This design comes from an exercise in tuning for small area on the open sky130 flow, not from production work.
The RTL was checked by simulation tests, not by an equivalence proof against the original design.
Some runs may be left out. An edit can pass the tests and still lose a function that they never use.
The clock cells of runs 7 to 9 come from the design's own scripts or RTL, not from TritonCTS.
No driver is modelled on the clock port, so clock power and skew are understated where the tree is cut down; a real chip needs a root buffer or a tree.
Power is estimated from default activity; no workload was simulated.

$ cat design/flow/run.sh
#!/bin/bash
# synth_recipe.tcl (not shown) runs the flow's synth.tcl, then flattens the netlist and writes it again
# the make line also repeats each setting of config.mk as NAME=value (left out here)
make -C /OpenROAD-flow-scripts/flow DESIGN_CONFIG=/design/flow/config.mk WORK_HOME=/design/flow/orfs CLKGATE_MAP_FILE= SYNTH_SCRIPT=/design/flow/synth_recipe.tcl finish
$ cat design/flow/config.mk
export PLATFORM = sky130hd
export DESIGN_NAME = lab4_2
export DESIGN_NICKNAME = lab4_2
export VERILOG_FILES = /design/flow/design.v
export SDC_FILE = /design/flow/constraint.sdc
export NUM_CORES = 4
export LEC_CHECK = 0
export CAP_MARGIN = 20
export CORE_MARGIN = 2
export CORE_UTILIZATION = 40
export SLEW_MARGIN = 20
$ cat design/flow/constraint.sdc
create_clock -name core_clock -period 10.0 [get_ports {CLK}]
set_input_delay 2.0000 -clock core_clock [delete_from_list [all_inputs] [get_ports {CLK}]]
set_output_delay 2.0000 -clock core_clock [all_outputs]
set_load 0.01 [all_outputs]
$ cat design/flow/design.v
`timescale 1ns / 1ps
module lab4_2(
	input[3:0] userID, 
	input CLK, 
	input RST,
	input team,
	input [1:0] mode,
	output reg  [7:0] numPlyLP,
	output reg  [7:0] numPlyCF,
	output reg  teamWng,
	output reg capWngLP,
	output reg capWngCF,
	output reg findRes,
	output reg [3:0] listOut,
	output reg  listMode
    );
	reg [3:0] LogicPowerRam[0:4];
	reg [3:0] CengForceRam[0:4];
	integer counterLP;
	integer counterCF;
	always@(posedge CLK) begin
		if (RST) begin
			numPlyLP <= 8'd0;
			numPlyCF <= 8'd0;
			teamWng <= 1'b0;
			capWngLP <= 1'b1;
			capWngCF <= 1'b1;
			findRes <= 1'b0;
			listOut <= 4'b0000;
			listMode <= 1'b0;
			LogicPowerRam[0] <= 4'b0000;
			LogicPowerRam[1] <= 4'b0000;
			LogicPowerRam[2] <= 4'b0000;
			LogicPowerRam[3] <= 4'b0000;
			LogicPowerRam[4] <= 4'b0000;
			CengForceRam[0] <= 4'b0000;
			CengForceRam[1] <= 4'b0000;
			CengForceRam[2] <= 4'b0000;
			CengForceRam[3] <= 4'b0000;
			CengForceRam[4] <= 4'b0000;
			counterLP <= 0;
			counterCF <= 0;
		end
		else if (mode == 2'b00) begin
			counterLP <= 0;
			counterCF <= 0;
			if (team != userID[3] || userID == 4'b0000) begin
				numPlyLP <= numPlyLP;
				numPlyCF <= numPlyCF;
				teamWng <= 1'b0;
				capWngLP <= capWngLP; 
				capWngCF <= capWngCF;
				findRes <= 1'b0;
				listMode <= 1'b0;
			end
			else begin
				case (userID)
					LogicPowerRam[0]: begin
						LogicPowerRam[0] <= 4'b0000;
						numPlyLP <= numPlyLP - 1;
						numPlyCF <= numPlyCF;
						teamWng <= 1'b0;
						capWngLP <= ((numPlyLP - 1 == 0) ? 1'b1 : 1'b0); 
						capWngCF <= capWngCF;
						findRes <= 1'b0;
						listMode <= 1'b0;
					end
					LogicPowerRam[1]: begin
						LogicPowerRam[1] <= 4'b0000;
						numPlyLP <= numPlyLP - 1;
						numPlyCF <= numPlyCF;
						teamWng <= 1'b0;
						capWngLP <= ((numPlyLP - 1 == 0) ? 1'b1 : 1'b0); 
						capWngCF <= capWngCF;
						findRes <= 1'b0;
						listMode <= 1'b0;				
					end
					LogicPowerRam[2]: begin
						LogicPowerRam[2] <= 4'b0000;
						numPlyLP <= numPlyLP - 1;
						numPlyCF <= numPlyCF;
						teamWng <= 1'b0;
						capWngLP <= ((numPlyLP - 1 == 0) ? 1'b1 : 1'b0); 
						capWngCF <= capWngCF;
						findRes <= 1'b0;
						listMode <= 1'b0;				
					end
					LogicPowerRam[3]: begin
						LogicPowerRam[3] <= 4'b0000;
						numPlyLP <= numPlyLP - 1;
						numPlyCF <= numPlyCF;
						teamWng <= 1'b0;
						capWngLP <= ((numPlyLP - 1 == 0) ? 1'b1 : 1'b0); 
						capWngCF <= capWngCF;
						findRes <= 1'b0;
						listMode <= 1'b0;
					end
					LogicPowerRam[4]: begin
						LogicPowerRam[4] <= 4'b0000;
						numPlyLP <= numPlyLP - 1;
						numPlyCF <= numPlyCF;
						teamWng <= 1'b0;
						capWngLP <= ((numPlyLP - 1 == 0) ? 1'b1 : 1'b0); 
						capWngCF <= capWngCF;
						findRes <= 1'b0;
						listMode <= 1'b0;				
					end
					CengForceRam[0]: begin
						CengForceRam[0] <= 4'b0000;
						numPlyLP <= numPlyLP;
						numPlyCF <= numPlyCF - 1;
						teamWng <= 1'b0;
						capWngLP <= capWngLP;
						capWngCF <= ((numPlyCF - 1 == 0) ? 1'b1 : 1'b0); 
						findRes <= 1'b0;
						listMode <= 1'b0;
					end
					CengForceRam[1]: begin
						CengForceRam[1] <= 4'b0000;
						numPlyLP <= numPlyLP;
						numPlyCF <= numPlyCF - 1;
						teamWng <= 1'b0;
						capWngLP <= capWngLP;
						capWngCF <= ((numPlyCF - 1 == 0) ? 1'b1 : 1'b0); 
						findRes <= 1'b0;
						listMode <= 1'b0;
					end
					CengForceRam[2]: begin
						CengForceRam[2] <= 4'b0000;
						numPlyLP <= numPlyLP;
						numPlyCF <= numPlyCF - 1;
						teamWng <= 1'b0;
						capWngLP <= capWngLP;
						capWngCF <= ((numPlyCF - 1 == 0) ? 1'b1 : 1'b0); 
						findRes <= 1'b0;
						listMode <= 1'b0;
					end
					CengForceRam[3]: begin
						CengForceRam[3] <= 4'b0000;
						numPlyLP <= numPlyLP;
						numPlyCF <= numPlyCF - 1;
						teamWng <= 1'b0;
						capWngLP <= capWngLP;
						capWngCF <= ((numPlyCF - 1 == 0) ? 1'b1 : 1'b0); 
						findRes <= 1'b0;
						listMode <= 1'b0;
					end
					CengForceRam[4]: begin
						CengForceRam[4] <= 4'b0000;
						numPlyLP <= numPlyLP;
						numPlyCF <= numPlyCF - 1;
						teamWng <= 1'b0;
						capWngLP <= capWngLP;
						capWngCF <= ((numPlyCF - 1 == 0) ? 1'b1 : 1'b0); 
						findRes <= 1'b0;
						listMode <= 1'b0;
					end
				endcase
			end
		end
		else if (mode == 2'b01) begin
			counterLP <= 0;
			counterCF <= 0;
			if (userID == 4'b0000) begin
				numPlyLP <= numPlyLP;
				numPlyCF <= numPlyCF;
				teamWng <= 1'b0;
				capWngLP <= capWngLP;
				capWngCF <= capWngCF;
				findRes <= 1'b0;
				listMode <= 1'b0;
			end
			else if (team != userID[3]) begin
				numPlyLP <= numPlyLP;
				numPlyCF <= numPlyCF;
				teamWng <= 1'b1;
				capWngLP <= capWngLP;
				capWngCF <= capWngCF;
				findRes <= 1'b0;
				listMode <= 1'b0;
			end
			else begin
				if (team == 1'b0) begin
					if (numPlyLP >= 8'd5) begin
							numPlyLP <= numPlyLP;
							numPlyCF <= numPlyCF;
							teamWng <= 1'b0;
							capWngLP <= 1'b1;
							capWngCF <= capWngCF;
							findRes <= 1'b0;
							listMode <= 1'b0;			
					end
					else begin
						if (LogicPowerRam[0] == userID
						 || LogicPowerRam[1] == userID
						 || LogicPowerRam[2] == userID
						 || LogicPowerRam[3] == userID
						 || LogicPowerRam[4] == userID) begin
							numPlyLP <= numPlyLP;
							numPlyCF <= numPlyCF;
							teamWng <= 1'b0;
							capWngLP <= capWngLP;
							capWngCF <= capWngCF;
							findRes <= 1'b0;
							listMode <= 1'b0;					 
						end
						else begin
							if (LogicPowerRam[0] == 4'b0000) begin
								LogicPowerRam[0] <= userID;
								numPlyLP <= numPlyLP + 1;
								numPlyCF <= numPlyCF;
								teamWng <= 1'b0;
								capWngLP <= ((numPlyLP + 1 == 5) ? 1'b1 : 1'b0);
								capWngCF <= capWngCF;
								findRes <= 1'b0;
								listMode <= 1'b0;
							end
							else if (LogicPowerRam[1] == 4'b0000) begin
								LogicPowerRam[1] <= userID;
								numPlyLP <= numPlyLP + 1;
								numPlyCF <= numPlyCF;
								teamWng <= 1'b0;
								capWngLP <= ((numPlyLP + 1 == 5) ? 1'b1 : 1'b0);
								capWngCF <= capWngCF;
								findRes <= 1'b0;
								listMode <= 1'b0;								
							end
							else if (LogicPowerRam[2] == 4'b0000) begin
								LogicPowerRam[2] <= userID;
								numPlyLP <= numPlyLP + 1;
								numPlyCF <= numPlyCF;
								teamWng <= 1'b0;
								capWngLP <= ((numPlyLP + 1 == 5) ? 1'b1 : 1'b0);
								capWngCF <= capWngCF;
								findRes <= 1'b0;
								listMode <= 1'b0;
							end
							else if (LogicPowerRam[3] == 4'b0000) begin
								LogicPowerRam[3] <= userID;
								numPlyLP <= numPlyLP + 1;
								numPlyCF <= numPlyCF;
								teamWng <= 1'b0;
								capWngLP <= ((numPlyLP + 1 == 5) ? 1'b1 : 1'b0);
								capWngCF <= capWngCF;
								findRes <= 1'b0;
								listMode <= 1'b0;
							end
							else begin
								LogicPowerRam[4] <= userID;
								numPlyLP <= numPlyLP + 1;
								numPlyCF <= numPlyCF;
								teamWng <= 1'b0;
								capWngLP <= ((numPlyLP + 1 == 5) ? 1'b1 : 1'b0);
								capWngCF <= capWngCF;
								findRes <= 1'b0;
								listMode <= 1'b0;
							end
						end
					end	
				end
				else begin
					if (numPlyCF >= 8'd5) begin
							numPlyLP <= numPlyLP;
							numPlyCF <= numPlyCF;
							teamWng <= 1'b0;
							capWngLP <= capWngLP;
							capWngCF <= 1'b1;
							findRes <= 1'b0;
							listMode <= 1'b0;			
					end
					else begin
						if (CengForceRam[0] == userID
						 || CengForceRam[1] == userID
						 || CengForceRam[2] == userID
						 || CengForceRam[3] == userID
						 || CengForceRam[4] == userID) begin
							numPlyLP <= numPlyLP;
							numPlyCF <= numPlyCF;
							teamWng <= 1'b0;
							capWngLP <= capWngLP;
							capWngCF <= capWngCF;
							findRes <= 1'b0;
							listMode <= 1'b0;					 
						end
						else begin
							if (CengForceRam[0] == 4'b0000) begin
								CengForceRam[0] <= userID;
								numPlyLP <= numPlyLP;
								numPlyCF <= numPlyCF + 1;
								teamWng <= 1'b0;
								capWngLP <= capWngLP;
								capWngCF <= ((numPlyCF + 1 == 5) ? 1'b1 : 1'b0);
								findRes <= 1'b0;
								listMode <= 1'b0;
							end
							else if (CengForceRam[1] == 4'b0000) begin
								CengForceRam[1] <= userID;
								numPlyLP <= numPlyLP;
								numPlyCF <= numPlyCF + 1;
								teamWng <= 1'b0;
								capWngLP <= capWngLP;
								capWngCF <= ((numPlyCF + 1 == 5) ? 1'b1 : 1'b0);
								findRes <= 1'b0;
								listMode <= 1'b0;							
							end
							else if (CengForceRam[2] == 4'b0000) begin
								CengForceRam[2] <= userID;
								numPlyLP <= numPlyLP;
								numPlyCF <= numPlyCF + 1;
								teamWng <= 1'b0;
								capWngLP <= capWngLP;
								capWngCF <= ((numPlyCF + 1 == 5) ? 1'b1 : 1'b0);
								findRes <= 1'b0;
								listMode <= 1'b0;
							end
							else if (CengForceRam[3] == 4'b0000) begin
								CengForceRam[3] <= userID;
								numPlyLP <= numPlyLP;
								numPlyCF <= numPlyCF + 1;
								teamWng <= 1'b0;
								capWngLP <= capWngLP;
								capWngCF <= ((numPlyCF + 1 == 5) ? 1'b1 : 1'b0);
								findRes <= 1'b0;
								listMode <= 1'b0;
							end
							else begin
								CengForceRam[4] <= userID;
								numPlyLP <= numPlyLP;
								numPlyCF <= numPlyCF + 1;
								teamWng <= 1'b0;
								capWngLP <= capWngLP;
								capWngCF <= ((numPlyCF + 1 == 5) ? 1'b1 : 1'b0);
								findRes <= 1'b0;
								listMode <= 1'b0;
							end
						end
					end				
				end
			end
		end
		else if (mode == 2'b10) begin
			counterLP <= 0;
			counterCF <= 0;
			if (userID == LogicPowerRam[0] || userID == CengForceRam[0]
			 || userID == LogicPowerRam[1] || userID == CengForceRam[1]
			 || userID == LogicPowerRam[2] || userID == CengForceRam[2]
			 || userID == LogicPowerRam[3] || userID == CengForceRam[3]
			 || userID == LogicPowerRam[4] || userID == CengForceRam[4]) begin
				numPlyLP <= numPlyLP;
				numPlyCF <= numPlyCF;
				teamWng <= 1'b0;
				capWngLP <= capWngLP;
				capWngCF <= capWngCF;
				findRes <= 1'b1;
				listMode <= 1'b0;
			end
			else begin
				numPlyLP <= numPlyLP;
				numPlyCF <= numPlyCF;
				teamWng <= 1'b0;
				capWngLP <= capWngLP;
				capWngCF <= capWngCF;
				findRes <= 1'b0;
				listMode <= 1'b0;
			end
		end
		else begin
			if (team == 1'b0) begin
				numPlyLP <= numPlyLP;
				numPlyCF <= numPlyCF;
				teamWng <= 1'b0;
				capWngLP <= capWngLP;
				capWngCF <= capWngCF;
				findRes <= 1'b0;
				listOut <= LogicPowerRam[counterLP];
				listMode <= 1'b1;
				counterLP <= ((counterLP == 4) ? 0 : (counterLP + 1));
			end
			else begin
				numPlyLP <= numPlyLP;
				numPlyCF <= numPlyCF;
				teamWng <= 1'b0;
				capWngLP <= capWngLP;
				capWngCF <= capWngCF;
				findRes <= 1'b0;
				listOut <= CengForceRam[counterCF];
				listMode <= 1'b1;
				counterCF <= ((counterCF == 4) ? 0 : (counterCF + 1));
			end
		end
	end
endmodule
**Run 1: port wiring**

Scale: 4 px per µm.
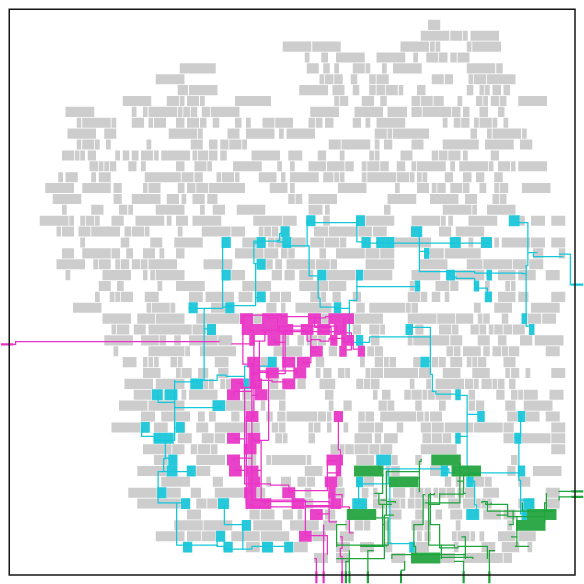
colour	port	bits	direction	end cells	wire
cyan	RST	1	input	70	690 µm
magenta	userID	4	input	54	629 µm
green	numPlyCF	8	output	8	379 µm

**Run 1: pin placement**

Scale: 3 px per µm. Pins as bars across the die edge, other pins in grey.
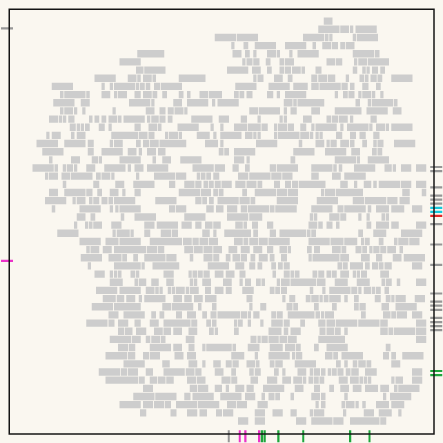
colour	port	pins	direction	edge
cyan	mode	2	input	east
red	RST	1	input	east
magenta	userID	4	input	3 south, 1 west
green	numPlyCF	8	output	6 south, 2 east
Die Height: 141 µm
Port-buffer cells: 33
Die W: 141 µm

**Run 1: where the registers sit**

Scale: 4 px per µm. Other sequential cells in the stronger grey, the rest of the logic in the fainter grey.
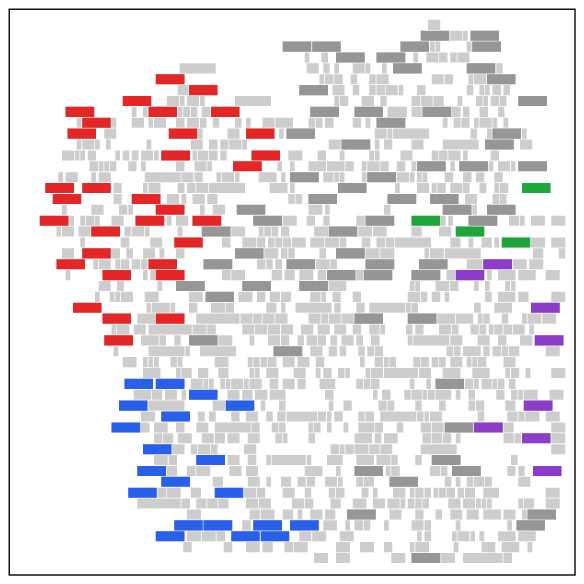
colour	netlist name	placed flops
green	listOut	4
red	counterLP	32
purple	numPlyLP	8
blue	LogicPowerRam	20
Reg area: 2580 µm²
Sequential Power: 0.532 mW
fraction of area in registers: 0.301

**Run 1: gate-type map**

Scale: 3 px per µm.
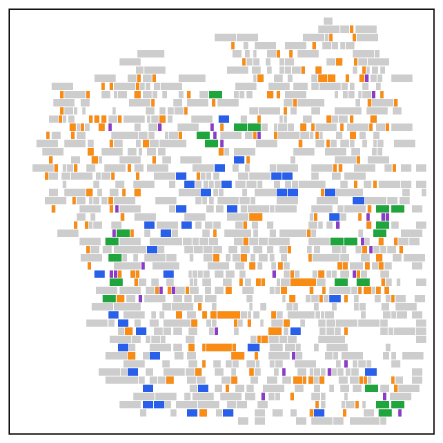
colour	family	cells	most used
purple	inverters	32	inv_1
green	adder and majority cells	22	ha_1
blue	multiplexers	39	mux2i_1
orange	NOR gates	195	nor2_1

==> results.toml, run 1 <==
[die]
dieArea_um2 = 19900
core_um2 = 18600

[synthesis]
yosys-top-cells-count = "dfxtp_1, nor2_1, xor2_1"
synth_compound_area_frac = 0.119
yosysUniqueCellTypes = 64
synth_top_family_by_area = "simple AND/OR/NAND/NOR gates"
synth.most_common_cell = "dfxtp_1"
synth_enable_flop_cells = 0
seq_area_frac_synth = 0.344

[finish]
buffers = 38
n_clock_buffer = 19
finalNonFillerCells = 1164
multiInputGateArea_um2 = 4620
syn_to_final_growth_pct = 14.1
final_cell_mix = "dfxtp_1, nor2_1, xor2_1"
diodes = 0

[pwr]
power_switching_mw = 0.333
vdd_drop_max_v = 0.000132
p_comb_mw = 0.137
clockPowerShare = 0.487
power_density_nw_per_um2 = 152
power_leader = "the clock network"

[clock_network]
clock-sinks = 129
cts_buffers = 17
clk_latency_ps = 420
cts_post_setup_buffers_inserted = 0
h-tree-depth = 4

[sta]
whs_ps = 489
tns_ps = 0
max_freq_ghz = 0.201
min_period_ps = 4990
finalHoldViolCount = 0
grt_setup_unrepaired = "no"
timing.final.crit_share = 0.499
slew_viol_final = 0

[detailed_routing]
num_vias = 6389
met1Wirelength_mm = 8.92
drtIter0Drc = 429
met3WireLength_um = 833
wl_mm = 18.0

[global_routing]
grt_util_met3 = 0.0401
grtUsageMet2 = 0.287
grt_pass1_vias = 5929

[worst_setup_path]
critical_path_cell_count = 8
start_kind = "input pin"
endpoint = "numPlyCF[7]$_SDFFE_PP0P_"
critPathMaxFanout = 16
r2r_end = "numPlyCF[7]$_SDFFE_PP0P_"
r2r_cells = 9
critPathTopFamily = "compound AO/OA/AOI/OAI gates"
cpPeakStageDelay_ps = 840

[placed_design]
place_congestion = 0.868

[run_status]
outcome = "no timing/DRC/antenna violations"

[worst_hold_path]
holdPathEnd = "counterCF[31]$_SDFFE_PP0P_"
==> run 1 -> run 2 <==
==> design/flow/design.v (replaced) <==
`timescale 1ns / 1ps
module lab4_2(
	input [3:0] userID,
	input CLK,
	input RST,
	input team,
	input [1:0] mode,
	output [7:0] numPlyLP,
	output [7:0] numPlyCF,
	output reg teamWng,
	output capWngLP,
	output capWngCF,
	output reg findRes,
	output reg [3:0] listOut,
	output reg listMode
    );
	reg [2:0] lp [0:4];
	reg [3:0] cf [0:4];
	reg [2:0] cntLP;
	reg [2:0] cntCF;
	wire m_out  = (mode == 2'd0);
	wire m_in   = (mode == 2'd1);
	wire m_find = (mode == 2'd2);
	wire m_list = (mode == 2'd3);
	wire uid_ok = |userID;
	wire tmatch = (team == userID[3]);
	wire [4:0] lpv, cfv, mlp, mcf;
	genvar i;
	generate
		for (i = 0; i < 5; i = i + 1) begin : g_slot
			assign lpv[i] = |lp[i];
			assign cfv[i] = cf[i][3];
			assign mlp[i] = ({1'b0, lp[i]} == userID);
			assign mcf[i] = (cf[i] == userID);
		end
	endgenerate
	wire anymatch = |{mlp, mcf};
	wire [4:0] ffl = {lpv[3:0] == 4'hf & ~lpv[4], lpv[2:0] == 3'h7 & ~lpv[3],
	                  lpv[1:0] == 2'h3 & ~lpv[2], lpv[0] & ~lpv[1], ~lpv[0]};
	wire [4:0] ffc = {cfv[3:0] == 4'hf & ~cfv[4], cfv[2:0] == 3'h7 & ~cfv[3],
	                  cfv[1:0] == 2'h3 & ~cfv[2], cfv[0] & ~cfv[1], ~cfv[0]};
	wire add_lp = m_in & ~team & ~userID[3] & ~anymatch;
	wire add_cf = m_in & team & userID[3] & ~anymatch;
	wire del_lp = m_out & ~team;
	wire del_cf = m_out & team;
	wire keep = m_out & tmatch & uid_ok & ~anymatch;
	integer k;
	always @(posedge CLK) begin
		for (k = 0; k < 5; k = k + 1) begin
			if (RST || (del_lp && mlp[k]))
				lp[k] <= 3'd0;
			else if (add_lp && ffl[k])
				lp[k] <= userID[2:0];
			if (RST || (del_cf && mcf[k]))
				cf[k] <= 4'd0;
			else if (add_cf && ffc[k])
				cf[k] <= userID;
		end
	end
	always @(posedge CLK) begin
		if (RST) begin
			teamWng <= 1'b0;
			findRes <= 1'b0;
			listMode <= 1'b0;
			cntLP <= 3'd0;
			cntCF <= 3'd0;
			listOut <= 4'd0;
		end else begin
			teamWng <= (keep & teamWng) | (m_in & uid_ok & ~tmatch);
			findRes <= (keep & findRes) | (m_find & anymatch);
			listMode <= (keep & listMode) | m_list;
			if (m_list) begin
				if (team) begin
					listOut <= cf[cntCF];
					cntCF <= (cntCF == 3'd4) ? 3'd0 : cntCF + 3'd1;
				end else begin
					listOut <= {1'b0, lp[cntLP]};
					cntLP <= (cntLP == 3'd4) ? 3'd0 : cntLP + 3'd1;
				end
			end else begin
				cntLP <= 3'd0;
				cntCF <= 3'd0;
			end
		end
	end
	wire [2:0] nlp = lpv[0] + lpv[1] + lpv[2] + lpv[3] + lpv[4];
	wire [2:0] ncf = cfv[0] + cfv[1] + cfv[2] + cfv[3] + cfv[4];
	assign numPlyLP = {5'd0, nlp};
	assign numPlyCF = {5'd0, ncf};
	assign capWngLP = ~|lpv | &lpv;
	assign capWngCF = ~|cfv | &cfv;
endmodule
**Run 2: where the registers sit**

Scale: 6 px per µm. Other sequential cells in the stronger grey, the rest of the logic in the fainter grey.
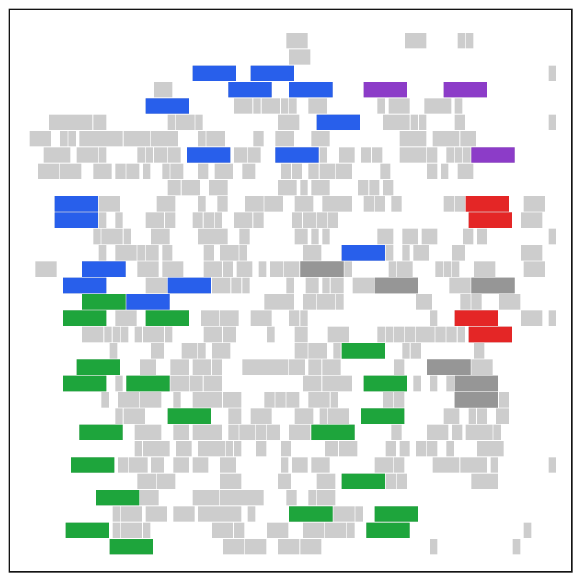
colour	netlist name	placed flops
red	listOut	4
blue	lp	15
purple	cntLP	3
green	cf	20
not coloured	6
Util after Layout: 0.454
Reg area: 961 µm²

**Run 2: the clock network**

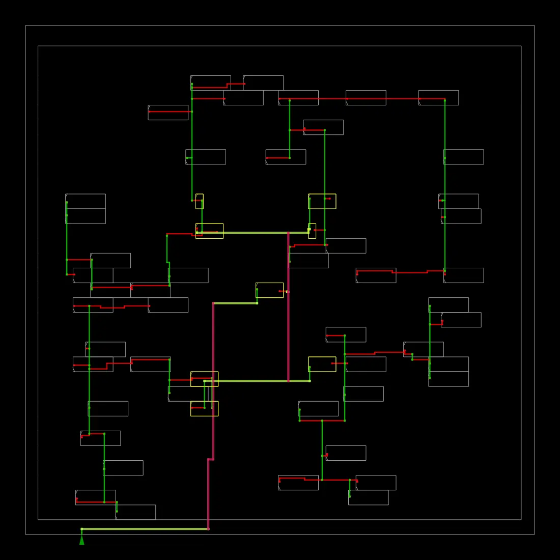
CTS sink cnt: 48
clock buf count: 8

**Run 2: gate-type map**

Scale: 4 px per µm.
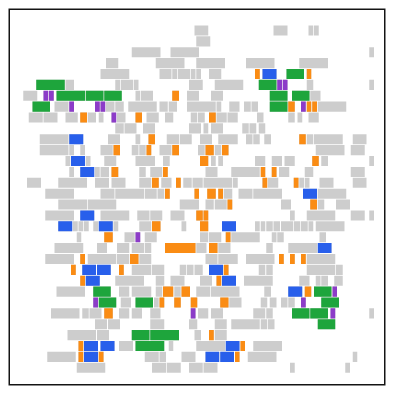
colour	family	cells	most used
orange	NOR gates	64	nor2_1
green	adder and majority cells	21	ha_1
blue	multiplexers	22	mux2i_1
purple	inverters	15	inv_1

**Run 2: port wiring**

Scale: 8 px per µm.
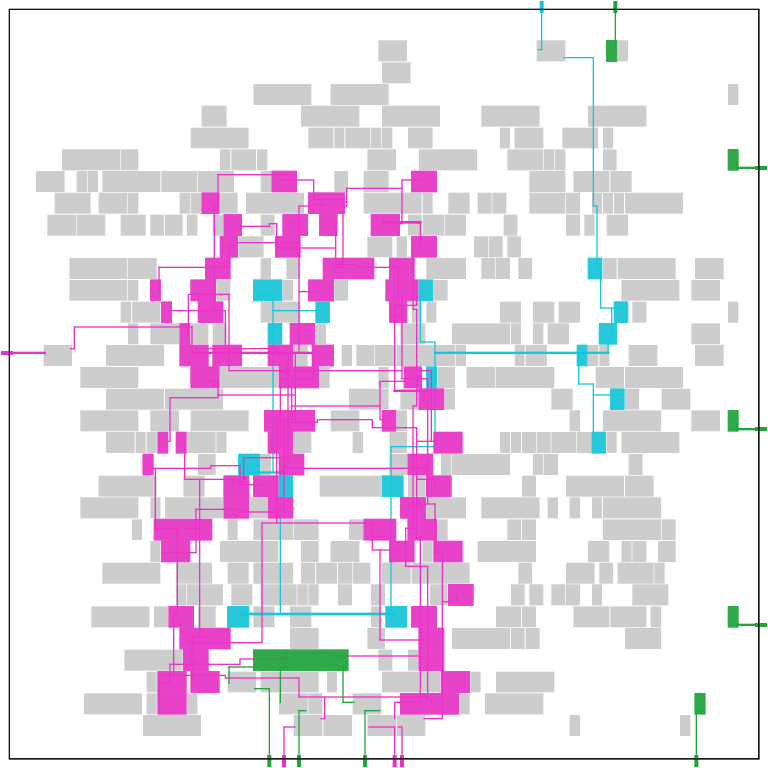
colour	port	bits	direction	end cells	wire
green	numPlyCF	8	output	7	60.9 µm
magenta	userID	4	input	74	895 µm
cyan	RST	1	input	17	209 µm

==> run 2 against run 1 <==
Against the previous run:
- via count shrank 58%
- critical path depth decreased by 2
- still clean on timing, DRC and antenna
- global-route usage fell by 0.054 points
- power fell by 72%
- clock-buffer cell count down 11
- clock power fell by 81%
- core utilization is 0.74 points lower
- highest routed layer unchanged
- final cell count decreased by 57%
- critical endpoint is now numPlyLP[1]
==> results.toml, run 2 <==
[run_status]
outcome = "no timing/DRC/antenna violations"

[worst_setup_path]
cpPeakStageDelay_ps = 660
critPathTopFamily = "adder cells"
critical_path_cell_count = 6
critPathMaxFanout = 7
crit_start = "lp[3][2]$_SDFFE_PP0P_"
r2r_end = "lp[2][2]$_SDFFE_PP0P_"
start_kind = "flip-flop"
endpoint = "numPlyLP[1]"
r2r_cells = 6

[sta]
timing.final.crit_share = 0.489
setup_slack_ps = 5110
slew_viol_final = 0
grt_setup_unrepaired = "no"
tns_ps = 0
whs_ps = 467
finalHoldViolCount = 0
min_period_ps = 4890
max_freq_ghz = 0.204

[synthesis]
yosysWarnings = 3
synth_top_family_by_area = "simple AND/OR/NAND/NOR gates"
synth_compound_area_frac = 0.160
yosys-top-cells-count = "dfxtp_1, nand2_1, xor2_1"
synth.most_common_cell = "dfxtp_1"
synth_fa_ha_area_frac = 0.0913
yosysUniqueCellTypes = 48
seq_area_frac_synth = 0.300
synth_enable_flop_cells = 0

[pwr]
power_leader = "sequential cells"
power_density_nw_per_um2 = 104
leakagePower_nw = 1.45
power_switching_mw = 0.0968
p_comb_mw = 0.0492
clockPowerShare = 0.330
vdd_drop_max_v = 0.0000517
powerSeq_mw = 0.195
powerClk_mw = 0.120

[detailed_routing]
drc = 0
routed.top_layer = "met4"
wl_mm = 7.65
met1Wirelength_mm = 3.77
vias_per_cell = 5.45
drtIter0Drc = 168
met3WireLength_um = 510
num_vias = 2708

[finish]
buffer_area_frac = 0.0656
seq-cell-share = 0.274
finalNonFillerCells = 497
regMostFlops = "cf"
buffers = 23
multiInputGateArea_um2 = 2040
syn_to_final_growth_pct = 9.48
diodes = 0

[die]
dieArea_um2 = 8750
dieHeight_um = 93.5
core_um2 = 7730

[placed_design]
place.port_buffers = 23
place_congestion = 0.875

[clock_network]
cts_buffers = 5
clk_latency_ps = 300
h-tree-depth = 2
cts_post_setup_buffers_inserted = 0

[global_routing]
grt_pass1_vias = 2479
grt_pass1_wl_mm = 12.5
grtUsageMet2 = 0.276
grt_util_met3 = 0.0363

[worst_hold_path]
holdPathEnd = "listOut[3]$_SDFFE_PP0N_"
==> run 2 -> run 3 <==
--- a/design/flow/design.v
+++ b/design/flow/design.v
@@ -46,2 +46,6 @@
 	wire keep = m_out & tmatch & uid_ok & ~anymatch;
+	wire [2:0] dlp = userID[2:0] & {3{add_lp & ~RST}};
+	wire [3:0] dcf = userID & {4{add_cf & ~RST}};
+	wire [4:0] wlp = {5{RST}} | (mlp & {5{del_lp}}) | (ffl & {5{add_lp}});
+	wire [4:0] wcf = {5{RST}} | (mcf & {5{del_cf}}) | (ffc & {5{add_cf}});
 	integer k;
@@ -49,12 +53,23 @@
 		for (k = 0; k < 5; k = k + 1) begin
-			if (RST || (del_lp && mlp[k]))
-				lp[k] <= 3'd0;
-			else if (add_lp && ffl[k])
-				lp[k] <= userID[2:0];
-			if (RST || (del_cf && mcf[k]))
-				cf[k] <= 4'd0;
-			else if (add_cf && ffc[k])
-				cf[k] <= userID;
+			if (wlp[k])
+				lp[k] <= dlp;
+			if (wcf[k])
+				cf[k] <= dcf;
 		end
 	end
+	function [2:0] nxt;
+		input [2:0] c;
+		nxt = {c[1] & c[0], c[0], ~c[2]};
+	endfunction
+	function [3:0] pick;
+		input [2:0] c;
+		input [3:0] s0, s1, s2, s3, s4;
+		case (c)
+			3'b001: pick = s1;
+			3'b011: pick = s2;
+			3'b111: pick = s3;
+			3'b110: pick = s4;
+			default: pick = s0;
+		endcase
+	endfunction
 	always @(posedge CLK) begin
@@ -73,7 +88,7 @@
 				if (team) begin
-					listOut <= cf[cntCF];
-					cntCF <= (cntCF == 3'd4) ? 3'd0 : cntCF + 3'd1;
+					listOut <= pick(cntCF, cf[0], cf[1], cf[2], cf[3], cf[4]);
+					cntCF <= nxt(cntCF);
 				end else begin
-					listOut <= {1'b0, lp[cntLP]};
-					cntLP <= (cntLP == 3'd4) ? 3'd0 : cntLP + 3'd1;
+					listOut <= pick(cntLP, {1'b0, lp[0]}, {1'b0, lp[1]}, {1'b0, lp[2]}, {1'b0, lp[3]}, {1'b0, lp[4]});
+					cntLP <= nxt(cntLP);
 				end
--- a/design/flow/config.mk
+++ b/design/flow/config.mk
@@ -10,2 +10,5 @@
 export CORE_UTILIZATION = 40
+export CTS_BUF_LIST = sky130_fd_sc_hd__clkbuf_8
+export CTS_CLUSTER_DIAMETER = 200
+export CTS_CLUSTER_SIZE = 50
 export SLEW_MARGIN = 20
**Run 3: gate-type map**

Scale: 4 px per µm.
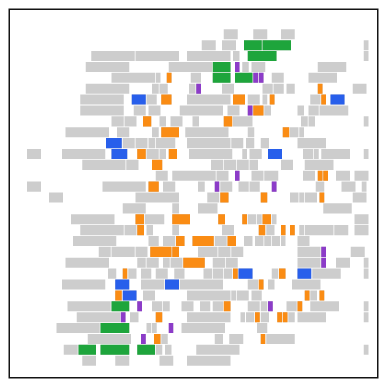
colour	family	cells	most used
green	adder and majority cells	11	ha_1
purple	inverters	15	inv_1
orange	NOR gates	50	nor2_1
blue	multiplexers	10	mux2i_1

**Run 3: pin placement**

Scale: 4 px per µm. Pins as bars across the die edge, other pins in grey.
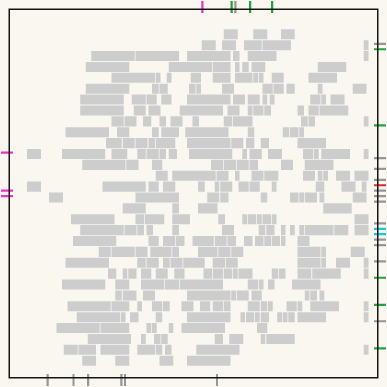
colour	port	pins	direction	edge
magenta	userID	4	input	3 west, 1 north
cyan	mode	2	input	east
green	numPlyCF	8	output	5 east, 3 north
red	RST	1	input	east
all pins by edge	20 east, 6 south, 5 north, 3 west

**Run 3: the clock network**

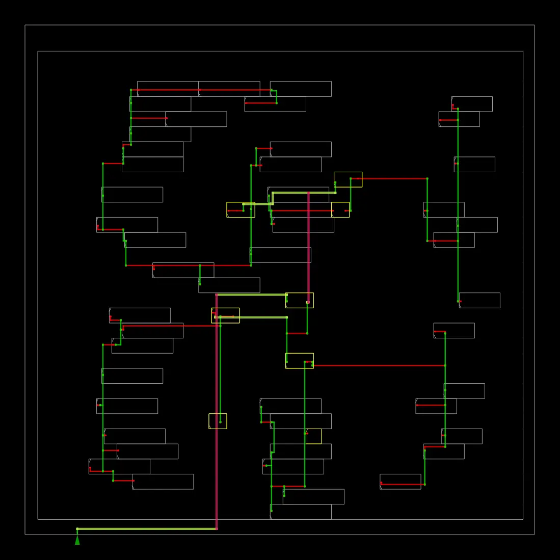
Seq Cell Count: 48
Clock group: 0.122 mW
Num CTS Buffers: 5

**Run 3: where the registers sit**

Scale: 6 px per µm. Other sequential cells in the stronger grey, the rest of the logic in the fainter grey.
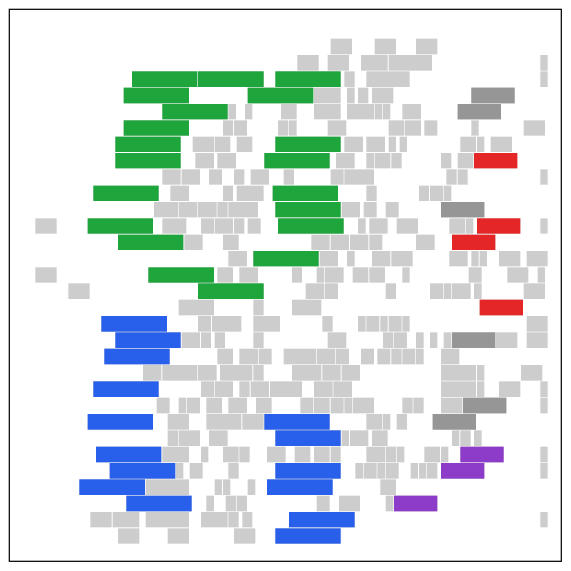
colour	netlist name	placed flops
green	cf	20
blue	lp	15
red	listOut	4
purple	cntLP	3

==> run 3 against run 2 <==
Against the previous run:
- global-route usage shrank 1.4 points
- hold slack improved by 18 ps
- non-clock buffer count stayed put
- setup slack lost 200 ps
- clock skew is 5.3 ps higher
- flip-flop and latch count unchanged
- combinational power rose by 59%
- register-to-register slack worse by 710 ps
- core utilization grew 0.49 points
- final cell count down 18%
- sequential share of layout area is 11 points higher
- critical path depth fell by 1
- critical endpoint unchanged
- largest cell class unchanged
- highest routed layer unchanged
==> results.toml, run 3 <==
[worst_setup_path]
crit_start = "lp[0][2]$_DFFE_PP_"
cpPeakStageDelay_ps = 550
endpoint = "numPlyLP[1]"
r2r_cells = 5
r2r_end = "lp[4][1]$_DFFE_PP_"
critPathMaxFanout = 5
start_kind = "flip-flop"
critPathTopFamily = "adder cells"

[clock_network]
cts_post_setup_buffers_inserted = 0
clock-sinks = 48

[synthesis]
yosys-top-cells-count = "edfxtp_1, xor2_1, nor2_1"
synth_enable_flop_cells = 35
synth_compound_area_frac = 0.140
synth_fa_ha_area_frac = 0.0544
synth_top_family_by_area = "simple AND/OR/NAND/NOR gates"
yosysWarnings = 3
yosysUniqueCellTypes = 53
synth.most_common_cell = "edfxtp_1"

[finish]
syn_to_final_growth_pct = 9.83
regMostFlops = "cf"
n_clock_buffer = 5
multiInputGateArea_um2 = 1570
diodes = 0
seq-cell-share = 0.388
finish.utilization = 0.459
final_cell_mix = "edfxtp_1, xor2_1, clkdlybuf4s50_1"
buffers = 23

[detailed_routing]
drc = 0
routed.top_layer = "met4"
vias_per_cell = 5.42
wl_mm = 6.78
drtIter0Drc = 161
met3WireLength_um = 390
met1Wirelength_mm = 3.19

[die]
die_w_um = 91.8
dieArea_um2 = 8420
dieHeight_um = 91.8

[sta]
timing.final.crit_share = 0.509
slew_viol_final = 0
min_period_ps = 5090
whs_ps = 485
grt_setup_unrepaired = "no"

[pwr]
clockPowerShare = 0.284
power_leader = "sequential cells"
leakagePower_nw = 1.18
power_density_nw_per_um2 = 127
powerSeq_mw = 0.230
vdd_drop_max_v = 0.0000548

[worst_hold_path]
holdPathEnd = "listOut[2]$_SDFFE_PP0N_"

[placed_design]
place.port_buffers = 23
place_congestion = 0.839

[run_status]
outcome = "no timing/DRC/antenna violations"

[global_routing]
grtUsageMet2 = 0.254
grt_pass1_vias = 2240
grt_util_met3 = 0.0329
==> run 3 -> run 4 <==
--- a/design/flow/config.mk
+++ b/design/flow/config.mk
@@ -10,5 +10,2 @@
 export CORE_UTILIZATION = 40
-export CTS_BUF_LIST = sky130_fd_sc_hd__clkbuf_8
-export CTS_CLUSTER_DIAMETER = 200
-export CTS_CLUSTER_SIZE = 50
 export SLEW_MARGIN = 20
**Run 4: port wiring**

Scale: 8 px per µm.
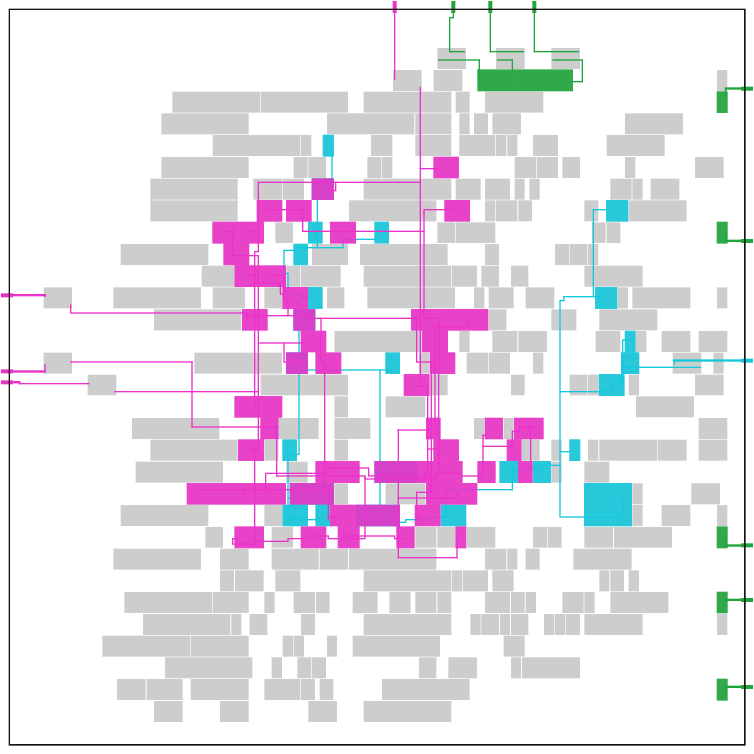
colour	port	bits	direction	end cells	wire
magenta	userID	4	input	54	606 µm
cyan	RST	1	input	26	230 µm
green	numPlyCF	8	output	7	59.4 µm
Port-buffer cells: 23
IO Count: 34

==> run 4 against run 3 <==
Against the previous run:
- via count is the same
- register-to-register slack barely moved
- clock power is essentially flat
- hold slack is the same
- setup slack unchanged
- sequential power about the same
- non-clock buffer count unchanged
- final cell count unchanged
- largest cell class unchanged
==> results.toml, run 4 <==
[detailed_routing]
num_vias = 2216
wl_mm = 6.78
met3WireLength_um = 390
routed.top_layer = "met4"
wl_met2_mm = 3.09
vias_per_cell = 5.42
drtIter0Drc = 161
drc = 0
met1Wirelength_mm = 3.19

[worst_setup_path]
endpoint = "numPlyLP[1]"
cpPeakStageDelay_ps = 550
r2r_end = "lp[4][1]$_DFFE_PP_"
r2r_cells = 5
start_kind = "flip-flop"
critPathTopFamily = "adder cells"
critical_path_cell_count = 5
crit_start = "lp[0][2]$_DFFE_PP_"
critPathMaxFanout = 5

[synthesis]
synth_top_family_by_area = "simple AND/OR/NAND/NOR gates"
synth_fa_ha_area_frac = 0.0544
synth_enable_flop_cells = 35
synth-xor-area-share = 0.0987
yosys-top-cells-count = "edfxtp_1, xor2_1, nor2_1"
yosysTopAreaCellShare = 0.341
yosysWarnings = 3
yosysUniqueCellTypes = 53
synth.most_common_cell = "edfxtp_1"
seq_area_frac_synth = 0.426
synth_compound_area_frac = 0.140

[sta]
timing.final.crit_share = 0.509
grt_setup_unrepaired = "no"
whs_ps = 485
tns_ps = 0
finalHoldViolCount = 0
setup_slack_ps = 4910
min_period_ps = 5090
max_freq_ghz = 0.197
slew_viol_final = 0

[clock_network]
cts_buffers = 5
h-tree-depth = 2
clock-sinks = 48
clk_latency_ps = 310
cts_post_setup_buffers_inserted = 0

[run_status]
outcome = "no timing/DRC/antenna violations"

[finish]
finalInstanceArea_um2 = 3380
buffers = 23
seq-cell-share = 0.388
regMostFlops = "cf"
buffer_area_frac = 0.0680
seqCellArea_um2 = 1310
num-nets-final = 329
syn_to_final_growth_pct = 9.83
diodes = 0
multiInputGateArea_um2 = 1570
flops_and_latches = 48
final_cell_mix = "edfxtp_1, xor2_1, clkdlybuf4s50_1"
finish.utilization = 0.459
n_clock_buffer = 5

[placed_design]
place_congestion = 0.839
placed_area_um2 = 3290

[pwr]
vdd_drop_max_v = 0.0000548
powerSeq_mw = 0.230
swShare = 0.289
power_leader = "sequential cells"
power_switching_mw = 0.124
power_density_nw_per_um2 = 127
clockPowerShare = 0.284
p_comb_mw = 0.0781
leakagePower_nw = 1.18
powerClk_mw = 0.122

[global_routing]
grtUsageMet2 = 0.254
grt_pass1_wl_mm = 11.4
grt_util_met3 = 0.0329
grt_pass1_vias = 2240

[die]
dieArea_um2 = 8420
core_um2 = 7370
dieHeight_um = 91.8
die_w_um = 91.8

[worst_hold_path]
holdPathEnd = "listOut[2]$_SDFFE_PP0N_"
==> run 4 -> run 5 <==
==> design/flow/flow/run.sh (new file) <==
#!/bin/bash
# Layout flow: the standard flow, with two changes:
#  - synthesis maps with an area-oriented ABC script (flow/area.abc) and
#    without full/half-adder extraction; registers are unchanged;
#  - port buffers use the smallest buffer, sky130_fd_sc_hd__buf_1.
set -euo pipefail
W=$(pwd)
cat flow/abc_wrap.tcl synth_recipe.tcl > area_synth.tcl
export AREA_ABC_SCRIPT=$W/flow/area.abc
export BUFFER_PORTS_ARGS="-buffer_cell sky130_fd_sc_hd__buf_1"
export CTS_ARGS="-sink_clustering_enable -repair_clock_nets -dont_use_dummy_load -sink_clustering_size 50 -sink_clustering_max_diameter 500 -buf_list sky130_fd_sc_hd__clkbuf_8"
bash standard.sh SYNTH_SCRIPT=$W/area_synth.tcl ADDER_MAP_FILE= finish > flow.log 2>&1
==> design/flow/flow/abc_wrap.tcl (new file) <==
# Run ABC with the area script in flow/area.abc instead of ORFS's speed script.
proc abc {args} {
  set i [lsearch -exact $args -script]
  if {$i >= 0} {
    set args [lreplace $args $i [expr {$i + 1}] -script $::env(AREA_ABC_SCRIPT)]
  }
  yosys abc {*}$args
}
==> design/flow/flow/area.abc (new file) <==
strash; dc2; dch -f; amap; topo
==> design/flow/standard.sh (new file) <==
#!/bin/bash
# synth_recipe.tcl (not shown) runs the flow's synth.tcl, then flattens the netlist and writes it again
# the make line also repeats each setting of config.mk as NAME=value (left out here)
make -C /OpenROAD-flow-scripts/flow DESIGN_CONFIG=/design/flow/config.mk WORK_HOME=/design/flow/orfs CLKGATE_MAP_FILE= SYNTH_SCRIPT=/design/flow/synth_recipe.tcl "${@:-finish}"
--- a/design/flow/config.mk
+++ b/design/flow/config.mk
@@ -9,3 +9,3 @@
 export CORE_MARGIN = 2
-export CORE_UTILIZATION = 40
+export CORE_UTILIZATION = 45
 export SLEW_MARGIN = 20
removed: design/flow/run.sh
**Run 5: the clock network**

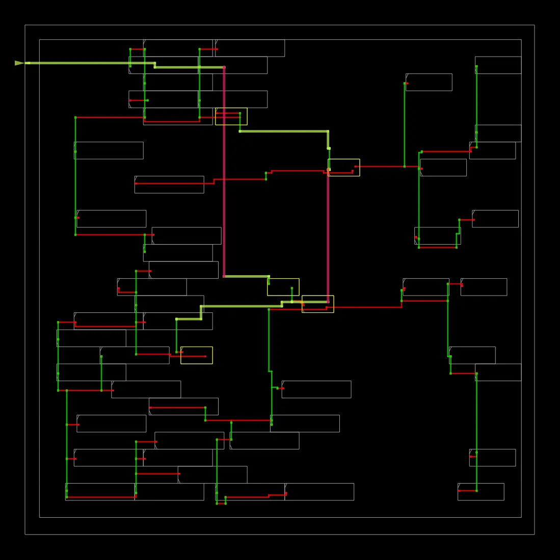
Clock group: 0.106 mW
clock buf count: 5
Setup Skew: 17.9 ps
clk latency of the worst-skew pair: 300 ps

**Run 5: gate-type map**

Scale: 6 px per µm.
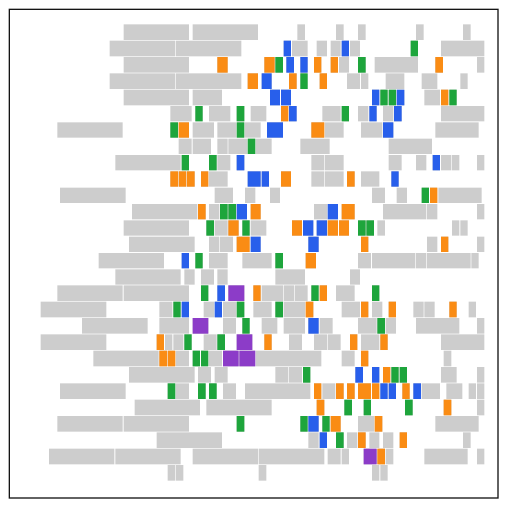
colour	family	cells	most used
orange	NOR gates	57	nor2_1
purple	AND and OR gates	6	or4_1
green	inverters	49	clkinv_1
blue	NAND gates	37	nand2_1
final non-filler cell total: 409
multi-input combinational area share: 0.397
most common cell after layout, fill and taps aside: clkinv_1

**Run 5: port wiring**

Scale: 8 px per µm.
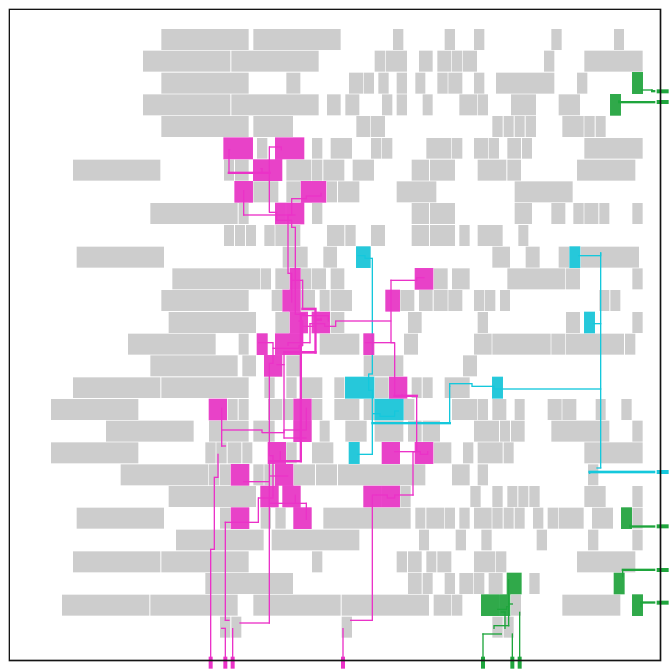
colour	port	bits	direction	end cells	wire
magenta	userID	4	input	32	354 µm
green	numPlyCF	8	output	8	43.0 µm
cyan	RST	1	input	7	107 µm

**Run 5: where the registers sit**

Scale: 8 px per µm. Other sequential cells in the stronger grey, the rest of the logic in the fainter grey.
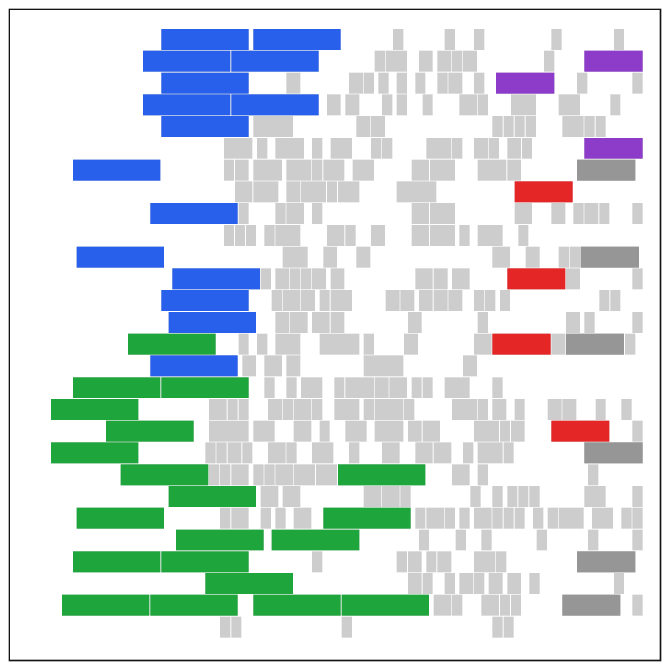
Sequential Power: 0.228 mW
fraction of area in registers: 0.454

==> run 5 against run 4 <==
Against the previous run:
- via count grew 10%
- combinational power shrank 26%
- critical endpoint is now cf[0][2]$_DFFE_PP_
- largest power group unchanged
- fmax shrank 4.0%
- first-iteration DRC count grew 55%
- sequential power is essentially flat
- global-route usage grew 5.3 points
- clock skew grew 5.1 ps
- non-clock buffer count is the same
- final cell count is the same
- sequential share of layout area grew 6.6 points
- hold slack lost 7.8 ps
- core utilization grew 3.5 points
==> results.toml, run 5 <==
[detailed_routing]
wl_mm = 7.05
drc = 0
met1Wirelength_mm = 3.26
drtIter0Drc = 250
num_vias = 2440
wl_met2_mm = 3.10
met3WireLength_um = 589

[die]
core_um2 = 5850
dieArea_um2 = 6600
dieHeight_um = 81.2

[clock_network]
clock-sinks = 48
cts_buffers = 5
cts_post_setup_buffers_inserted = 0

[synthesis]
seq_area_frac_synth = 0.489
synth_compound_area_frac = 0.248
synth-xor-area-share = 0
yosysTopAreaCellShare = 0.392
synth.most_common_cell = "clkinv_1"
yosysWarnings = 3
yosys-top-cells-count = "clkinv_1, nor2_1, edfxtp_1"

[worst_hold_path]
holdPathEnd = "listMode$_SDFF_PP0_"

[sta]
tns_ps = 0
max_freq_ghz = 0.189
setup_slack_ps = 4700
slew_viol_final = 0
whs_ps = 477
min_period_ps = 5300

[worst_setup_path]
critPathTopFamily = "simple AND/OR/NAND/NOR gates"
endpoint = "cf[0][2]$_DFFE_PP_"
r2r_end = "cf[0][2]$_DFFE_PP_"
start_kind = "input pin"
cpPeakStageDelay_ps = 460
critical_path_cell_count = 13

[finish]
final_cell_mix = "clkinv_1, nor2_1, edfxtp_1"
syn_to_final_growth_pct = 7.74
diodes = 0
num-nets-final = 345
finalInstanceArea_um2 = 2890
regMostFlops = "cf"

[global_routing]
grt_pass1_vias = 2150
grt_util_met3 = 0.0633
grt_pass1_wl_mm = 10.9
grtUsageMet2 = 0.337

[pwr]
clockPowerShare = 0.271
power_leader = "sequential cells"
vdd_drop_max_v = 0.0000728

[run_status]
outcome = "no timing/DRC/antenna violations"

[placed_design]
place.port_buffers = 23
==> run 5 -> run 6 <==
--- a/design/flow/design.v
+++ b/design/flow/design.v
@@ -74,2 +74,15 @@
 	endfunction
+	always @(posedge CLK)
+		if (RST | m_list)
+			listOut <= lsel & {4{~RST}};
+	wire [2:0] cl = cntLP, cc = cntCF;
+	wire [4:0] sl = {cl[2] & ~cl[0], cl[2] & cl[0], ~cl[2] & cl[1], cl[0] & ~cl[1], ~cl[0] & ~cl[1]} & {5{~team}};
+	wire [4:0] sc = {cc[2] & ~cc[0], cc[2] & cc[0], ~cc[2] & cc[1], cc[0] & ~cc[1], ~cc[0] & ~cc[1]} & {5{team}};
+	reg [3:0] lsel;
+	integer j;
+	always @(*) begin
+		lsel = 4'd0;
+		for (j = 0; j < 5; j = j + 1)
+			lsel = lsel | ({1'b0, lp[j]} & {4{sl[j]}}) | (cf[j] & {4{sc[j]}});
+	end
 	always @(posedge CLK) begin
@@ -81,3 +94,2 @@
 			cntCF <= 3'd0;
-			listOut <= 4'd0;
 		end else begin
@@ -88,6 +100,4 @@
 				if (team) begin
-					listOut <= pick(cntCF, cf[0], cf[1], cf[2], cf[3], cf[4]);
 					cntCF <= nxt(cntCF);
 				end else begin
-					listOut <= pick(cntLP, {1'b0, lp[0]}, {1'b0, lp[1]}, {1'b0, lp[2]}, {1'b0, lp[3]}, {1'b0, lp[4]});
 					cntLP <= nxt(cntLP);
--- a/design/flow/flow/run.sh
+++ b/design/flow/flow/run.sh
@@ -2,3 +2,4 @@
 # Layout flow: the standard flow, with two changes:
-#  - synthesis maps with an area-oriented ABC script (flow/area.abc) and
+#  - synthesis maps with the area-oriented ABC scripts flow/area*.abc, keeps
+#    the smallest result, and runs
 #    without full/half-adder extraction; registers are unchanged;
@@ -8,3 +9,3 @@
 cat flow/abc_wrap.tcl synth_recipe.tcl > area_synth.tcl
-export AREA_ABC_SCRIPT=$W/flow/area.abc
+export AREA_ABC_SCRIPTS="$W/flow/area1.abc $W/flow/area2.abc $W/flow/area3.abc $W/flow/area4.abc"
 export BUFFER_PORTS_ARGS="-buffer_cell sky130_fd_sc_hd__buf_1"
==> design/flow/flow/abc_wrap.tcl (replaced) <==
# Map with each ABC script in AREA_ABC_SCRIPTS in place of ORFS's speed
# script, and keep the mapping with the smallest cell area.
proc abc {args} {
  set i [lsearch -exact $args -script]
  set lib [lindex $args [expr {[lsearch -exact $args -liberty] + 1}]]
  set best_area 1e18
  yosys design -save pre_abc
  foreach s $::env(AREA_ABC_SCRIPTS) {
    yosys design -load pre_abc
    yosys abc {*}[lreplace $args $i [expr {$i + 1}] -script $s]
    set st [tee -q -s result.string stat -liberty $lib]
    regexp {Chip area for module [^:]*: ([0-9.]+)} $st -> area
    puts "ABC script $s: area $area"
    if {$area < $best_area} {
      set best_area $area
      yosys design -save best_abc
    }
  }
  yosys design -load best_abc
}
==> design/flow/flow/area1.abc (new file) <==
strash; dc2; dch -f; amap; topo
==> design/flow/flow/area2.abc (new file) <==
strash; dc2; dch -f; amap -F 5 -A 5; topo
==> design/flow/flow/area3.abc (new file) <==
strash; &get -n; &deepsyn -T 60; &put; dc2; dch -f; amap; topo
==> design/flow/flow/area4.abc (new file) <==
strash; &get -n; &deepsyn -T 20; &put; dch -f; amap; topo
removed: design/flow/flow/area.abc
**Run 6: where the registers sit**

Scale: 8 px per µm. Other sequential cells in the stronger grey, the rest of the logic in the fainter grey.
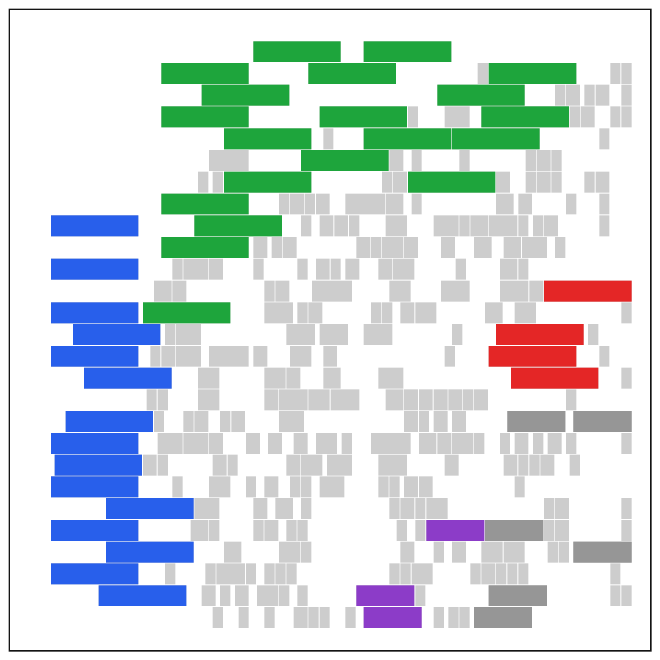
colour	netlist name	placed flops
blue	lp	15
green	cf	20
purple	cntLP	3
red	listOut	4
Util after Layout: 0.506
Sequential Power: 0.232 mW
Reg area: 1350 µm²

**Run 6: pin placement**

Scale: 4 px per µm. Pins as bars across the die edge, other pins in grey.
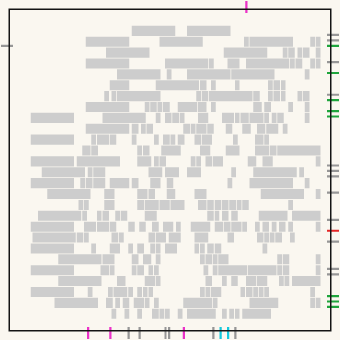
colour	port	pins	direction	edge
red	RST	1	input	east
cyan	mode	2	input	south
magenta	userID	4	input	3 south, 1 north
green	numPlyCF	8	output	east
all pins by edge	21 east, 11 south, 1 west, 1 north
Die W: 80.0 µm
Die Height: 80.0 µm

**Run 6: the clock network**

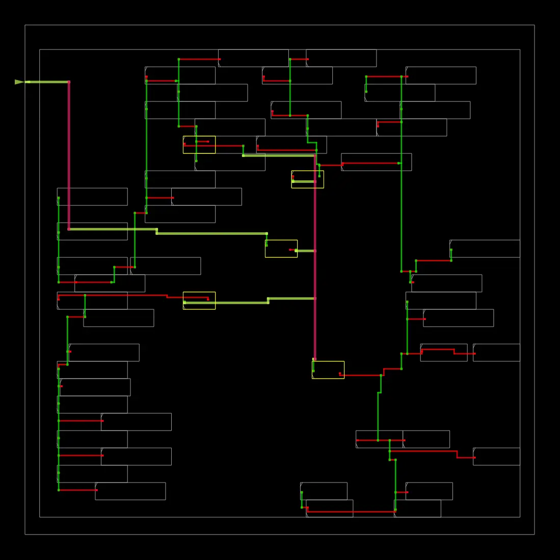
Setup Skew: 12.3 ps
Clock group: 0.103 mW

**Run 6: gate-type map**

Scale: 6 px per µm.
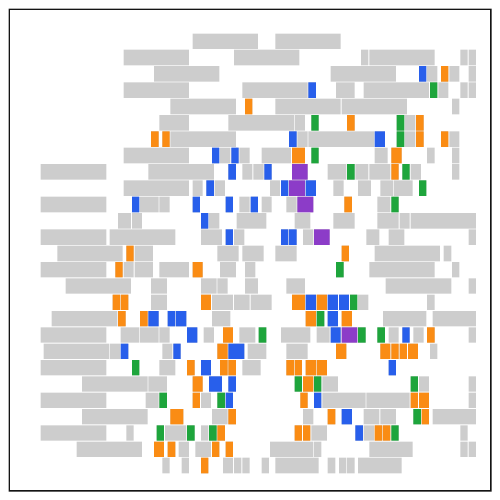
colour	family	cells	most used
blue	NAND gates	40	nand2_1
green	inverters	26	clkinv_1
orange	NOR gates	60	nor2_1
purple	AND and OR gates	5	or4_1
most common cell after layout, fill and taps aside: nor2_1
multi-input combinational area share: 0.396
final non-filler cell total: 380

==> run 6 against run 5 <==
Against the previous run:
- critical endpoint unchanged
- via count decreased by 7.0%
- largest power group unchanged
- global-route usage decreased by 0.10 points
- power decreased by 0.75%
==> results.toml, run 6 <==
[sta]
finalHoldViolCount = 0
grt_setup_unrepaired = "no"
slew_viol_final = 0
timing.final.crit_share = 0.545
min_period_ps = 5450

[die]
dieArea_um2 = 6400
ios = 34
core_um2 = 5540

[pwr]
power_leader = "sequential cells"
vdd_drop_max_v = 0.0000648
power_switching_mw = 0.104
clockPowerShare = 0.264
p_comb_mw = 0.0546

[detailed_routing]
vias_per_cell = 5.97
met3WireLength_um = 413
wl_mm = 6.59
wl_met2_mm = 3.13
routed.top_layer = "met4"

[finish]
buffers = 23
n_clock_buffer = 5
regMostFlops = "cf"
num-nets-final = 319
flops_and_latches = 48
diodes = 0
seq-cell-share = 0.482
final_cell_mix = "nor2_1, edfxtp_1, nand2_1, clkinv_1, o21ai_0"
multiInputGateArea_um2 = 1110

[synthesis]
synth_enable_flop_cells = 39
yosysUniqueCellTypes = 29
yosysTopAreaCellShare = 0.450
seq_area_frac_synth = 0.520

[placed_design]
placed_area_um2 = 2740

[global_routing]
grt_util_met3 = 0.0373
grt_pass1_wl_mm = 10.7
grt_pass1_vias = 2080

[clock_network]
h-tree-depth = 2
cts_buffers = 5
clk_latency_ps = 300

[run_status]
outcome = "no timing/DRC/antenna violations"

[worst_setup_path]
crit_start = "userID[3]"
r2r_cells = 11
endpoint = "cf[0][2]$_DFFE_PP_"
critPathMaxFanout = 11
r2r_end = "cf[0][2]$_DFFE_PP_"

[worst_hold_path]
holdPathEnd = "teamWng$_SDFF_PP0_"
==> run 6 -> run 7 <==
==> design/flow/flow/run.sh (replaced) <==
#!/bin/bash
# Layout flow: the standard flow (standard.sh), with these changes:
#  - synthesis: ORFS's synthesis without full/half-adder extraction, mapped
#    by each of the area-oriented ABC scripts flow/area*.abc, keeping the
#    smallest result (flow/abc_wrap.tcl); registers are unchanged;
#  - port buffers use the smallest buffer, sky130_fd_sc_hd__buf_1;
#  - the constant outputs share one tie cell;
#  - clock: three sky130_fd_sc_hd__clkbuf_8, each driving a third of the
#    registers, in place of TritonCTS's tree (flow/clock_buffer.tcl).
# ORFS writes each step's full log under orfs/logs/; make's output goes to
# flow.log.
set -euo pipefail
W=$(pwd)
cat flow/abc_wrap.tcl synth_recipe.tcl > area_synth.tcl
export AREA_ABC_SCRIPTS="$W/flow/area1.abc $W/flow/area2.abc $W/flow/area3.abc $W/flow/area4.abc"
export BUFFER_PORTS_ARGS="-buffer_cell sky130_fd_sc_hd__buf_1"
export SKIP_REPAIR_TIE_FANOUT=1
export PRE_CTS_TCL=$W/flow/clock_buffer.tcl
export CLOCK_BUF=sky130_fd_sc_hd__clkbuf_8
export CLOCK_BUF_COUNT=3
bash standard.sh SYNTH_SCRIPT=$W/area_synth.tcl ADDER_MAP_FILE= finish > flow.log 2>&1
==> design/flow/flow/clock_buffer.tcl (new file) <==
# Sourced before ORFS's CTS step (PRE_CTS_TCL). In place of TritonCTS's
# H-tree, splits the registers into CLOCK_BUF_COUNT groups by location
# (repeated splitting at the median) and gives each group one clock buffer
# of type CLOCK_BUF, driven by the clock port and placed at the group's
# centre. The CTS step then legalizes the buffers and repairs timing as usual.
proc clock_groups {items k} {
  if {$k <= 1 || [llength $items] < 2} {
    return [list $items]
  }
  set xs [lmap i $items {lindex $i 1}]
  set ys [lmap i $items {lindex $i 2}]
  set dx [expr {[tcl::mathfunc::max {*}$xs] - [tcl::mathfunc::min {*}$xs]}]
  set dy [expr {[tcl::mathfunc::max {*}$ys] - [tcl::mathfunc::min {*}$ys]}]
  set axis [expr {$dx >= $dy ? 1 : 2}]
  set sorted [lsort -integer -index $axis $items]
  set k2 [expr {$k / 2}]
  set half [expr {[llength $sorted] * $k2 / $k}]
  return [concat [clock_groups [lrange $sorted 0 [expr {$half - 1}]] $k2] \
            [clock_groups [lrange $sorted $half end] [expr {$k - $k2}]]]
}

proc clock_tree_synthesis {args} {
  set db [ord::get_db]
  set block [ord::get_db_block]
  set clk_net [$block findNet CLK]
  set master [$db findMaster $::env(CLOCK_BUF)]
  set items {}
  foreach it [$clk_net getITerms] {
    set loc [[$it getInst] getLocation]
    lappend items [list $it [lindex $loc 0] [lindex $loc 1]]
  }
  set g 0
  foreach group [clock_groups $items $::env(CLOCK_BUF_COUNT)] {
    set buf [odb::dbInst_create $block $master clkbuf_$g]
    set leaf [odb::dbNet_create $block clknet_$g]
    $leaf setSigType CLOCK
    set xs 0
    set ys 0
    foreach item $group {
      set it [lindex $item 0]
      $it disconnect
      $it connect $leaf
      set xs [expr {$xs + [lindex $item 1]}]
      set ys [expr {$ys + [lindex $item 2]}]
    }
    set n [llength $group]
    [$buf findITerm A] connect $clk_net
    [$buf findITerm X] connect $leaf
    $buf setLocation [expr {$xs / $n}] [expr {$ys / $n}]
    $buf setPlacementStatus PLACED
    puts "clock_buffer: clkbuf_$g ($::env(CLOCK_BUF)) drives $n registers"
    incr g
  }
  set_propagated_clock [all_clocks]
}
**Run 7: the clock network**

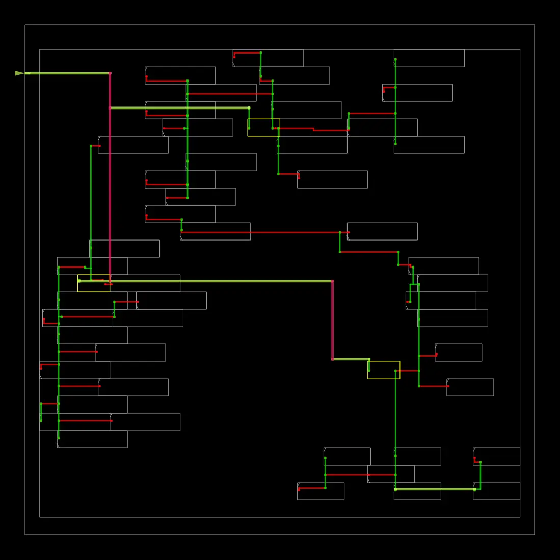
Clock group: 0.0741 mW
Setup Skew: 14.6 ps
clk latency of the worst-skew pair: 160 ps

**Run 7: gate-type map**

Scale: 6 px per µm.
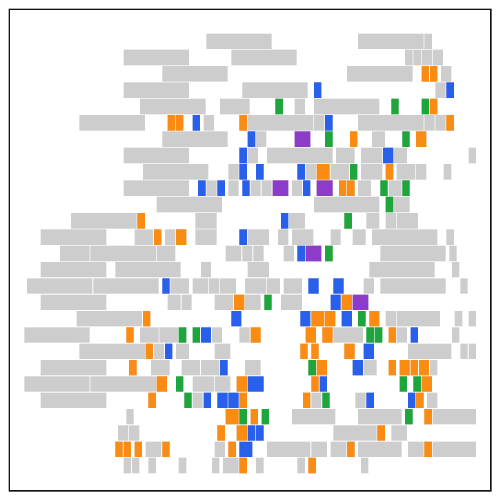
colour	family	cells	most used
orange	NOR gates	60	nor2_1
green	inverters	26	clkinv_1
blue	NAND gates	40	nand2_1
purple	AND and OR gates	5	or4_1

**Run 7: where the registers sit**

Scale: 8 px per µm. Other sequential cells in the stronger grey, the rest of the logic in the fainter grey.
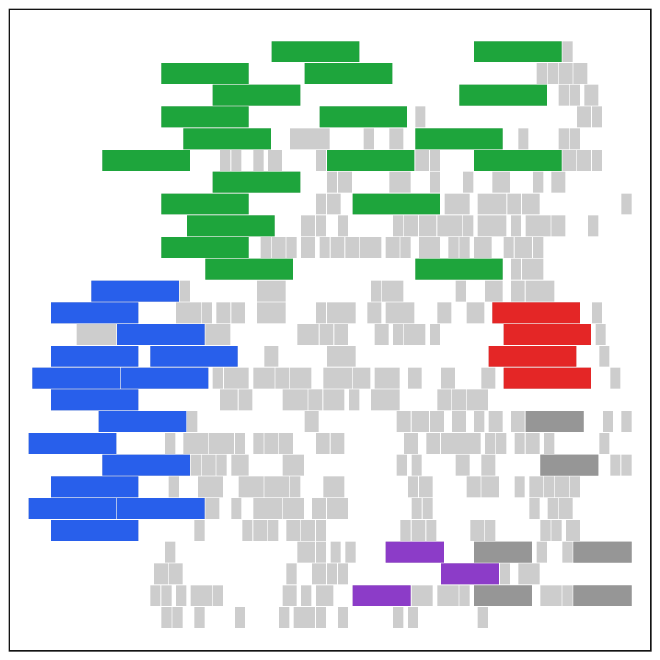
Util after Layout: 0.495
fraction of area in registers: 0.493

**Run 7: pin placement**

Scale: 4 px per µm. Pins as bars across the die edge, other pins in grey.
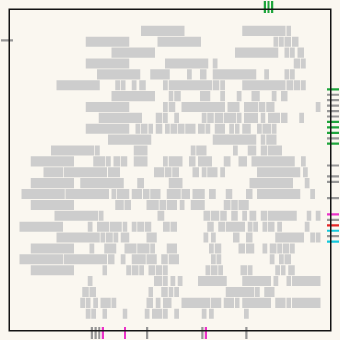

==> run 7 against run 6 <==
Against the previous run:
- still clean on timing, DRC and antenna
- core utilization down 1.1 points
- register-to-register slack worse by 50 ps
- critical path depth unchanged
- clock power down 28%
- global-route usage down 1.5 points
- cell area down 2.2%
- fmax down 3.9%
- clock skew up 2.3 ps
- combinational power about the same
- die area unchanged
- largest cell class unchanged
- largest power group unchanged
- highest routed layer unchanged
==> results.toml, run 7 <==
[synthesis]
synthCells = 281
yosysTopAreaCellShare = 0.450
yosys-top-cells-count = "nor2_1, edfxtp_1, clkinv_1, nand2_1, o21ai_0"
yosysUniqueCellTypes = 29
synthFlopType = "edfxtp_1"
synth_fa_ha_area_frac = 0
synth_top_family_by_area = "compound AO/OA/AOI/OAI gates"
synth.most_common_cell = "nor2_1"
synth-xor-area-share = 0
seq_area_frac_synth = 0.520
yosysWarnings = 3
synth_compound_area_frac = 0.234
synth_enable_flop_cells = 39

[detailed_routing]
met3WireLength_um = 556
met1Wirelength_mm = 2.88
wl_met2_mm = 3.11
wl_mm = 6.59
routed.top_layer = "met4"
drc = 0
drtIter0Drc = 308
num_vias = 2283
vias_per_cell = 6.19
ant_nets = 0

[sta]
grt_setup_unrepaired = "no"
timing.final.crit_share = 0.567
min_period_ps = 5670
max_freq_ghz = 0.176
tns_ps = 0
whs_ps = 467
finalHoldViolCount = 0
slew_viol_final = 0
setup_slack_ps = 4330

[finish]
diodes = 0
largest_class = "registers"
seqCellArea_um2 = 1350
flops_and_latches = 48
largest_reg_flops = 20
layout_commonest_cell = "nor2_1"
num-fill-cells = 523
regMostFlops = "cf"
final_cell_mix = "nor2_1, edfxtp_1, nand2_1, clkinv_1, o21ai_0"
num-nets-final = 308
syn_to_final_growth_pct = 5.49
multi_input_area_share = 0.392
multiInputGateArea_um2 = 1080
finalInstanceArea_um2 = 2740
finalNonFillerCells = 369

[die]
dieArea_um2 = 6400
core_um2 = 5540
dieHeight_um = 80.0
ios = 34
die_w_um = 80.0
rows = 27

[pwr]
powerSeq_mw = 0.232
swShare = 0.256
clockPowerShare = 0.205
power_switching_mw = 0.0923
p_comb_mw = 0.0547
power.total_mw = 0.361
leakagePower_nw = 0.845
p_int_mw = 0.269
power_leader = "sequential cells"
power_density_nw_per_um2 = 132
vdd_drop_max_v = 0.000124

[placed_design]
place.port_buffers = 23
pre_cts_ws_ps = 4290
dpl.hpwl_mm = 5.14
placed_area_um2 = 2700
place_congestion = 0.892

[global_routing]
top_usage_layer = "met2"
grt_pass1_wl_mm = 10.3
grt_usage = 0.207
globalRouteMet1Util = 0.300
grt_util_met3 = 0.0170
grtUsageMet2 = 0.353
grt_pass1_vias = 2025

[worst_setup_path]
r2r_end = "cf[1][1]$_DFFE_PP_"
endpoint = "cf[1][1]$_DFFE_PP_"
critPathMaxFanout = 11
critical_path_cell_count = 12
critPathTopFamily = "simple AND/OR/NAND/NOR gates"
r2r_cells = 11
start_kind = "input pin"
cpPeakStageDelay_ps = 480
crit_start = "userID[3]"

[worst_hold_path]
holdPathEnd = "teamWng$_SDFF_PP0_"

[clock_network]
cts_post_setup_buffers_inserted = 0

[run_status]
outcome = "no timing/DRC/antenna violations"
==> run 7 -> run 8 <==
--- a/design/flow/design.v
+++ b/design/flow/design.v
@@ -17,3 +17,4 @@
 	reg [2:0] lp [0:4];
-	reg [3:0] cf [0:4];
+	reg [2:0] cf [0:4];
+	reg [4:0] cfe;
 	reg [2:0] cntLP;
@@ -31,5 +32,5 @@
 			assign lpv[i] = |lp[i];
-			assign cfv[i] = cf[i][3];
+			assign cfv[i] = ~cfe[i];
 			assign mlp[i] = ({1'b0, lp[i]} == userID);
-			assign mcf[i] = (cf[i] == userID);
+			assign mcf[i] = ({~cfe[i], cf[i]} == userID);
 		end
@@ -47,3 +48,3 @@
 	wire [2:0] dlp = userID[2:0] & {3{add_lp & ~RST}};
-	wire [3:0] dcf = userID & {4{add_cf & ~RST}};
+	wire [2:0] dcf = userID[2:0] & {3{add_cf & ~RST}};
 	wire [4:0] wlp = {5{RST}} | (mlp & {5{del_lp}}) | (ffl & {5{add_lp}});
@@ -55,4 +56,6 @@
 				lp[k] <= dlp;
-			if (wcf[k])
+			if (wcf[k]) begin
 				cf[k] <= dcf;
+				cfe[k] <= ~(add_cf & ~RST);
+			end
 		end
@@ -63,16 +66,2 @@
 	endfunction
-	function [3:0] pick;
-		input [2:0] c;
-		input [3:0] s0, s1, s2, s3, s4;
-		case (c)
-			3'b001: pick = s1;
-			3'b011: pick = s2;
-			3'b111: pick = s3;
-			3'b110: pick = s4;
-			default: pick = s0;
-		endcase
-	endfunction
-	always @(posedge CLK)
-		if (RST | m_list)
-			listOut <= lsel & {4{~RST}};
 	wire [2:0] cl = cntLP, cc = cntCF;
@@ -85,4 +74,7 @@
 		for (j = 0; j < 5; j = j + 1)
-			lsel = lsel | ({1'b0, lp[j]} & {4{sl[j]}}) | (cf[j] & {4{sc[j]}});
+			lsel = lsel | ({1'b0, lp[j]} & {4{sl[j]}}) | ({~cfe[j], cf[j]} & {4{sc[j]}});
 	end
+	always @(posedge CLK)
+		if (RST | m_list)
+			listOut <= lsel & {4{~RST}};
 	always @(posedge CLK) begin
@@ -99,7 +91,6 @@
 			if (m_list) begin
-				if (team) begin
+				if (team)
 					cntCF <= nxt(cntCF);
-				end else begin
+				else
 					cntLP <= nxt(cntLP);
-				end
 			end else begin
@@ -110,4 +101,4 @@
 	end
-	wire [2:0] nlp = lpv[0] + lpv[1] + lpv[2] + lpv[3] + lpv[4];
-	wire [2:0] ncf = cfv[0] + cfv[1] + cfv[2] + cfv[3] + cfv[4];
+	wire [2:0] nlp = {2'd0, lpv[0]} + {2'd0, lpv[1]} + {2'd0, lpv[2]} + {2'd0, lpv[3]} + {2'd0, lpv[4]};
+	wire [2:0] ncf = {2'd0, cfv[0]} + {2'd0, cfv[1]} + {2'd0, cfv[2]} + {2'd0, cfv[3]} + {2'd0, cfv[4]};
 	assign numPlyLP = {5'd0, nlp};
--- a/design/flow/flow/run.sh
+++ b/design/flow/flow/run.sh
@@ -14,3 +14,3 @@
 cat flow/abc_wrap.tcl synth_recipe.tcl > area_synth.tcl
-export AREA_ABC_SCRIPTS="$W/flow/area1.abc $W/flow/area2.abc $W/flow/area3.abc $W/flow/area4.abc"
+export AREA_ABC_SCRIPTS="$(ls $W/flow/area*.abc | tr "\n" " ")"
 export BUFFER_PORTS_ARGS="-buffer_cell sky130_fd_sc_hd__buf_1"
==> design/flow/flow/area5.abc (new file) <==
strash; dc2; dch -f; amap -F 10 -A 10; topo
==> design/flow/flow/area6.abc (new file) <==
strash; dch -f; amap -F 5 -A 5; topo
**Run 8: port wiring**

Scale: 8 px per µm.
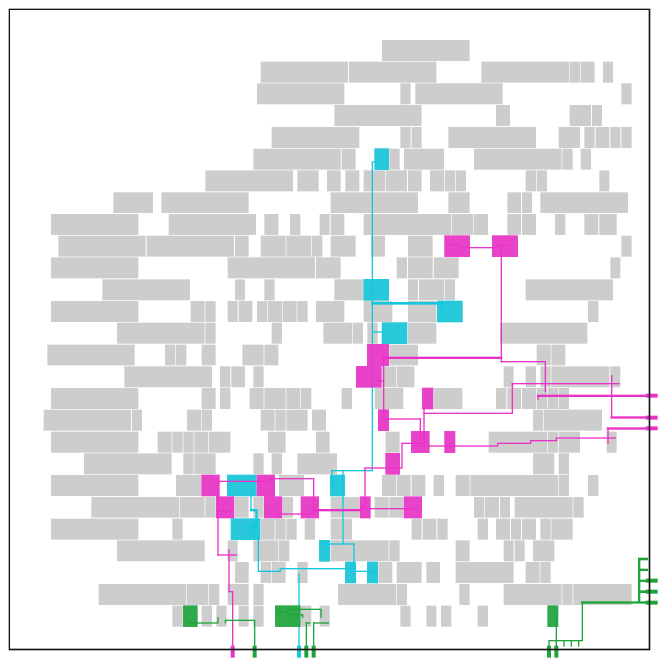

**Run 8: pin placement**

Scale: 4 px per µm. Pins as bars across the die edge, other pins in grey.
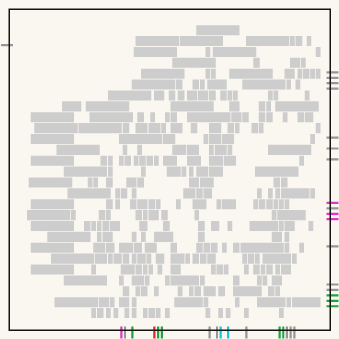
colour	port	pins	direction	edge
magenta	userID	4	input	3 east, 1 south
green	numPlyCF	8	output	5 south, 3 east
red	RST	1	input	south
cyan	mode	2	input	south
all pins by edge	17 east, 16 south, 1 west

**Run 8: gate-type map**

Scale: 6 px per µm.
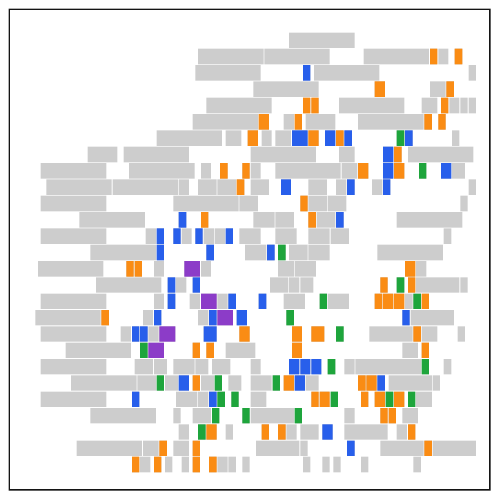
colour	family	cells	most used
purple	AND and OR gates	5	or4_1
blue	NAND gates	42	nand2_1
orange	NOR gates	63	nor2_1
green	inverters	23	clkinv_1

**Run 8: the clock network**

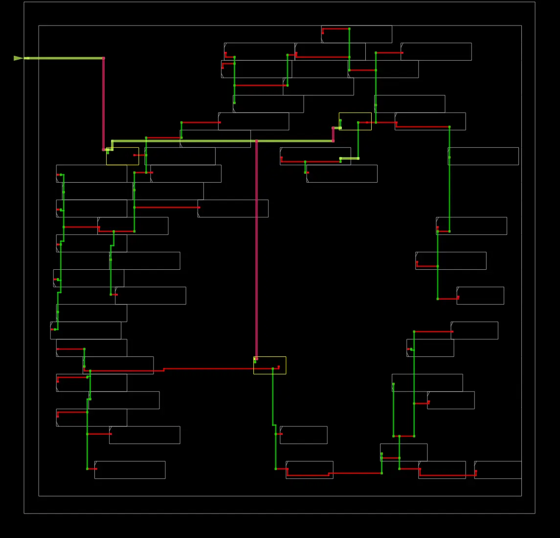
Clock group: 0.0752 mW
Setup Skew: 17.6 ps

==> run 8 against run 7 <==
Against the previous run:
- final cell count fell by 1.1%
- power down 2.0%
- hold slack improved by 21 ps
- sequential power hardly changed
- cell area fell by 0.41%
- critical path depth is 1 lower
- largest power group unchanged
==> results.toml, run 8 <==
[sta]
timing.final.crit_share = 0.526
finalHoldViolCount = 0
max_freq_ghz = 0.190
grt_setup_unrepaired = "no"

[run_status]
outcome = "no timing/DRC/antenna violations"

[die]
dieHeight_um = 79.8
core_um2 = 5540
dieArea_um2 = 6380

[global_routing]
grt_pass1_vias = 2020
grt_usage = 0.208
grt_util_met3 = 0.0147
grt_pass1_wl_mm = 10.4

[finish]
diodes = 0
syn_to_final_growth_pct = 5.51
layout_commonest_cell = "nor2_1"
seq-cell-share = 0.495
num-nets-final = 304
multi_input_area_share = 0.394
num-fill-cells = 514
finish.utilization = 0.493

[worst_setup_path]
critPathMaxFanout = 22
endpoint = "cf[4][0]$_DFFE_PP_"
critPathTopFamily = "simple AND/OR/NAND/NOR gates"
r2r_cells = 9
cpPeakStageDelay_ps = 570

[clock_network]
cts_post_setup_buffers_inserted = 0

[synthesis]
yosysTopAreaCellShare = 0.452
synth-xor-area-share = 0
seq_area_frac_synth = 0.522
synth_compound_area_frac = 0.230
yosysUniqueCellTypes = 26
synth.most_common_cell = "nor2_1"
yosysWarnings = 3

[detailed_routing]
num_vias = 2310
ant_nets = 0
routed.top_layer = "met4"
met1Wirelength_mm = 2.97
wl_met2_mm = 2.96
drtIter0Drc = 434
drc = 0

[pwr]
vdd_drop_max_v = 0.000104
p_comb_mw = 0.0484
clockPowerShare = 0.212
leakagePower_nw = 0.832
power_density_nw_per_um2 = 129
power_leader = "sequential cells"

[placed_design]
placed_area_um2 = 2690
place.port_buffers = 23

[worst_hold_path]
holdPathEnd = "listMode$_SDFF_PP0_"
==> run 8 -> run 9 <==
--- a/design/flow/design.v
+++ b/design/flow/design.v
@@ -9,8 +9,8 @@
 	output [7:0] numPlyCF,
-	output reg teamWng,
+	output teamWng,
 	output capWngLP,
 	output capWngCF,
-	output reg findRes,
+	output findRes,
 	output reg [3:0] listOut,
-	output reg listMode
+	output listMode
     );
@@ -62,2 +62,4 @@
 	end
+	localparam [2:0] P0 = 3'b000, P1 = 3'b001, P2 = 3'b011, P3 = 3'b111, P4 = 3'b110;
+	localparam [2:0] FN = 3'b100, FT = 3'b101, FF = 3'b010;
 	function [2:0] nxt;
@@ -66,3 +68,8 @@
 	endfunction
-	wire [2:0] cl = cntLP, cc = cntCF;
+	wire isflag = (cntLP == FN) | (cntLP == FT) | (cntLP == FF);
+	wire [2:0] effLP = isflag ? P0 : cntLP;
+	assign listMode = ~isflag;
+	assign teamWng = (cntLP == FT);
+	assign findRes = (cntLP == FF);
+	wire [2:0] cl = effLP, cc = cntCF;
 	wire [4:0] sl = {cl[2] & ~cl[0], cl[2] & cl[0], ~cl[2] & cl[1], cl[0] & ~cl[1], ~cl[0] & ~cl[1]} & {5{~team}};
@@ -81,19 +88,22 @@
 		if (RST) begin
-			teamWng <= 1'b0;
-			findRes <= 1'b0;
-			listMode <= 1'b0;
-			cntLP <= 3'd0;
-			cntCF <= 3'd0;
+			cntLP <= FN;
+			cntCF <= P0;
 		end else begin
-			teamWng <= (keep & teamWng) | (m_in & uid_ok & ~tmatch);
-			findRes <= (keep & findRes) | (m_find & anymatch);
-			listMode <= (keep & listMode) | m_list;
+			cntCF <= P0;
 			if (m_list) begin
-				if (team)
+				if (team) begin
 					cntCF <= nxt(cntCF);
-				else
-					cntLP <= nxt(cntLP);
+					cntLP <= effLP;
+				end else begin
+					cntCF <= cntCF;
+					cntLP <= nxt(effLP);
+				end
+			end else if (keep) begin
+				cntLP <= isflag ? cntLP : P0;
+			end else if (m_find & anymatch) begin
+				cntLP <= FF;
+			end else if (m_in & uid_ok & ~tmatch) begin
+				cntLP <= FT;
 			end else begin
-				cntLP <= 3'd0;
-				cntCF <= 3'd0;
+				cntLP <= FN;
 			end
**Run 9: the clock network**

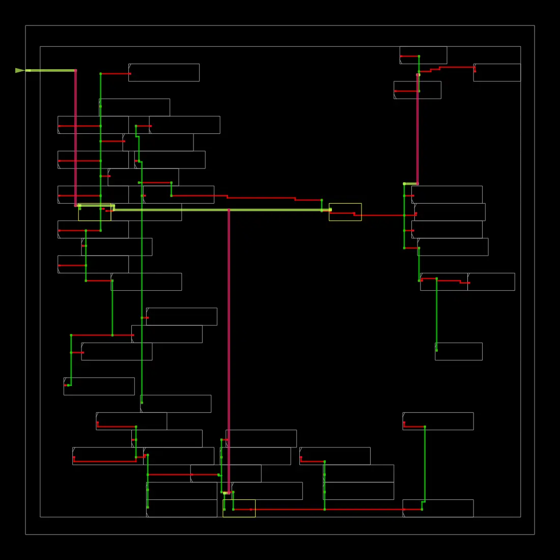
Seq Cell Count: 45
Setup Skew: 20.6 ps
Clock group: 0.0732 mW

**Run 9: where the registers sit**

Scale: 8 px per µm. Other sequential cells in the stronger grey, the rest of the logic in the fainter grey.
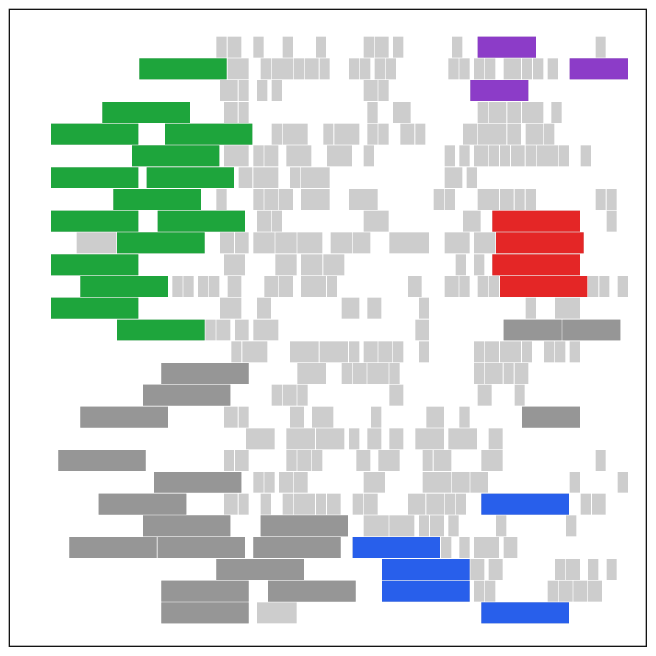
colour	netlist name	placed flops
purple	cntLP	3
green	lp	15
blue	cfe	5
red	listOut	4

**Run 9: gate-type map**

Scale: 6 px per µm.
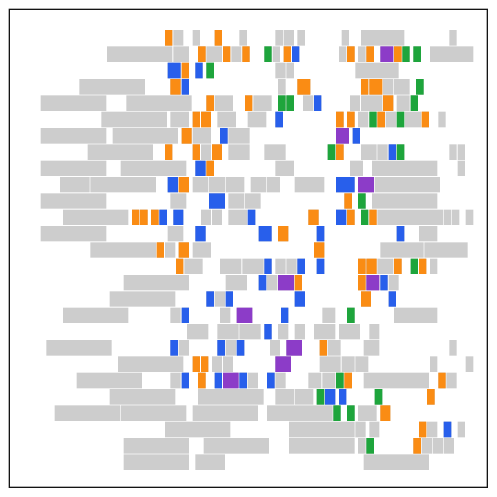
colour	family	cells	most used
orange	NOR gates	59	nor2_1
green	inverters	22	clkinv_1
blue	NAND gates	43	nand2_1
purple	AND and OR gates	9	or4_1
multi-input combinational area share: 0.411
final non-filler cell total: 367

**Run 9: pin placement**

Scale: 4 px per µm. Pins as bars across the die edge, other pins in grey.
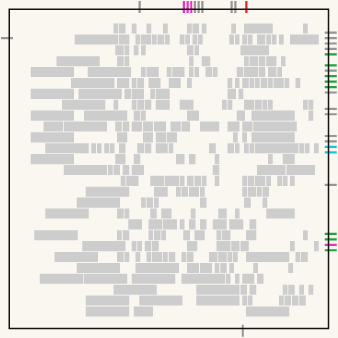
Die W: 79.4 µm
Die Height: 79.4 µm

==> run 9 against run 8 <==
Against the previous run:
- combinational power is 17% higher
- flip-flop and latch count down 3
- synthesized area fell by 1.1%
- critical path type unchanged
- via count rose by 0.30%
- global-route usage up 0.17 points
- setup slack got worse by 61 ps
- hold slack gained 42 ps
- largest cell class unchanged
- synthesized cell count rose by 0.72%
- highest routed layer unchanged
- sequential share of layout area is 1.7 points lower
==> results.toml, run 9 <==
[placed_design]
placed_area_um2 = 2660
pre_cts_ws_ps = 4680
place_congestion = 0.987
place.port_buffers = 23
dp.cells = 364
dpl.hpwl_mm = 5.06

[clock_network]
clk_latency_ps = 160
cts_post_setup_buffers_inserted = 0
post_cts_resized = 0

[synthesis]
seq_area_frac_synth = 0.504
synth_enable_flop_cells = 39
synth_compound_area_frac = 0.241
muxShareOfSynthArea = 0
yosysTopAreaCellShare = 0.457
yosysWarnings = 3
synth_fa_ha_area_frac = 0
yosysUniqueCellTypes = 31
ys_seq_elements = 45
synth_top_family_by_area = "compound AO/OA/AOI/OAI gates"
synthFlopType = "edfxtp_1"
yosys-top-cells-count = "nor2_1, edfxtp_1, nand2_1"
synth_top_area_cell = "edfxtp_1"
ys_top_cells_by_area = "edfxtp_1, nor2_1, o21ai_0, dfxtp_1, nand2_1"
synthCells = 279
synth.most_common_cell = "nor2_1"
synth-xor-area-share = 0

[finish]
num-fill-cells = 515
diodes = 0
layout_commonest_cell = "nor2_1"
syn_to_final_growth_pct = 5.57
drive_above_1_share = 0.0102
num-nets-final = 306
finalInstanceArea_um2 = 2700
seqCellArea_um2 = 1290
largest_class = "registers"
nNonClkInverters = 22
seq-cell-share = 0.478
multiInputGateArea_um2 = 1110
final_cell_mix = "nor2_1, edfxtp_1, nand2_1"
finish.utilization = 0.491
multi_input_gates = 202
largestRegisters = "cf x15, lp x15, cfe x5"

[sta]
max_freq_ghz = 0.188
slew_headroom = 0.476
min_period_ps = 5320
setup_viol = 0
grt_setup_unrepaired = "no"
timing.final.crit_share = 0.532
tightest_slew_ps = 778
tns_ps = 0
finalHoldViolCount = 0
slew_viol_final = 0
whs_ps = 531
setup_slack_ps = 4680

[global_routing]
antenna_found_initial = 0
top_usage_layer = "met1"
grtUsageMet2 = 0.325
grt_pass1_wl_mm = 10.6
grt_usage = 0.210
grt_util_met3 = 0.0102
grt_pass1_vias = 2021
globalRouteMet1Util = 0.326
grt_overflow = 0

[die]
initial_core_util = 0.465
core_um2 = 5510
ios = 34
rows = 27
taps = 72
dieArea_um2 = 6310

[pwr]
powerSeq_mw = 0.218
pwr-share-seq = 0.627
power_leader = "sequential cells"
combPwrFrac = 0.163
power_density_nw_per_um2 = 129
swShare = 0.263
power_switching_mw = 0.0917
power.total_mw = 0.348
leakagePower_nw = 0.839
p_int_mw = 0.256
clockPowerShare = 0.210
p_comb_mw = 0.0566
vdd_drop_max_v = 0.000125

[worst_setup_path]
r2r_cells = 9
start_kind = "input pin"
crit_start = "userID[3]"
crit_buf_inv = 3
critPathTopFamily = "simple AND/OR/NAND/NOR gates"
endpoint = "cf[0][0]$_DFFE_PP_"
rrSetupSlack_ps = 6930
cpPeakStageDelay_ps = 490
r2r_start = "cfe[4]$_DFFE_PP_"
critPathMaxFanout = 11
r2r_end = "cf[0][0]$_DFFE_PP_"
critical_path_cell_count = 10

[worst_hold_path]
min-delay-start = "cntCF[2]$_SDFFE_PP0P_"
holdPathEnd = "cntCF[2]$_SDFFE_PP0P_"

[run_status]
outcome = "no timing/DRC/antenna violations"

[detailed_routing]
wl_per_cell_um = 18.2
wl_mm = 6.67
drtIter0Drc = 258
met3WireLength_um = 505
vias_per_cell = 6.31
drc = 0
ant_nets = 0
num_vias = 2317
first_pass_iters = 5
met1Wirelength_mm = 3.05
routed.top_layer = "met4"
wl_met2_mm = 2.99

==> gallery <==
Port wiring.
Scale: 8 px per µm.
shot_01.png
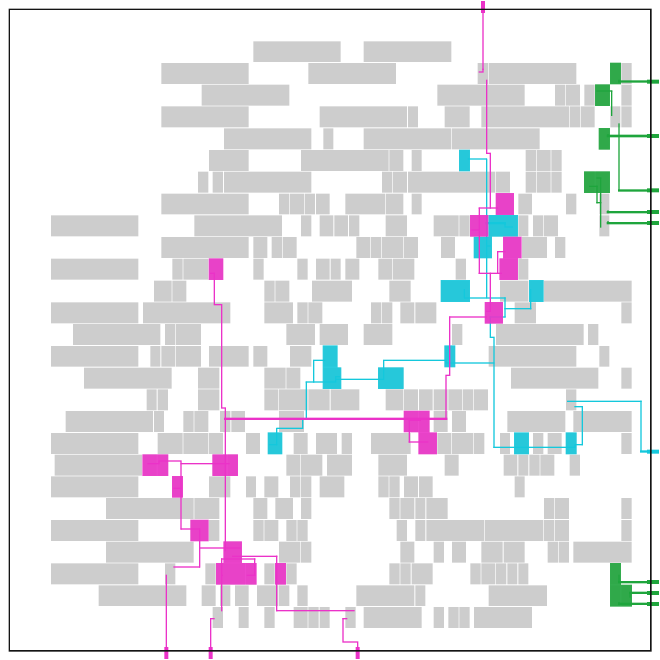
shot_02.png
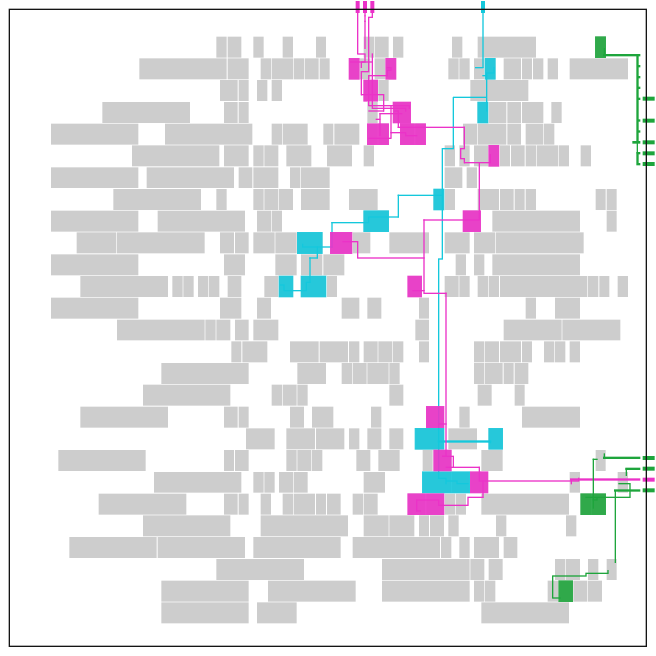
| picture | from |
|---|---|
| shot_01.png | run 6 |
| shot_02.png | run 9 |

Key to shot_01.png:
colour	port	bits	direction	end cells	wire
cyan	RST	1	input	12	134 µm
green	numPlyCF	8	output	8	55.8 µm
magenta	userID	4	input	19	226 µm

==> static timing again, ports no longer ideal <==
Ports are ideal in the flow. The routed layouts listed here were re-timed in OpenROAD.
Step 1, drivers: a clkbuf_16 drives CLK and a buf_2 each remaining input, both assumed.
Step 2 also shifts input and output timing later by t, the mid clock arrival at the registers, as if the neighbouring blocks saw the same clock.
a / b / c = ideal / step 1 / step 2; a / b = the first two.
run	shift t [ns]	slack for setup (ns)	worst register clock-pin slew, ns	pins driven straight from the clock port
run 1	0.466	5.014 / 5.017 / 4.551	0.06 / 0.06	1
run 2	0.330	5.108 / 5.078 / 5.038	0.09 / 0.09	1
run 3	0.333	4.912 / 4.881 / 4.705	0.10 / 0.10	1
run 4	0.333	4.912 / 4.881 / 4.705	0.10 / 0.10	1
run 5	0.326	4.699 / 4.690 / 4.364	0.09 / 0.09	1
run 6	0.319	4.553 / 4.554 / 4.235	0.08 / 0.08	1
run 7	0.201	4.330 / 4.355 / 4.155	0.10 / 0.10	3
run 8	0.199	4.743 / 4.764 / 4.566	0.10 / 0.10	3
run 9	0.203	4.682 / 4.705 / 4.503	0.11 / 0.11	3
After both steps setup and hold are still met in every run listed. The setup slack of run 1, which loses most, moves by +0.003 ns with the drivers and by -0.463 ns with both steps.
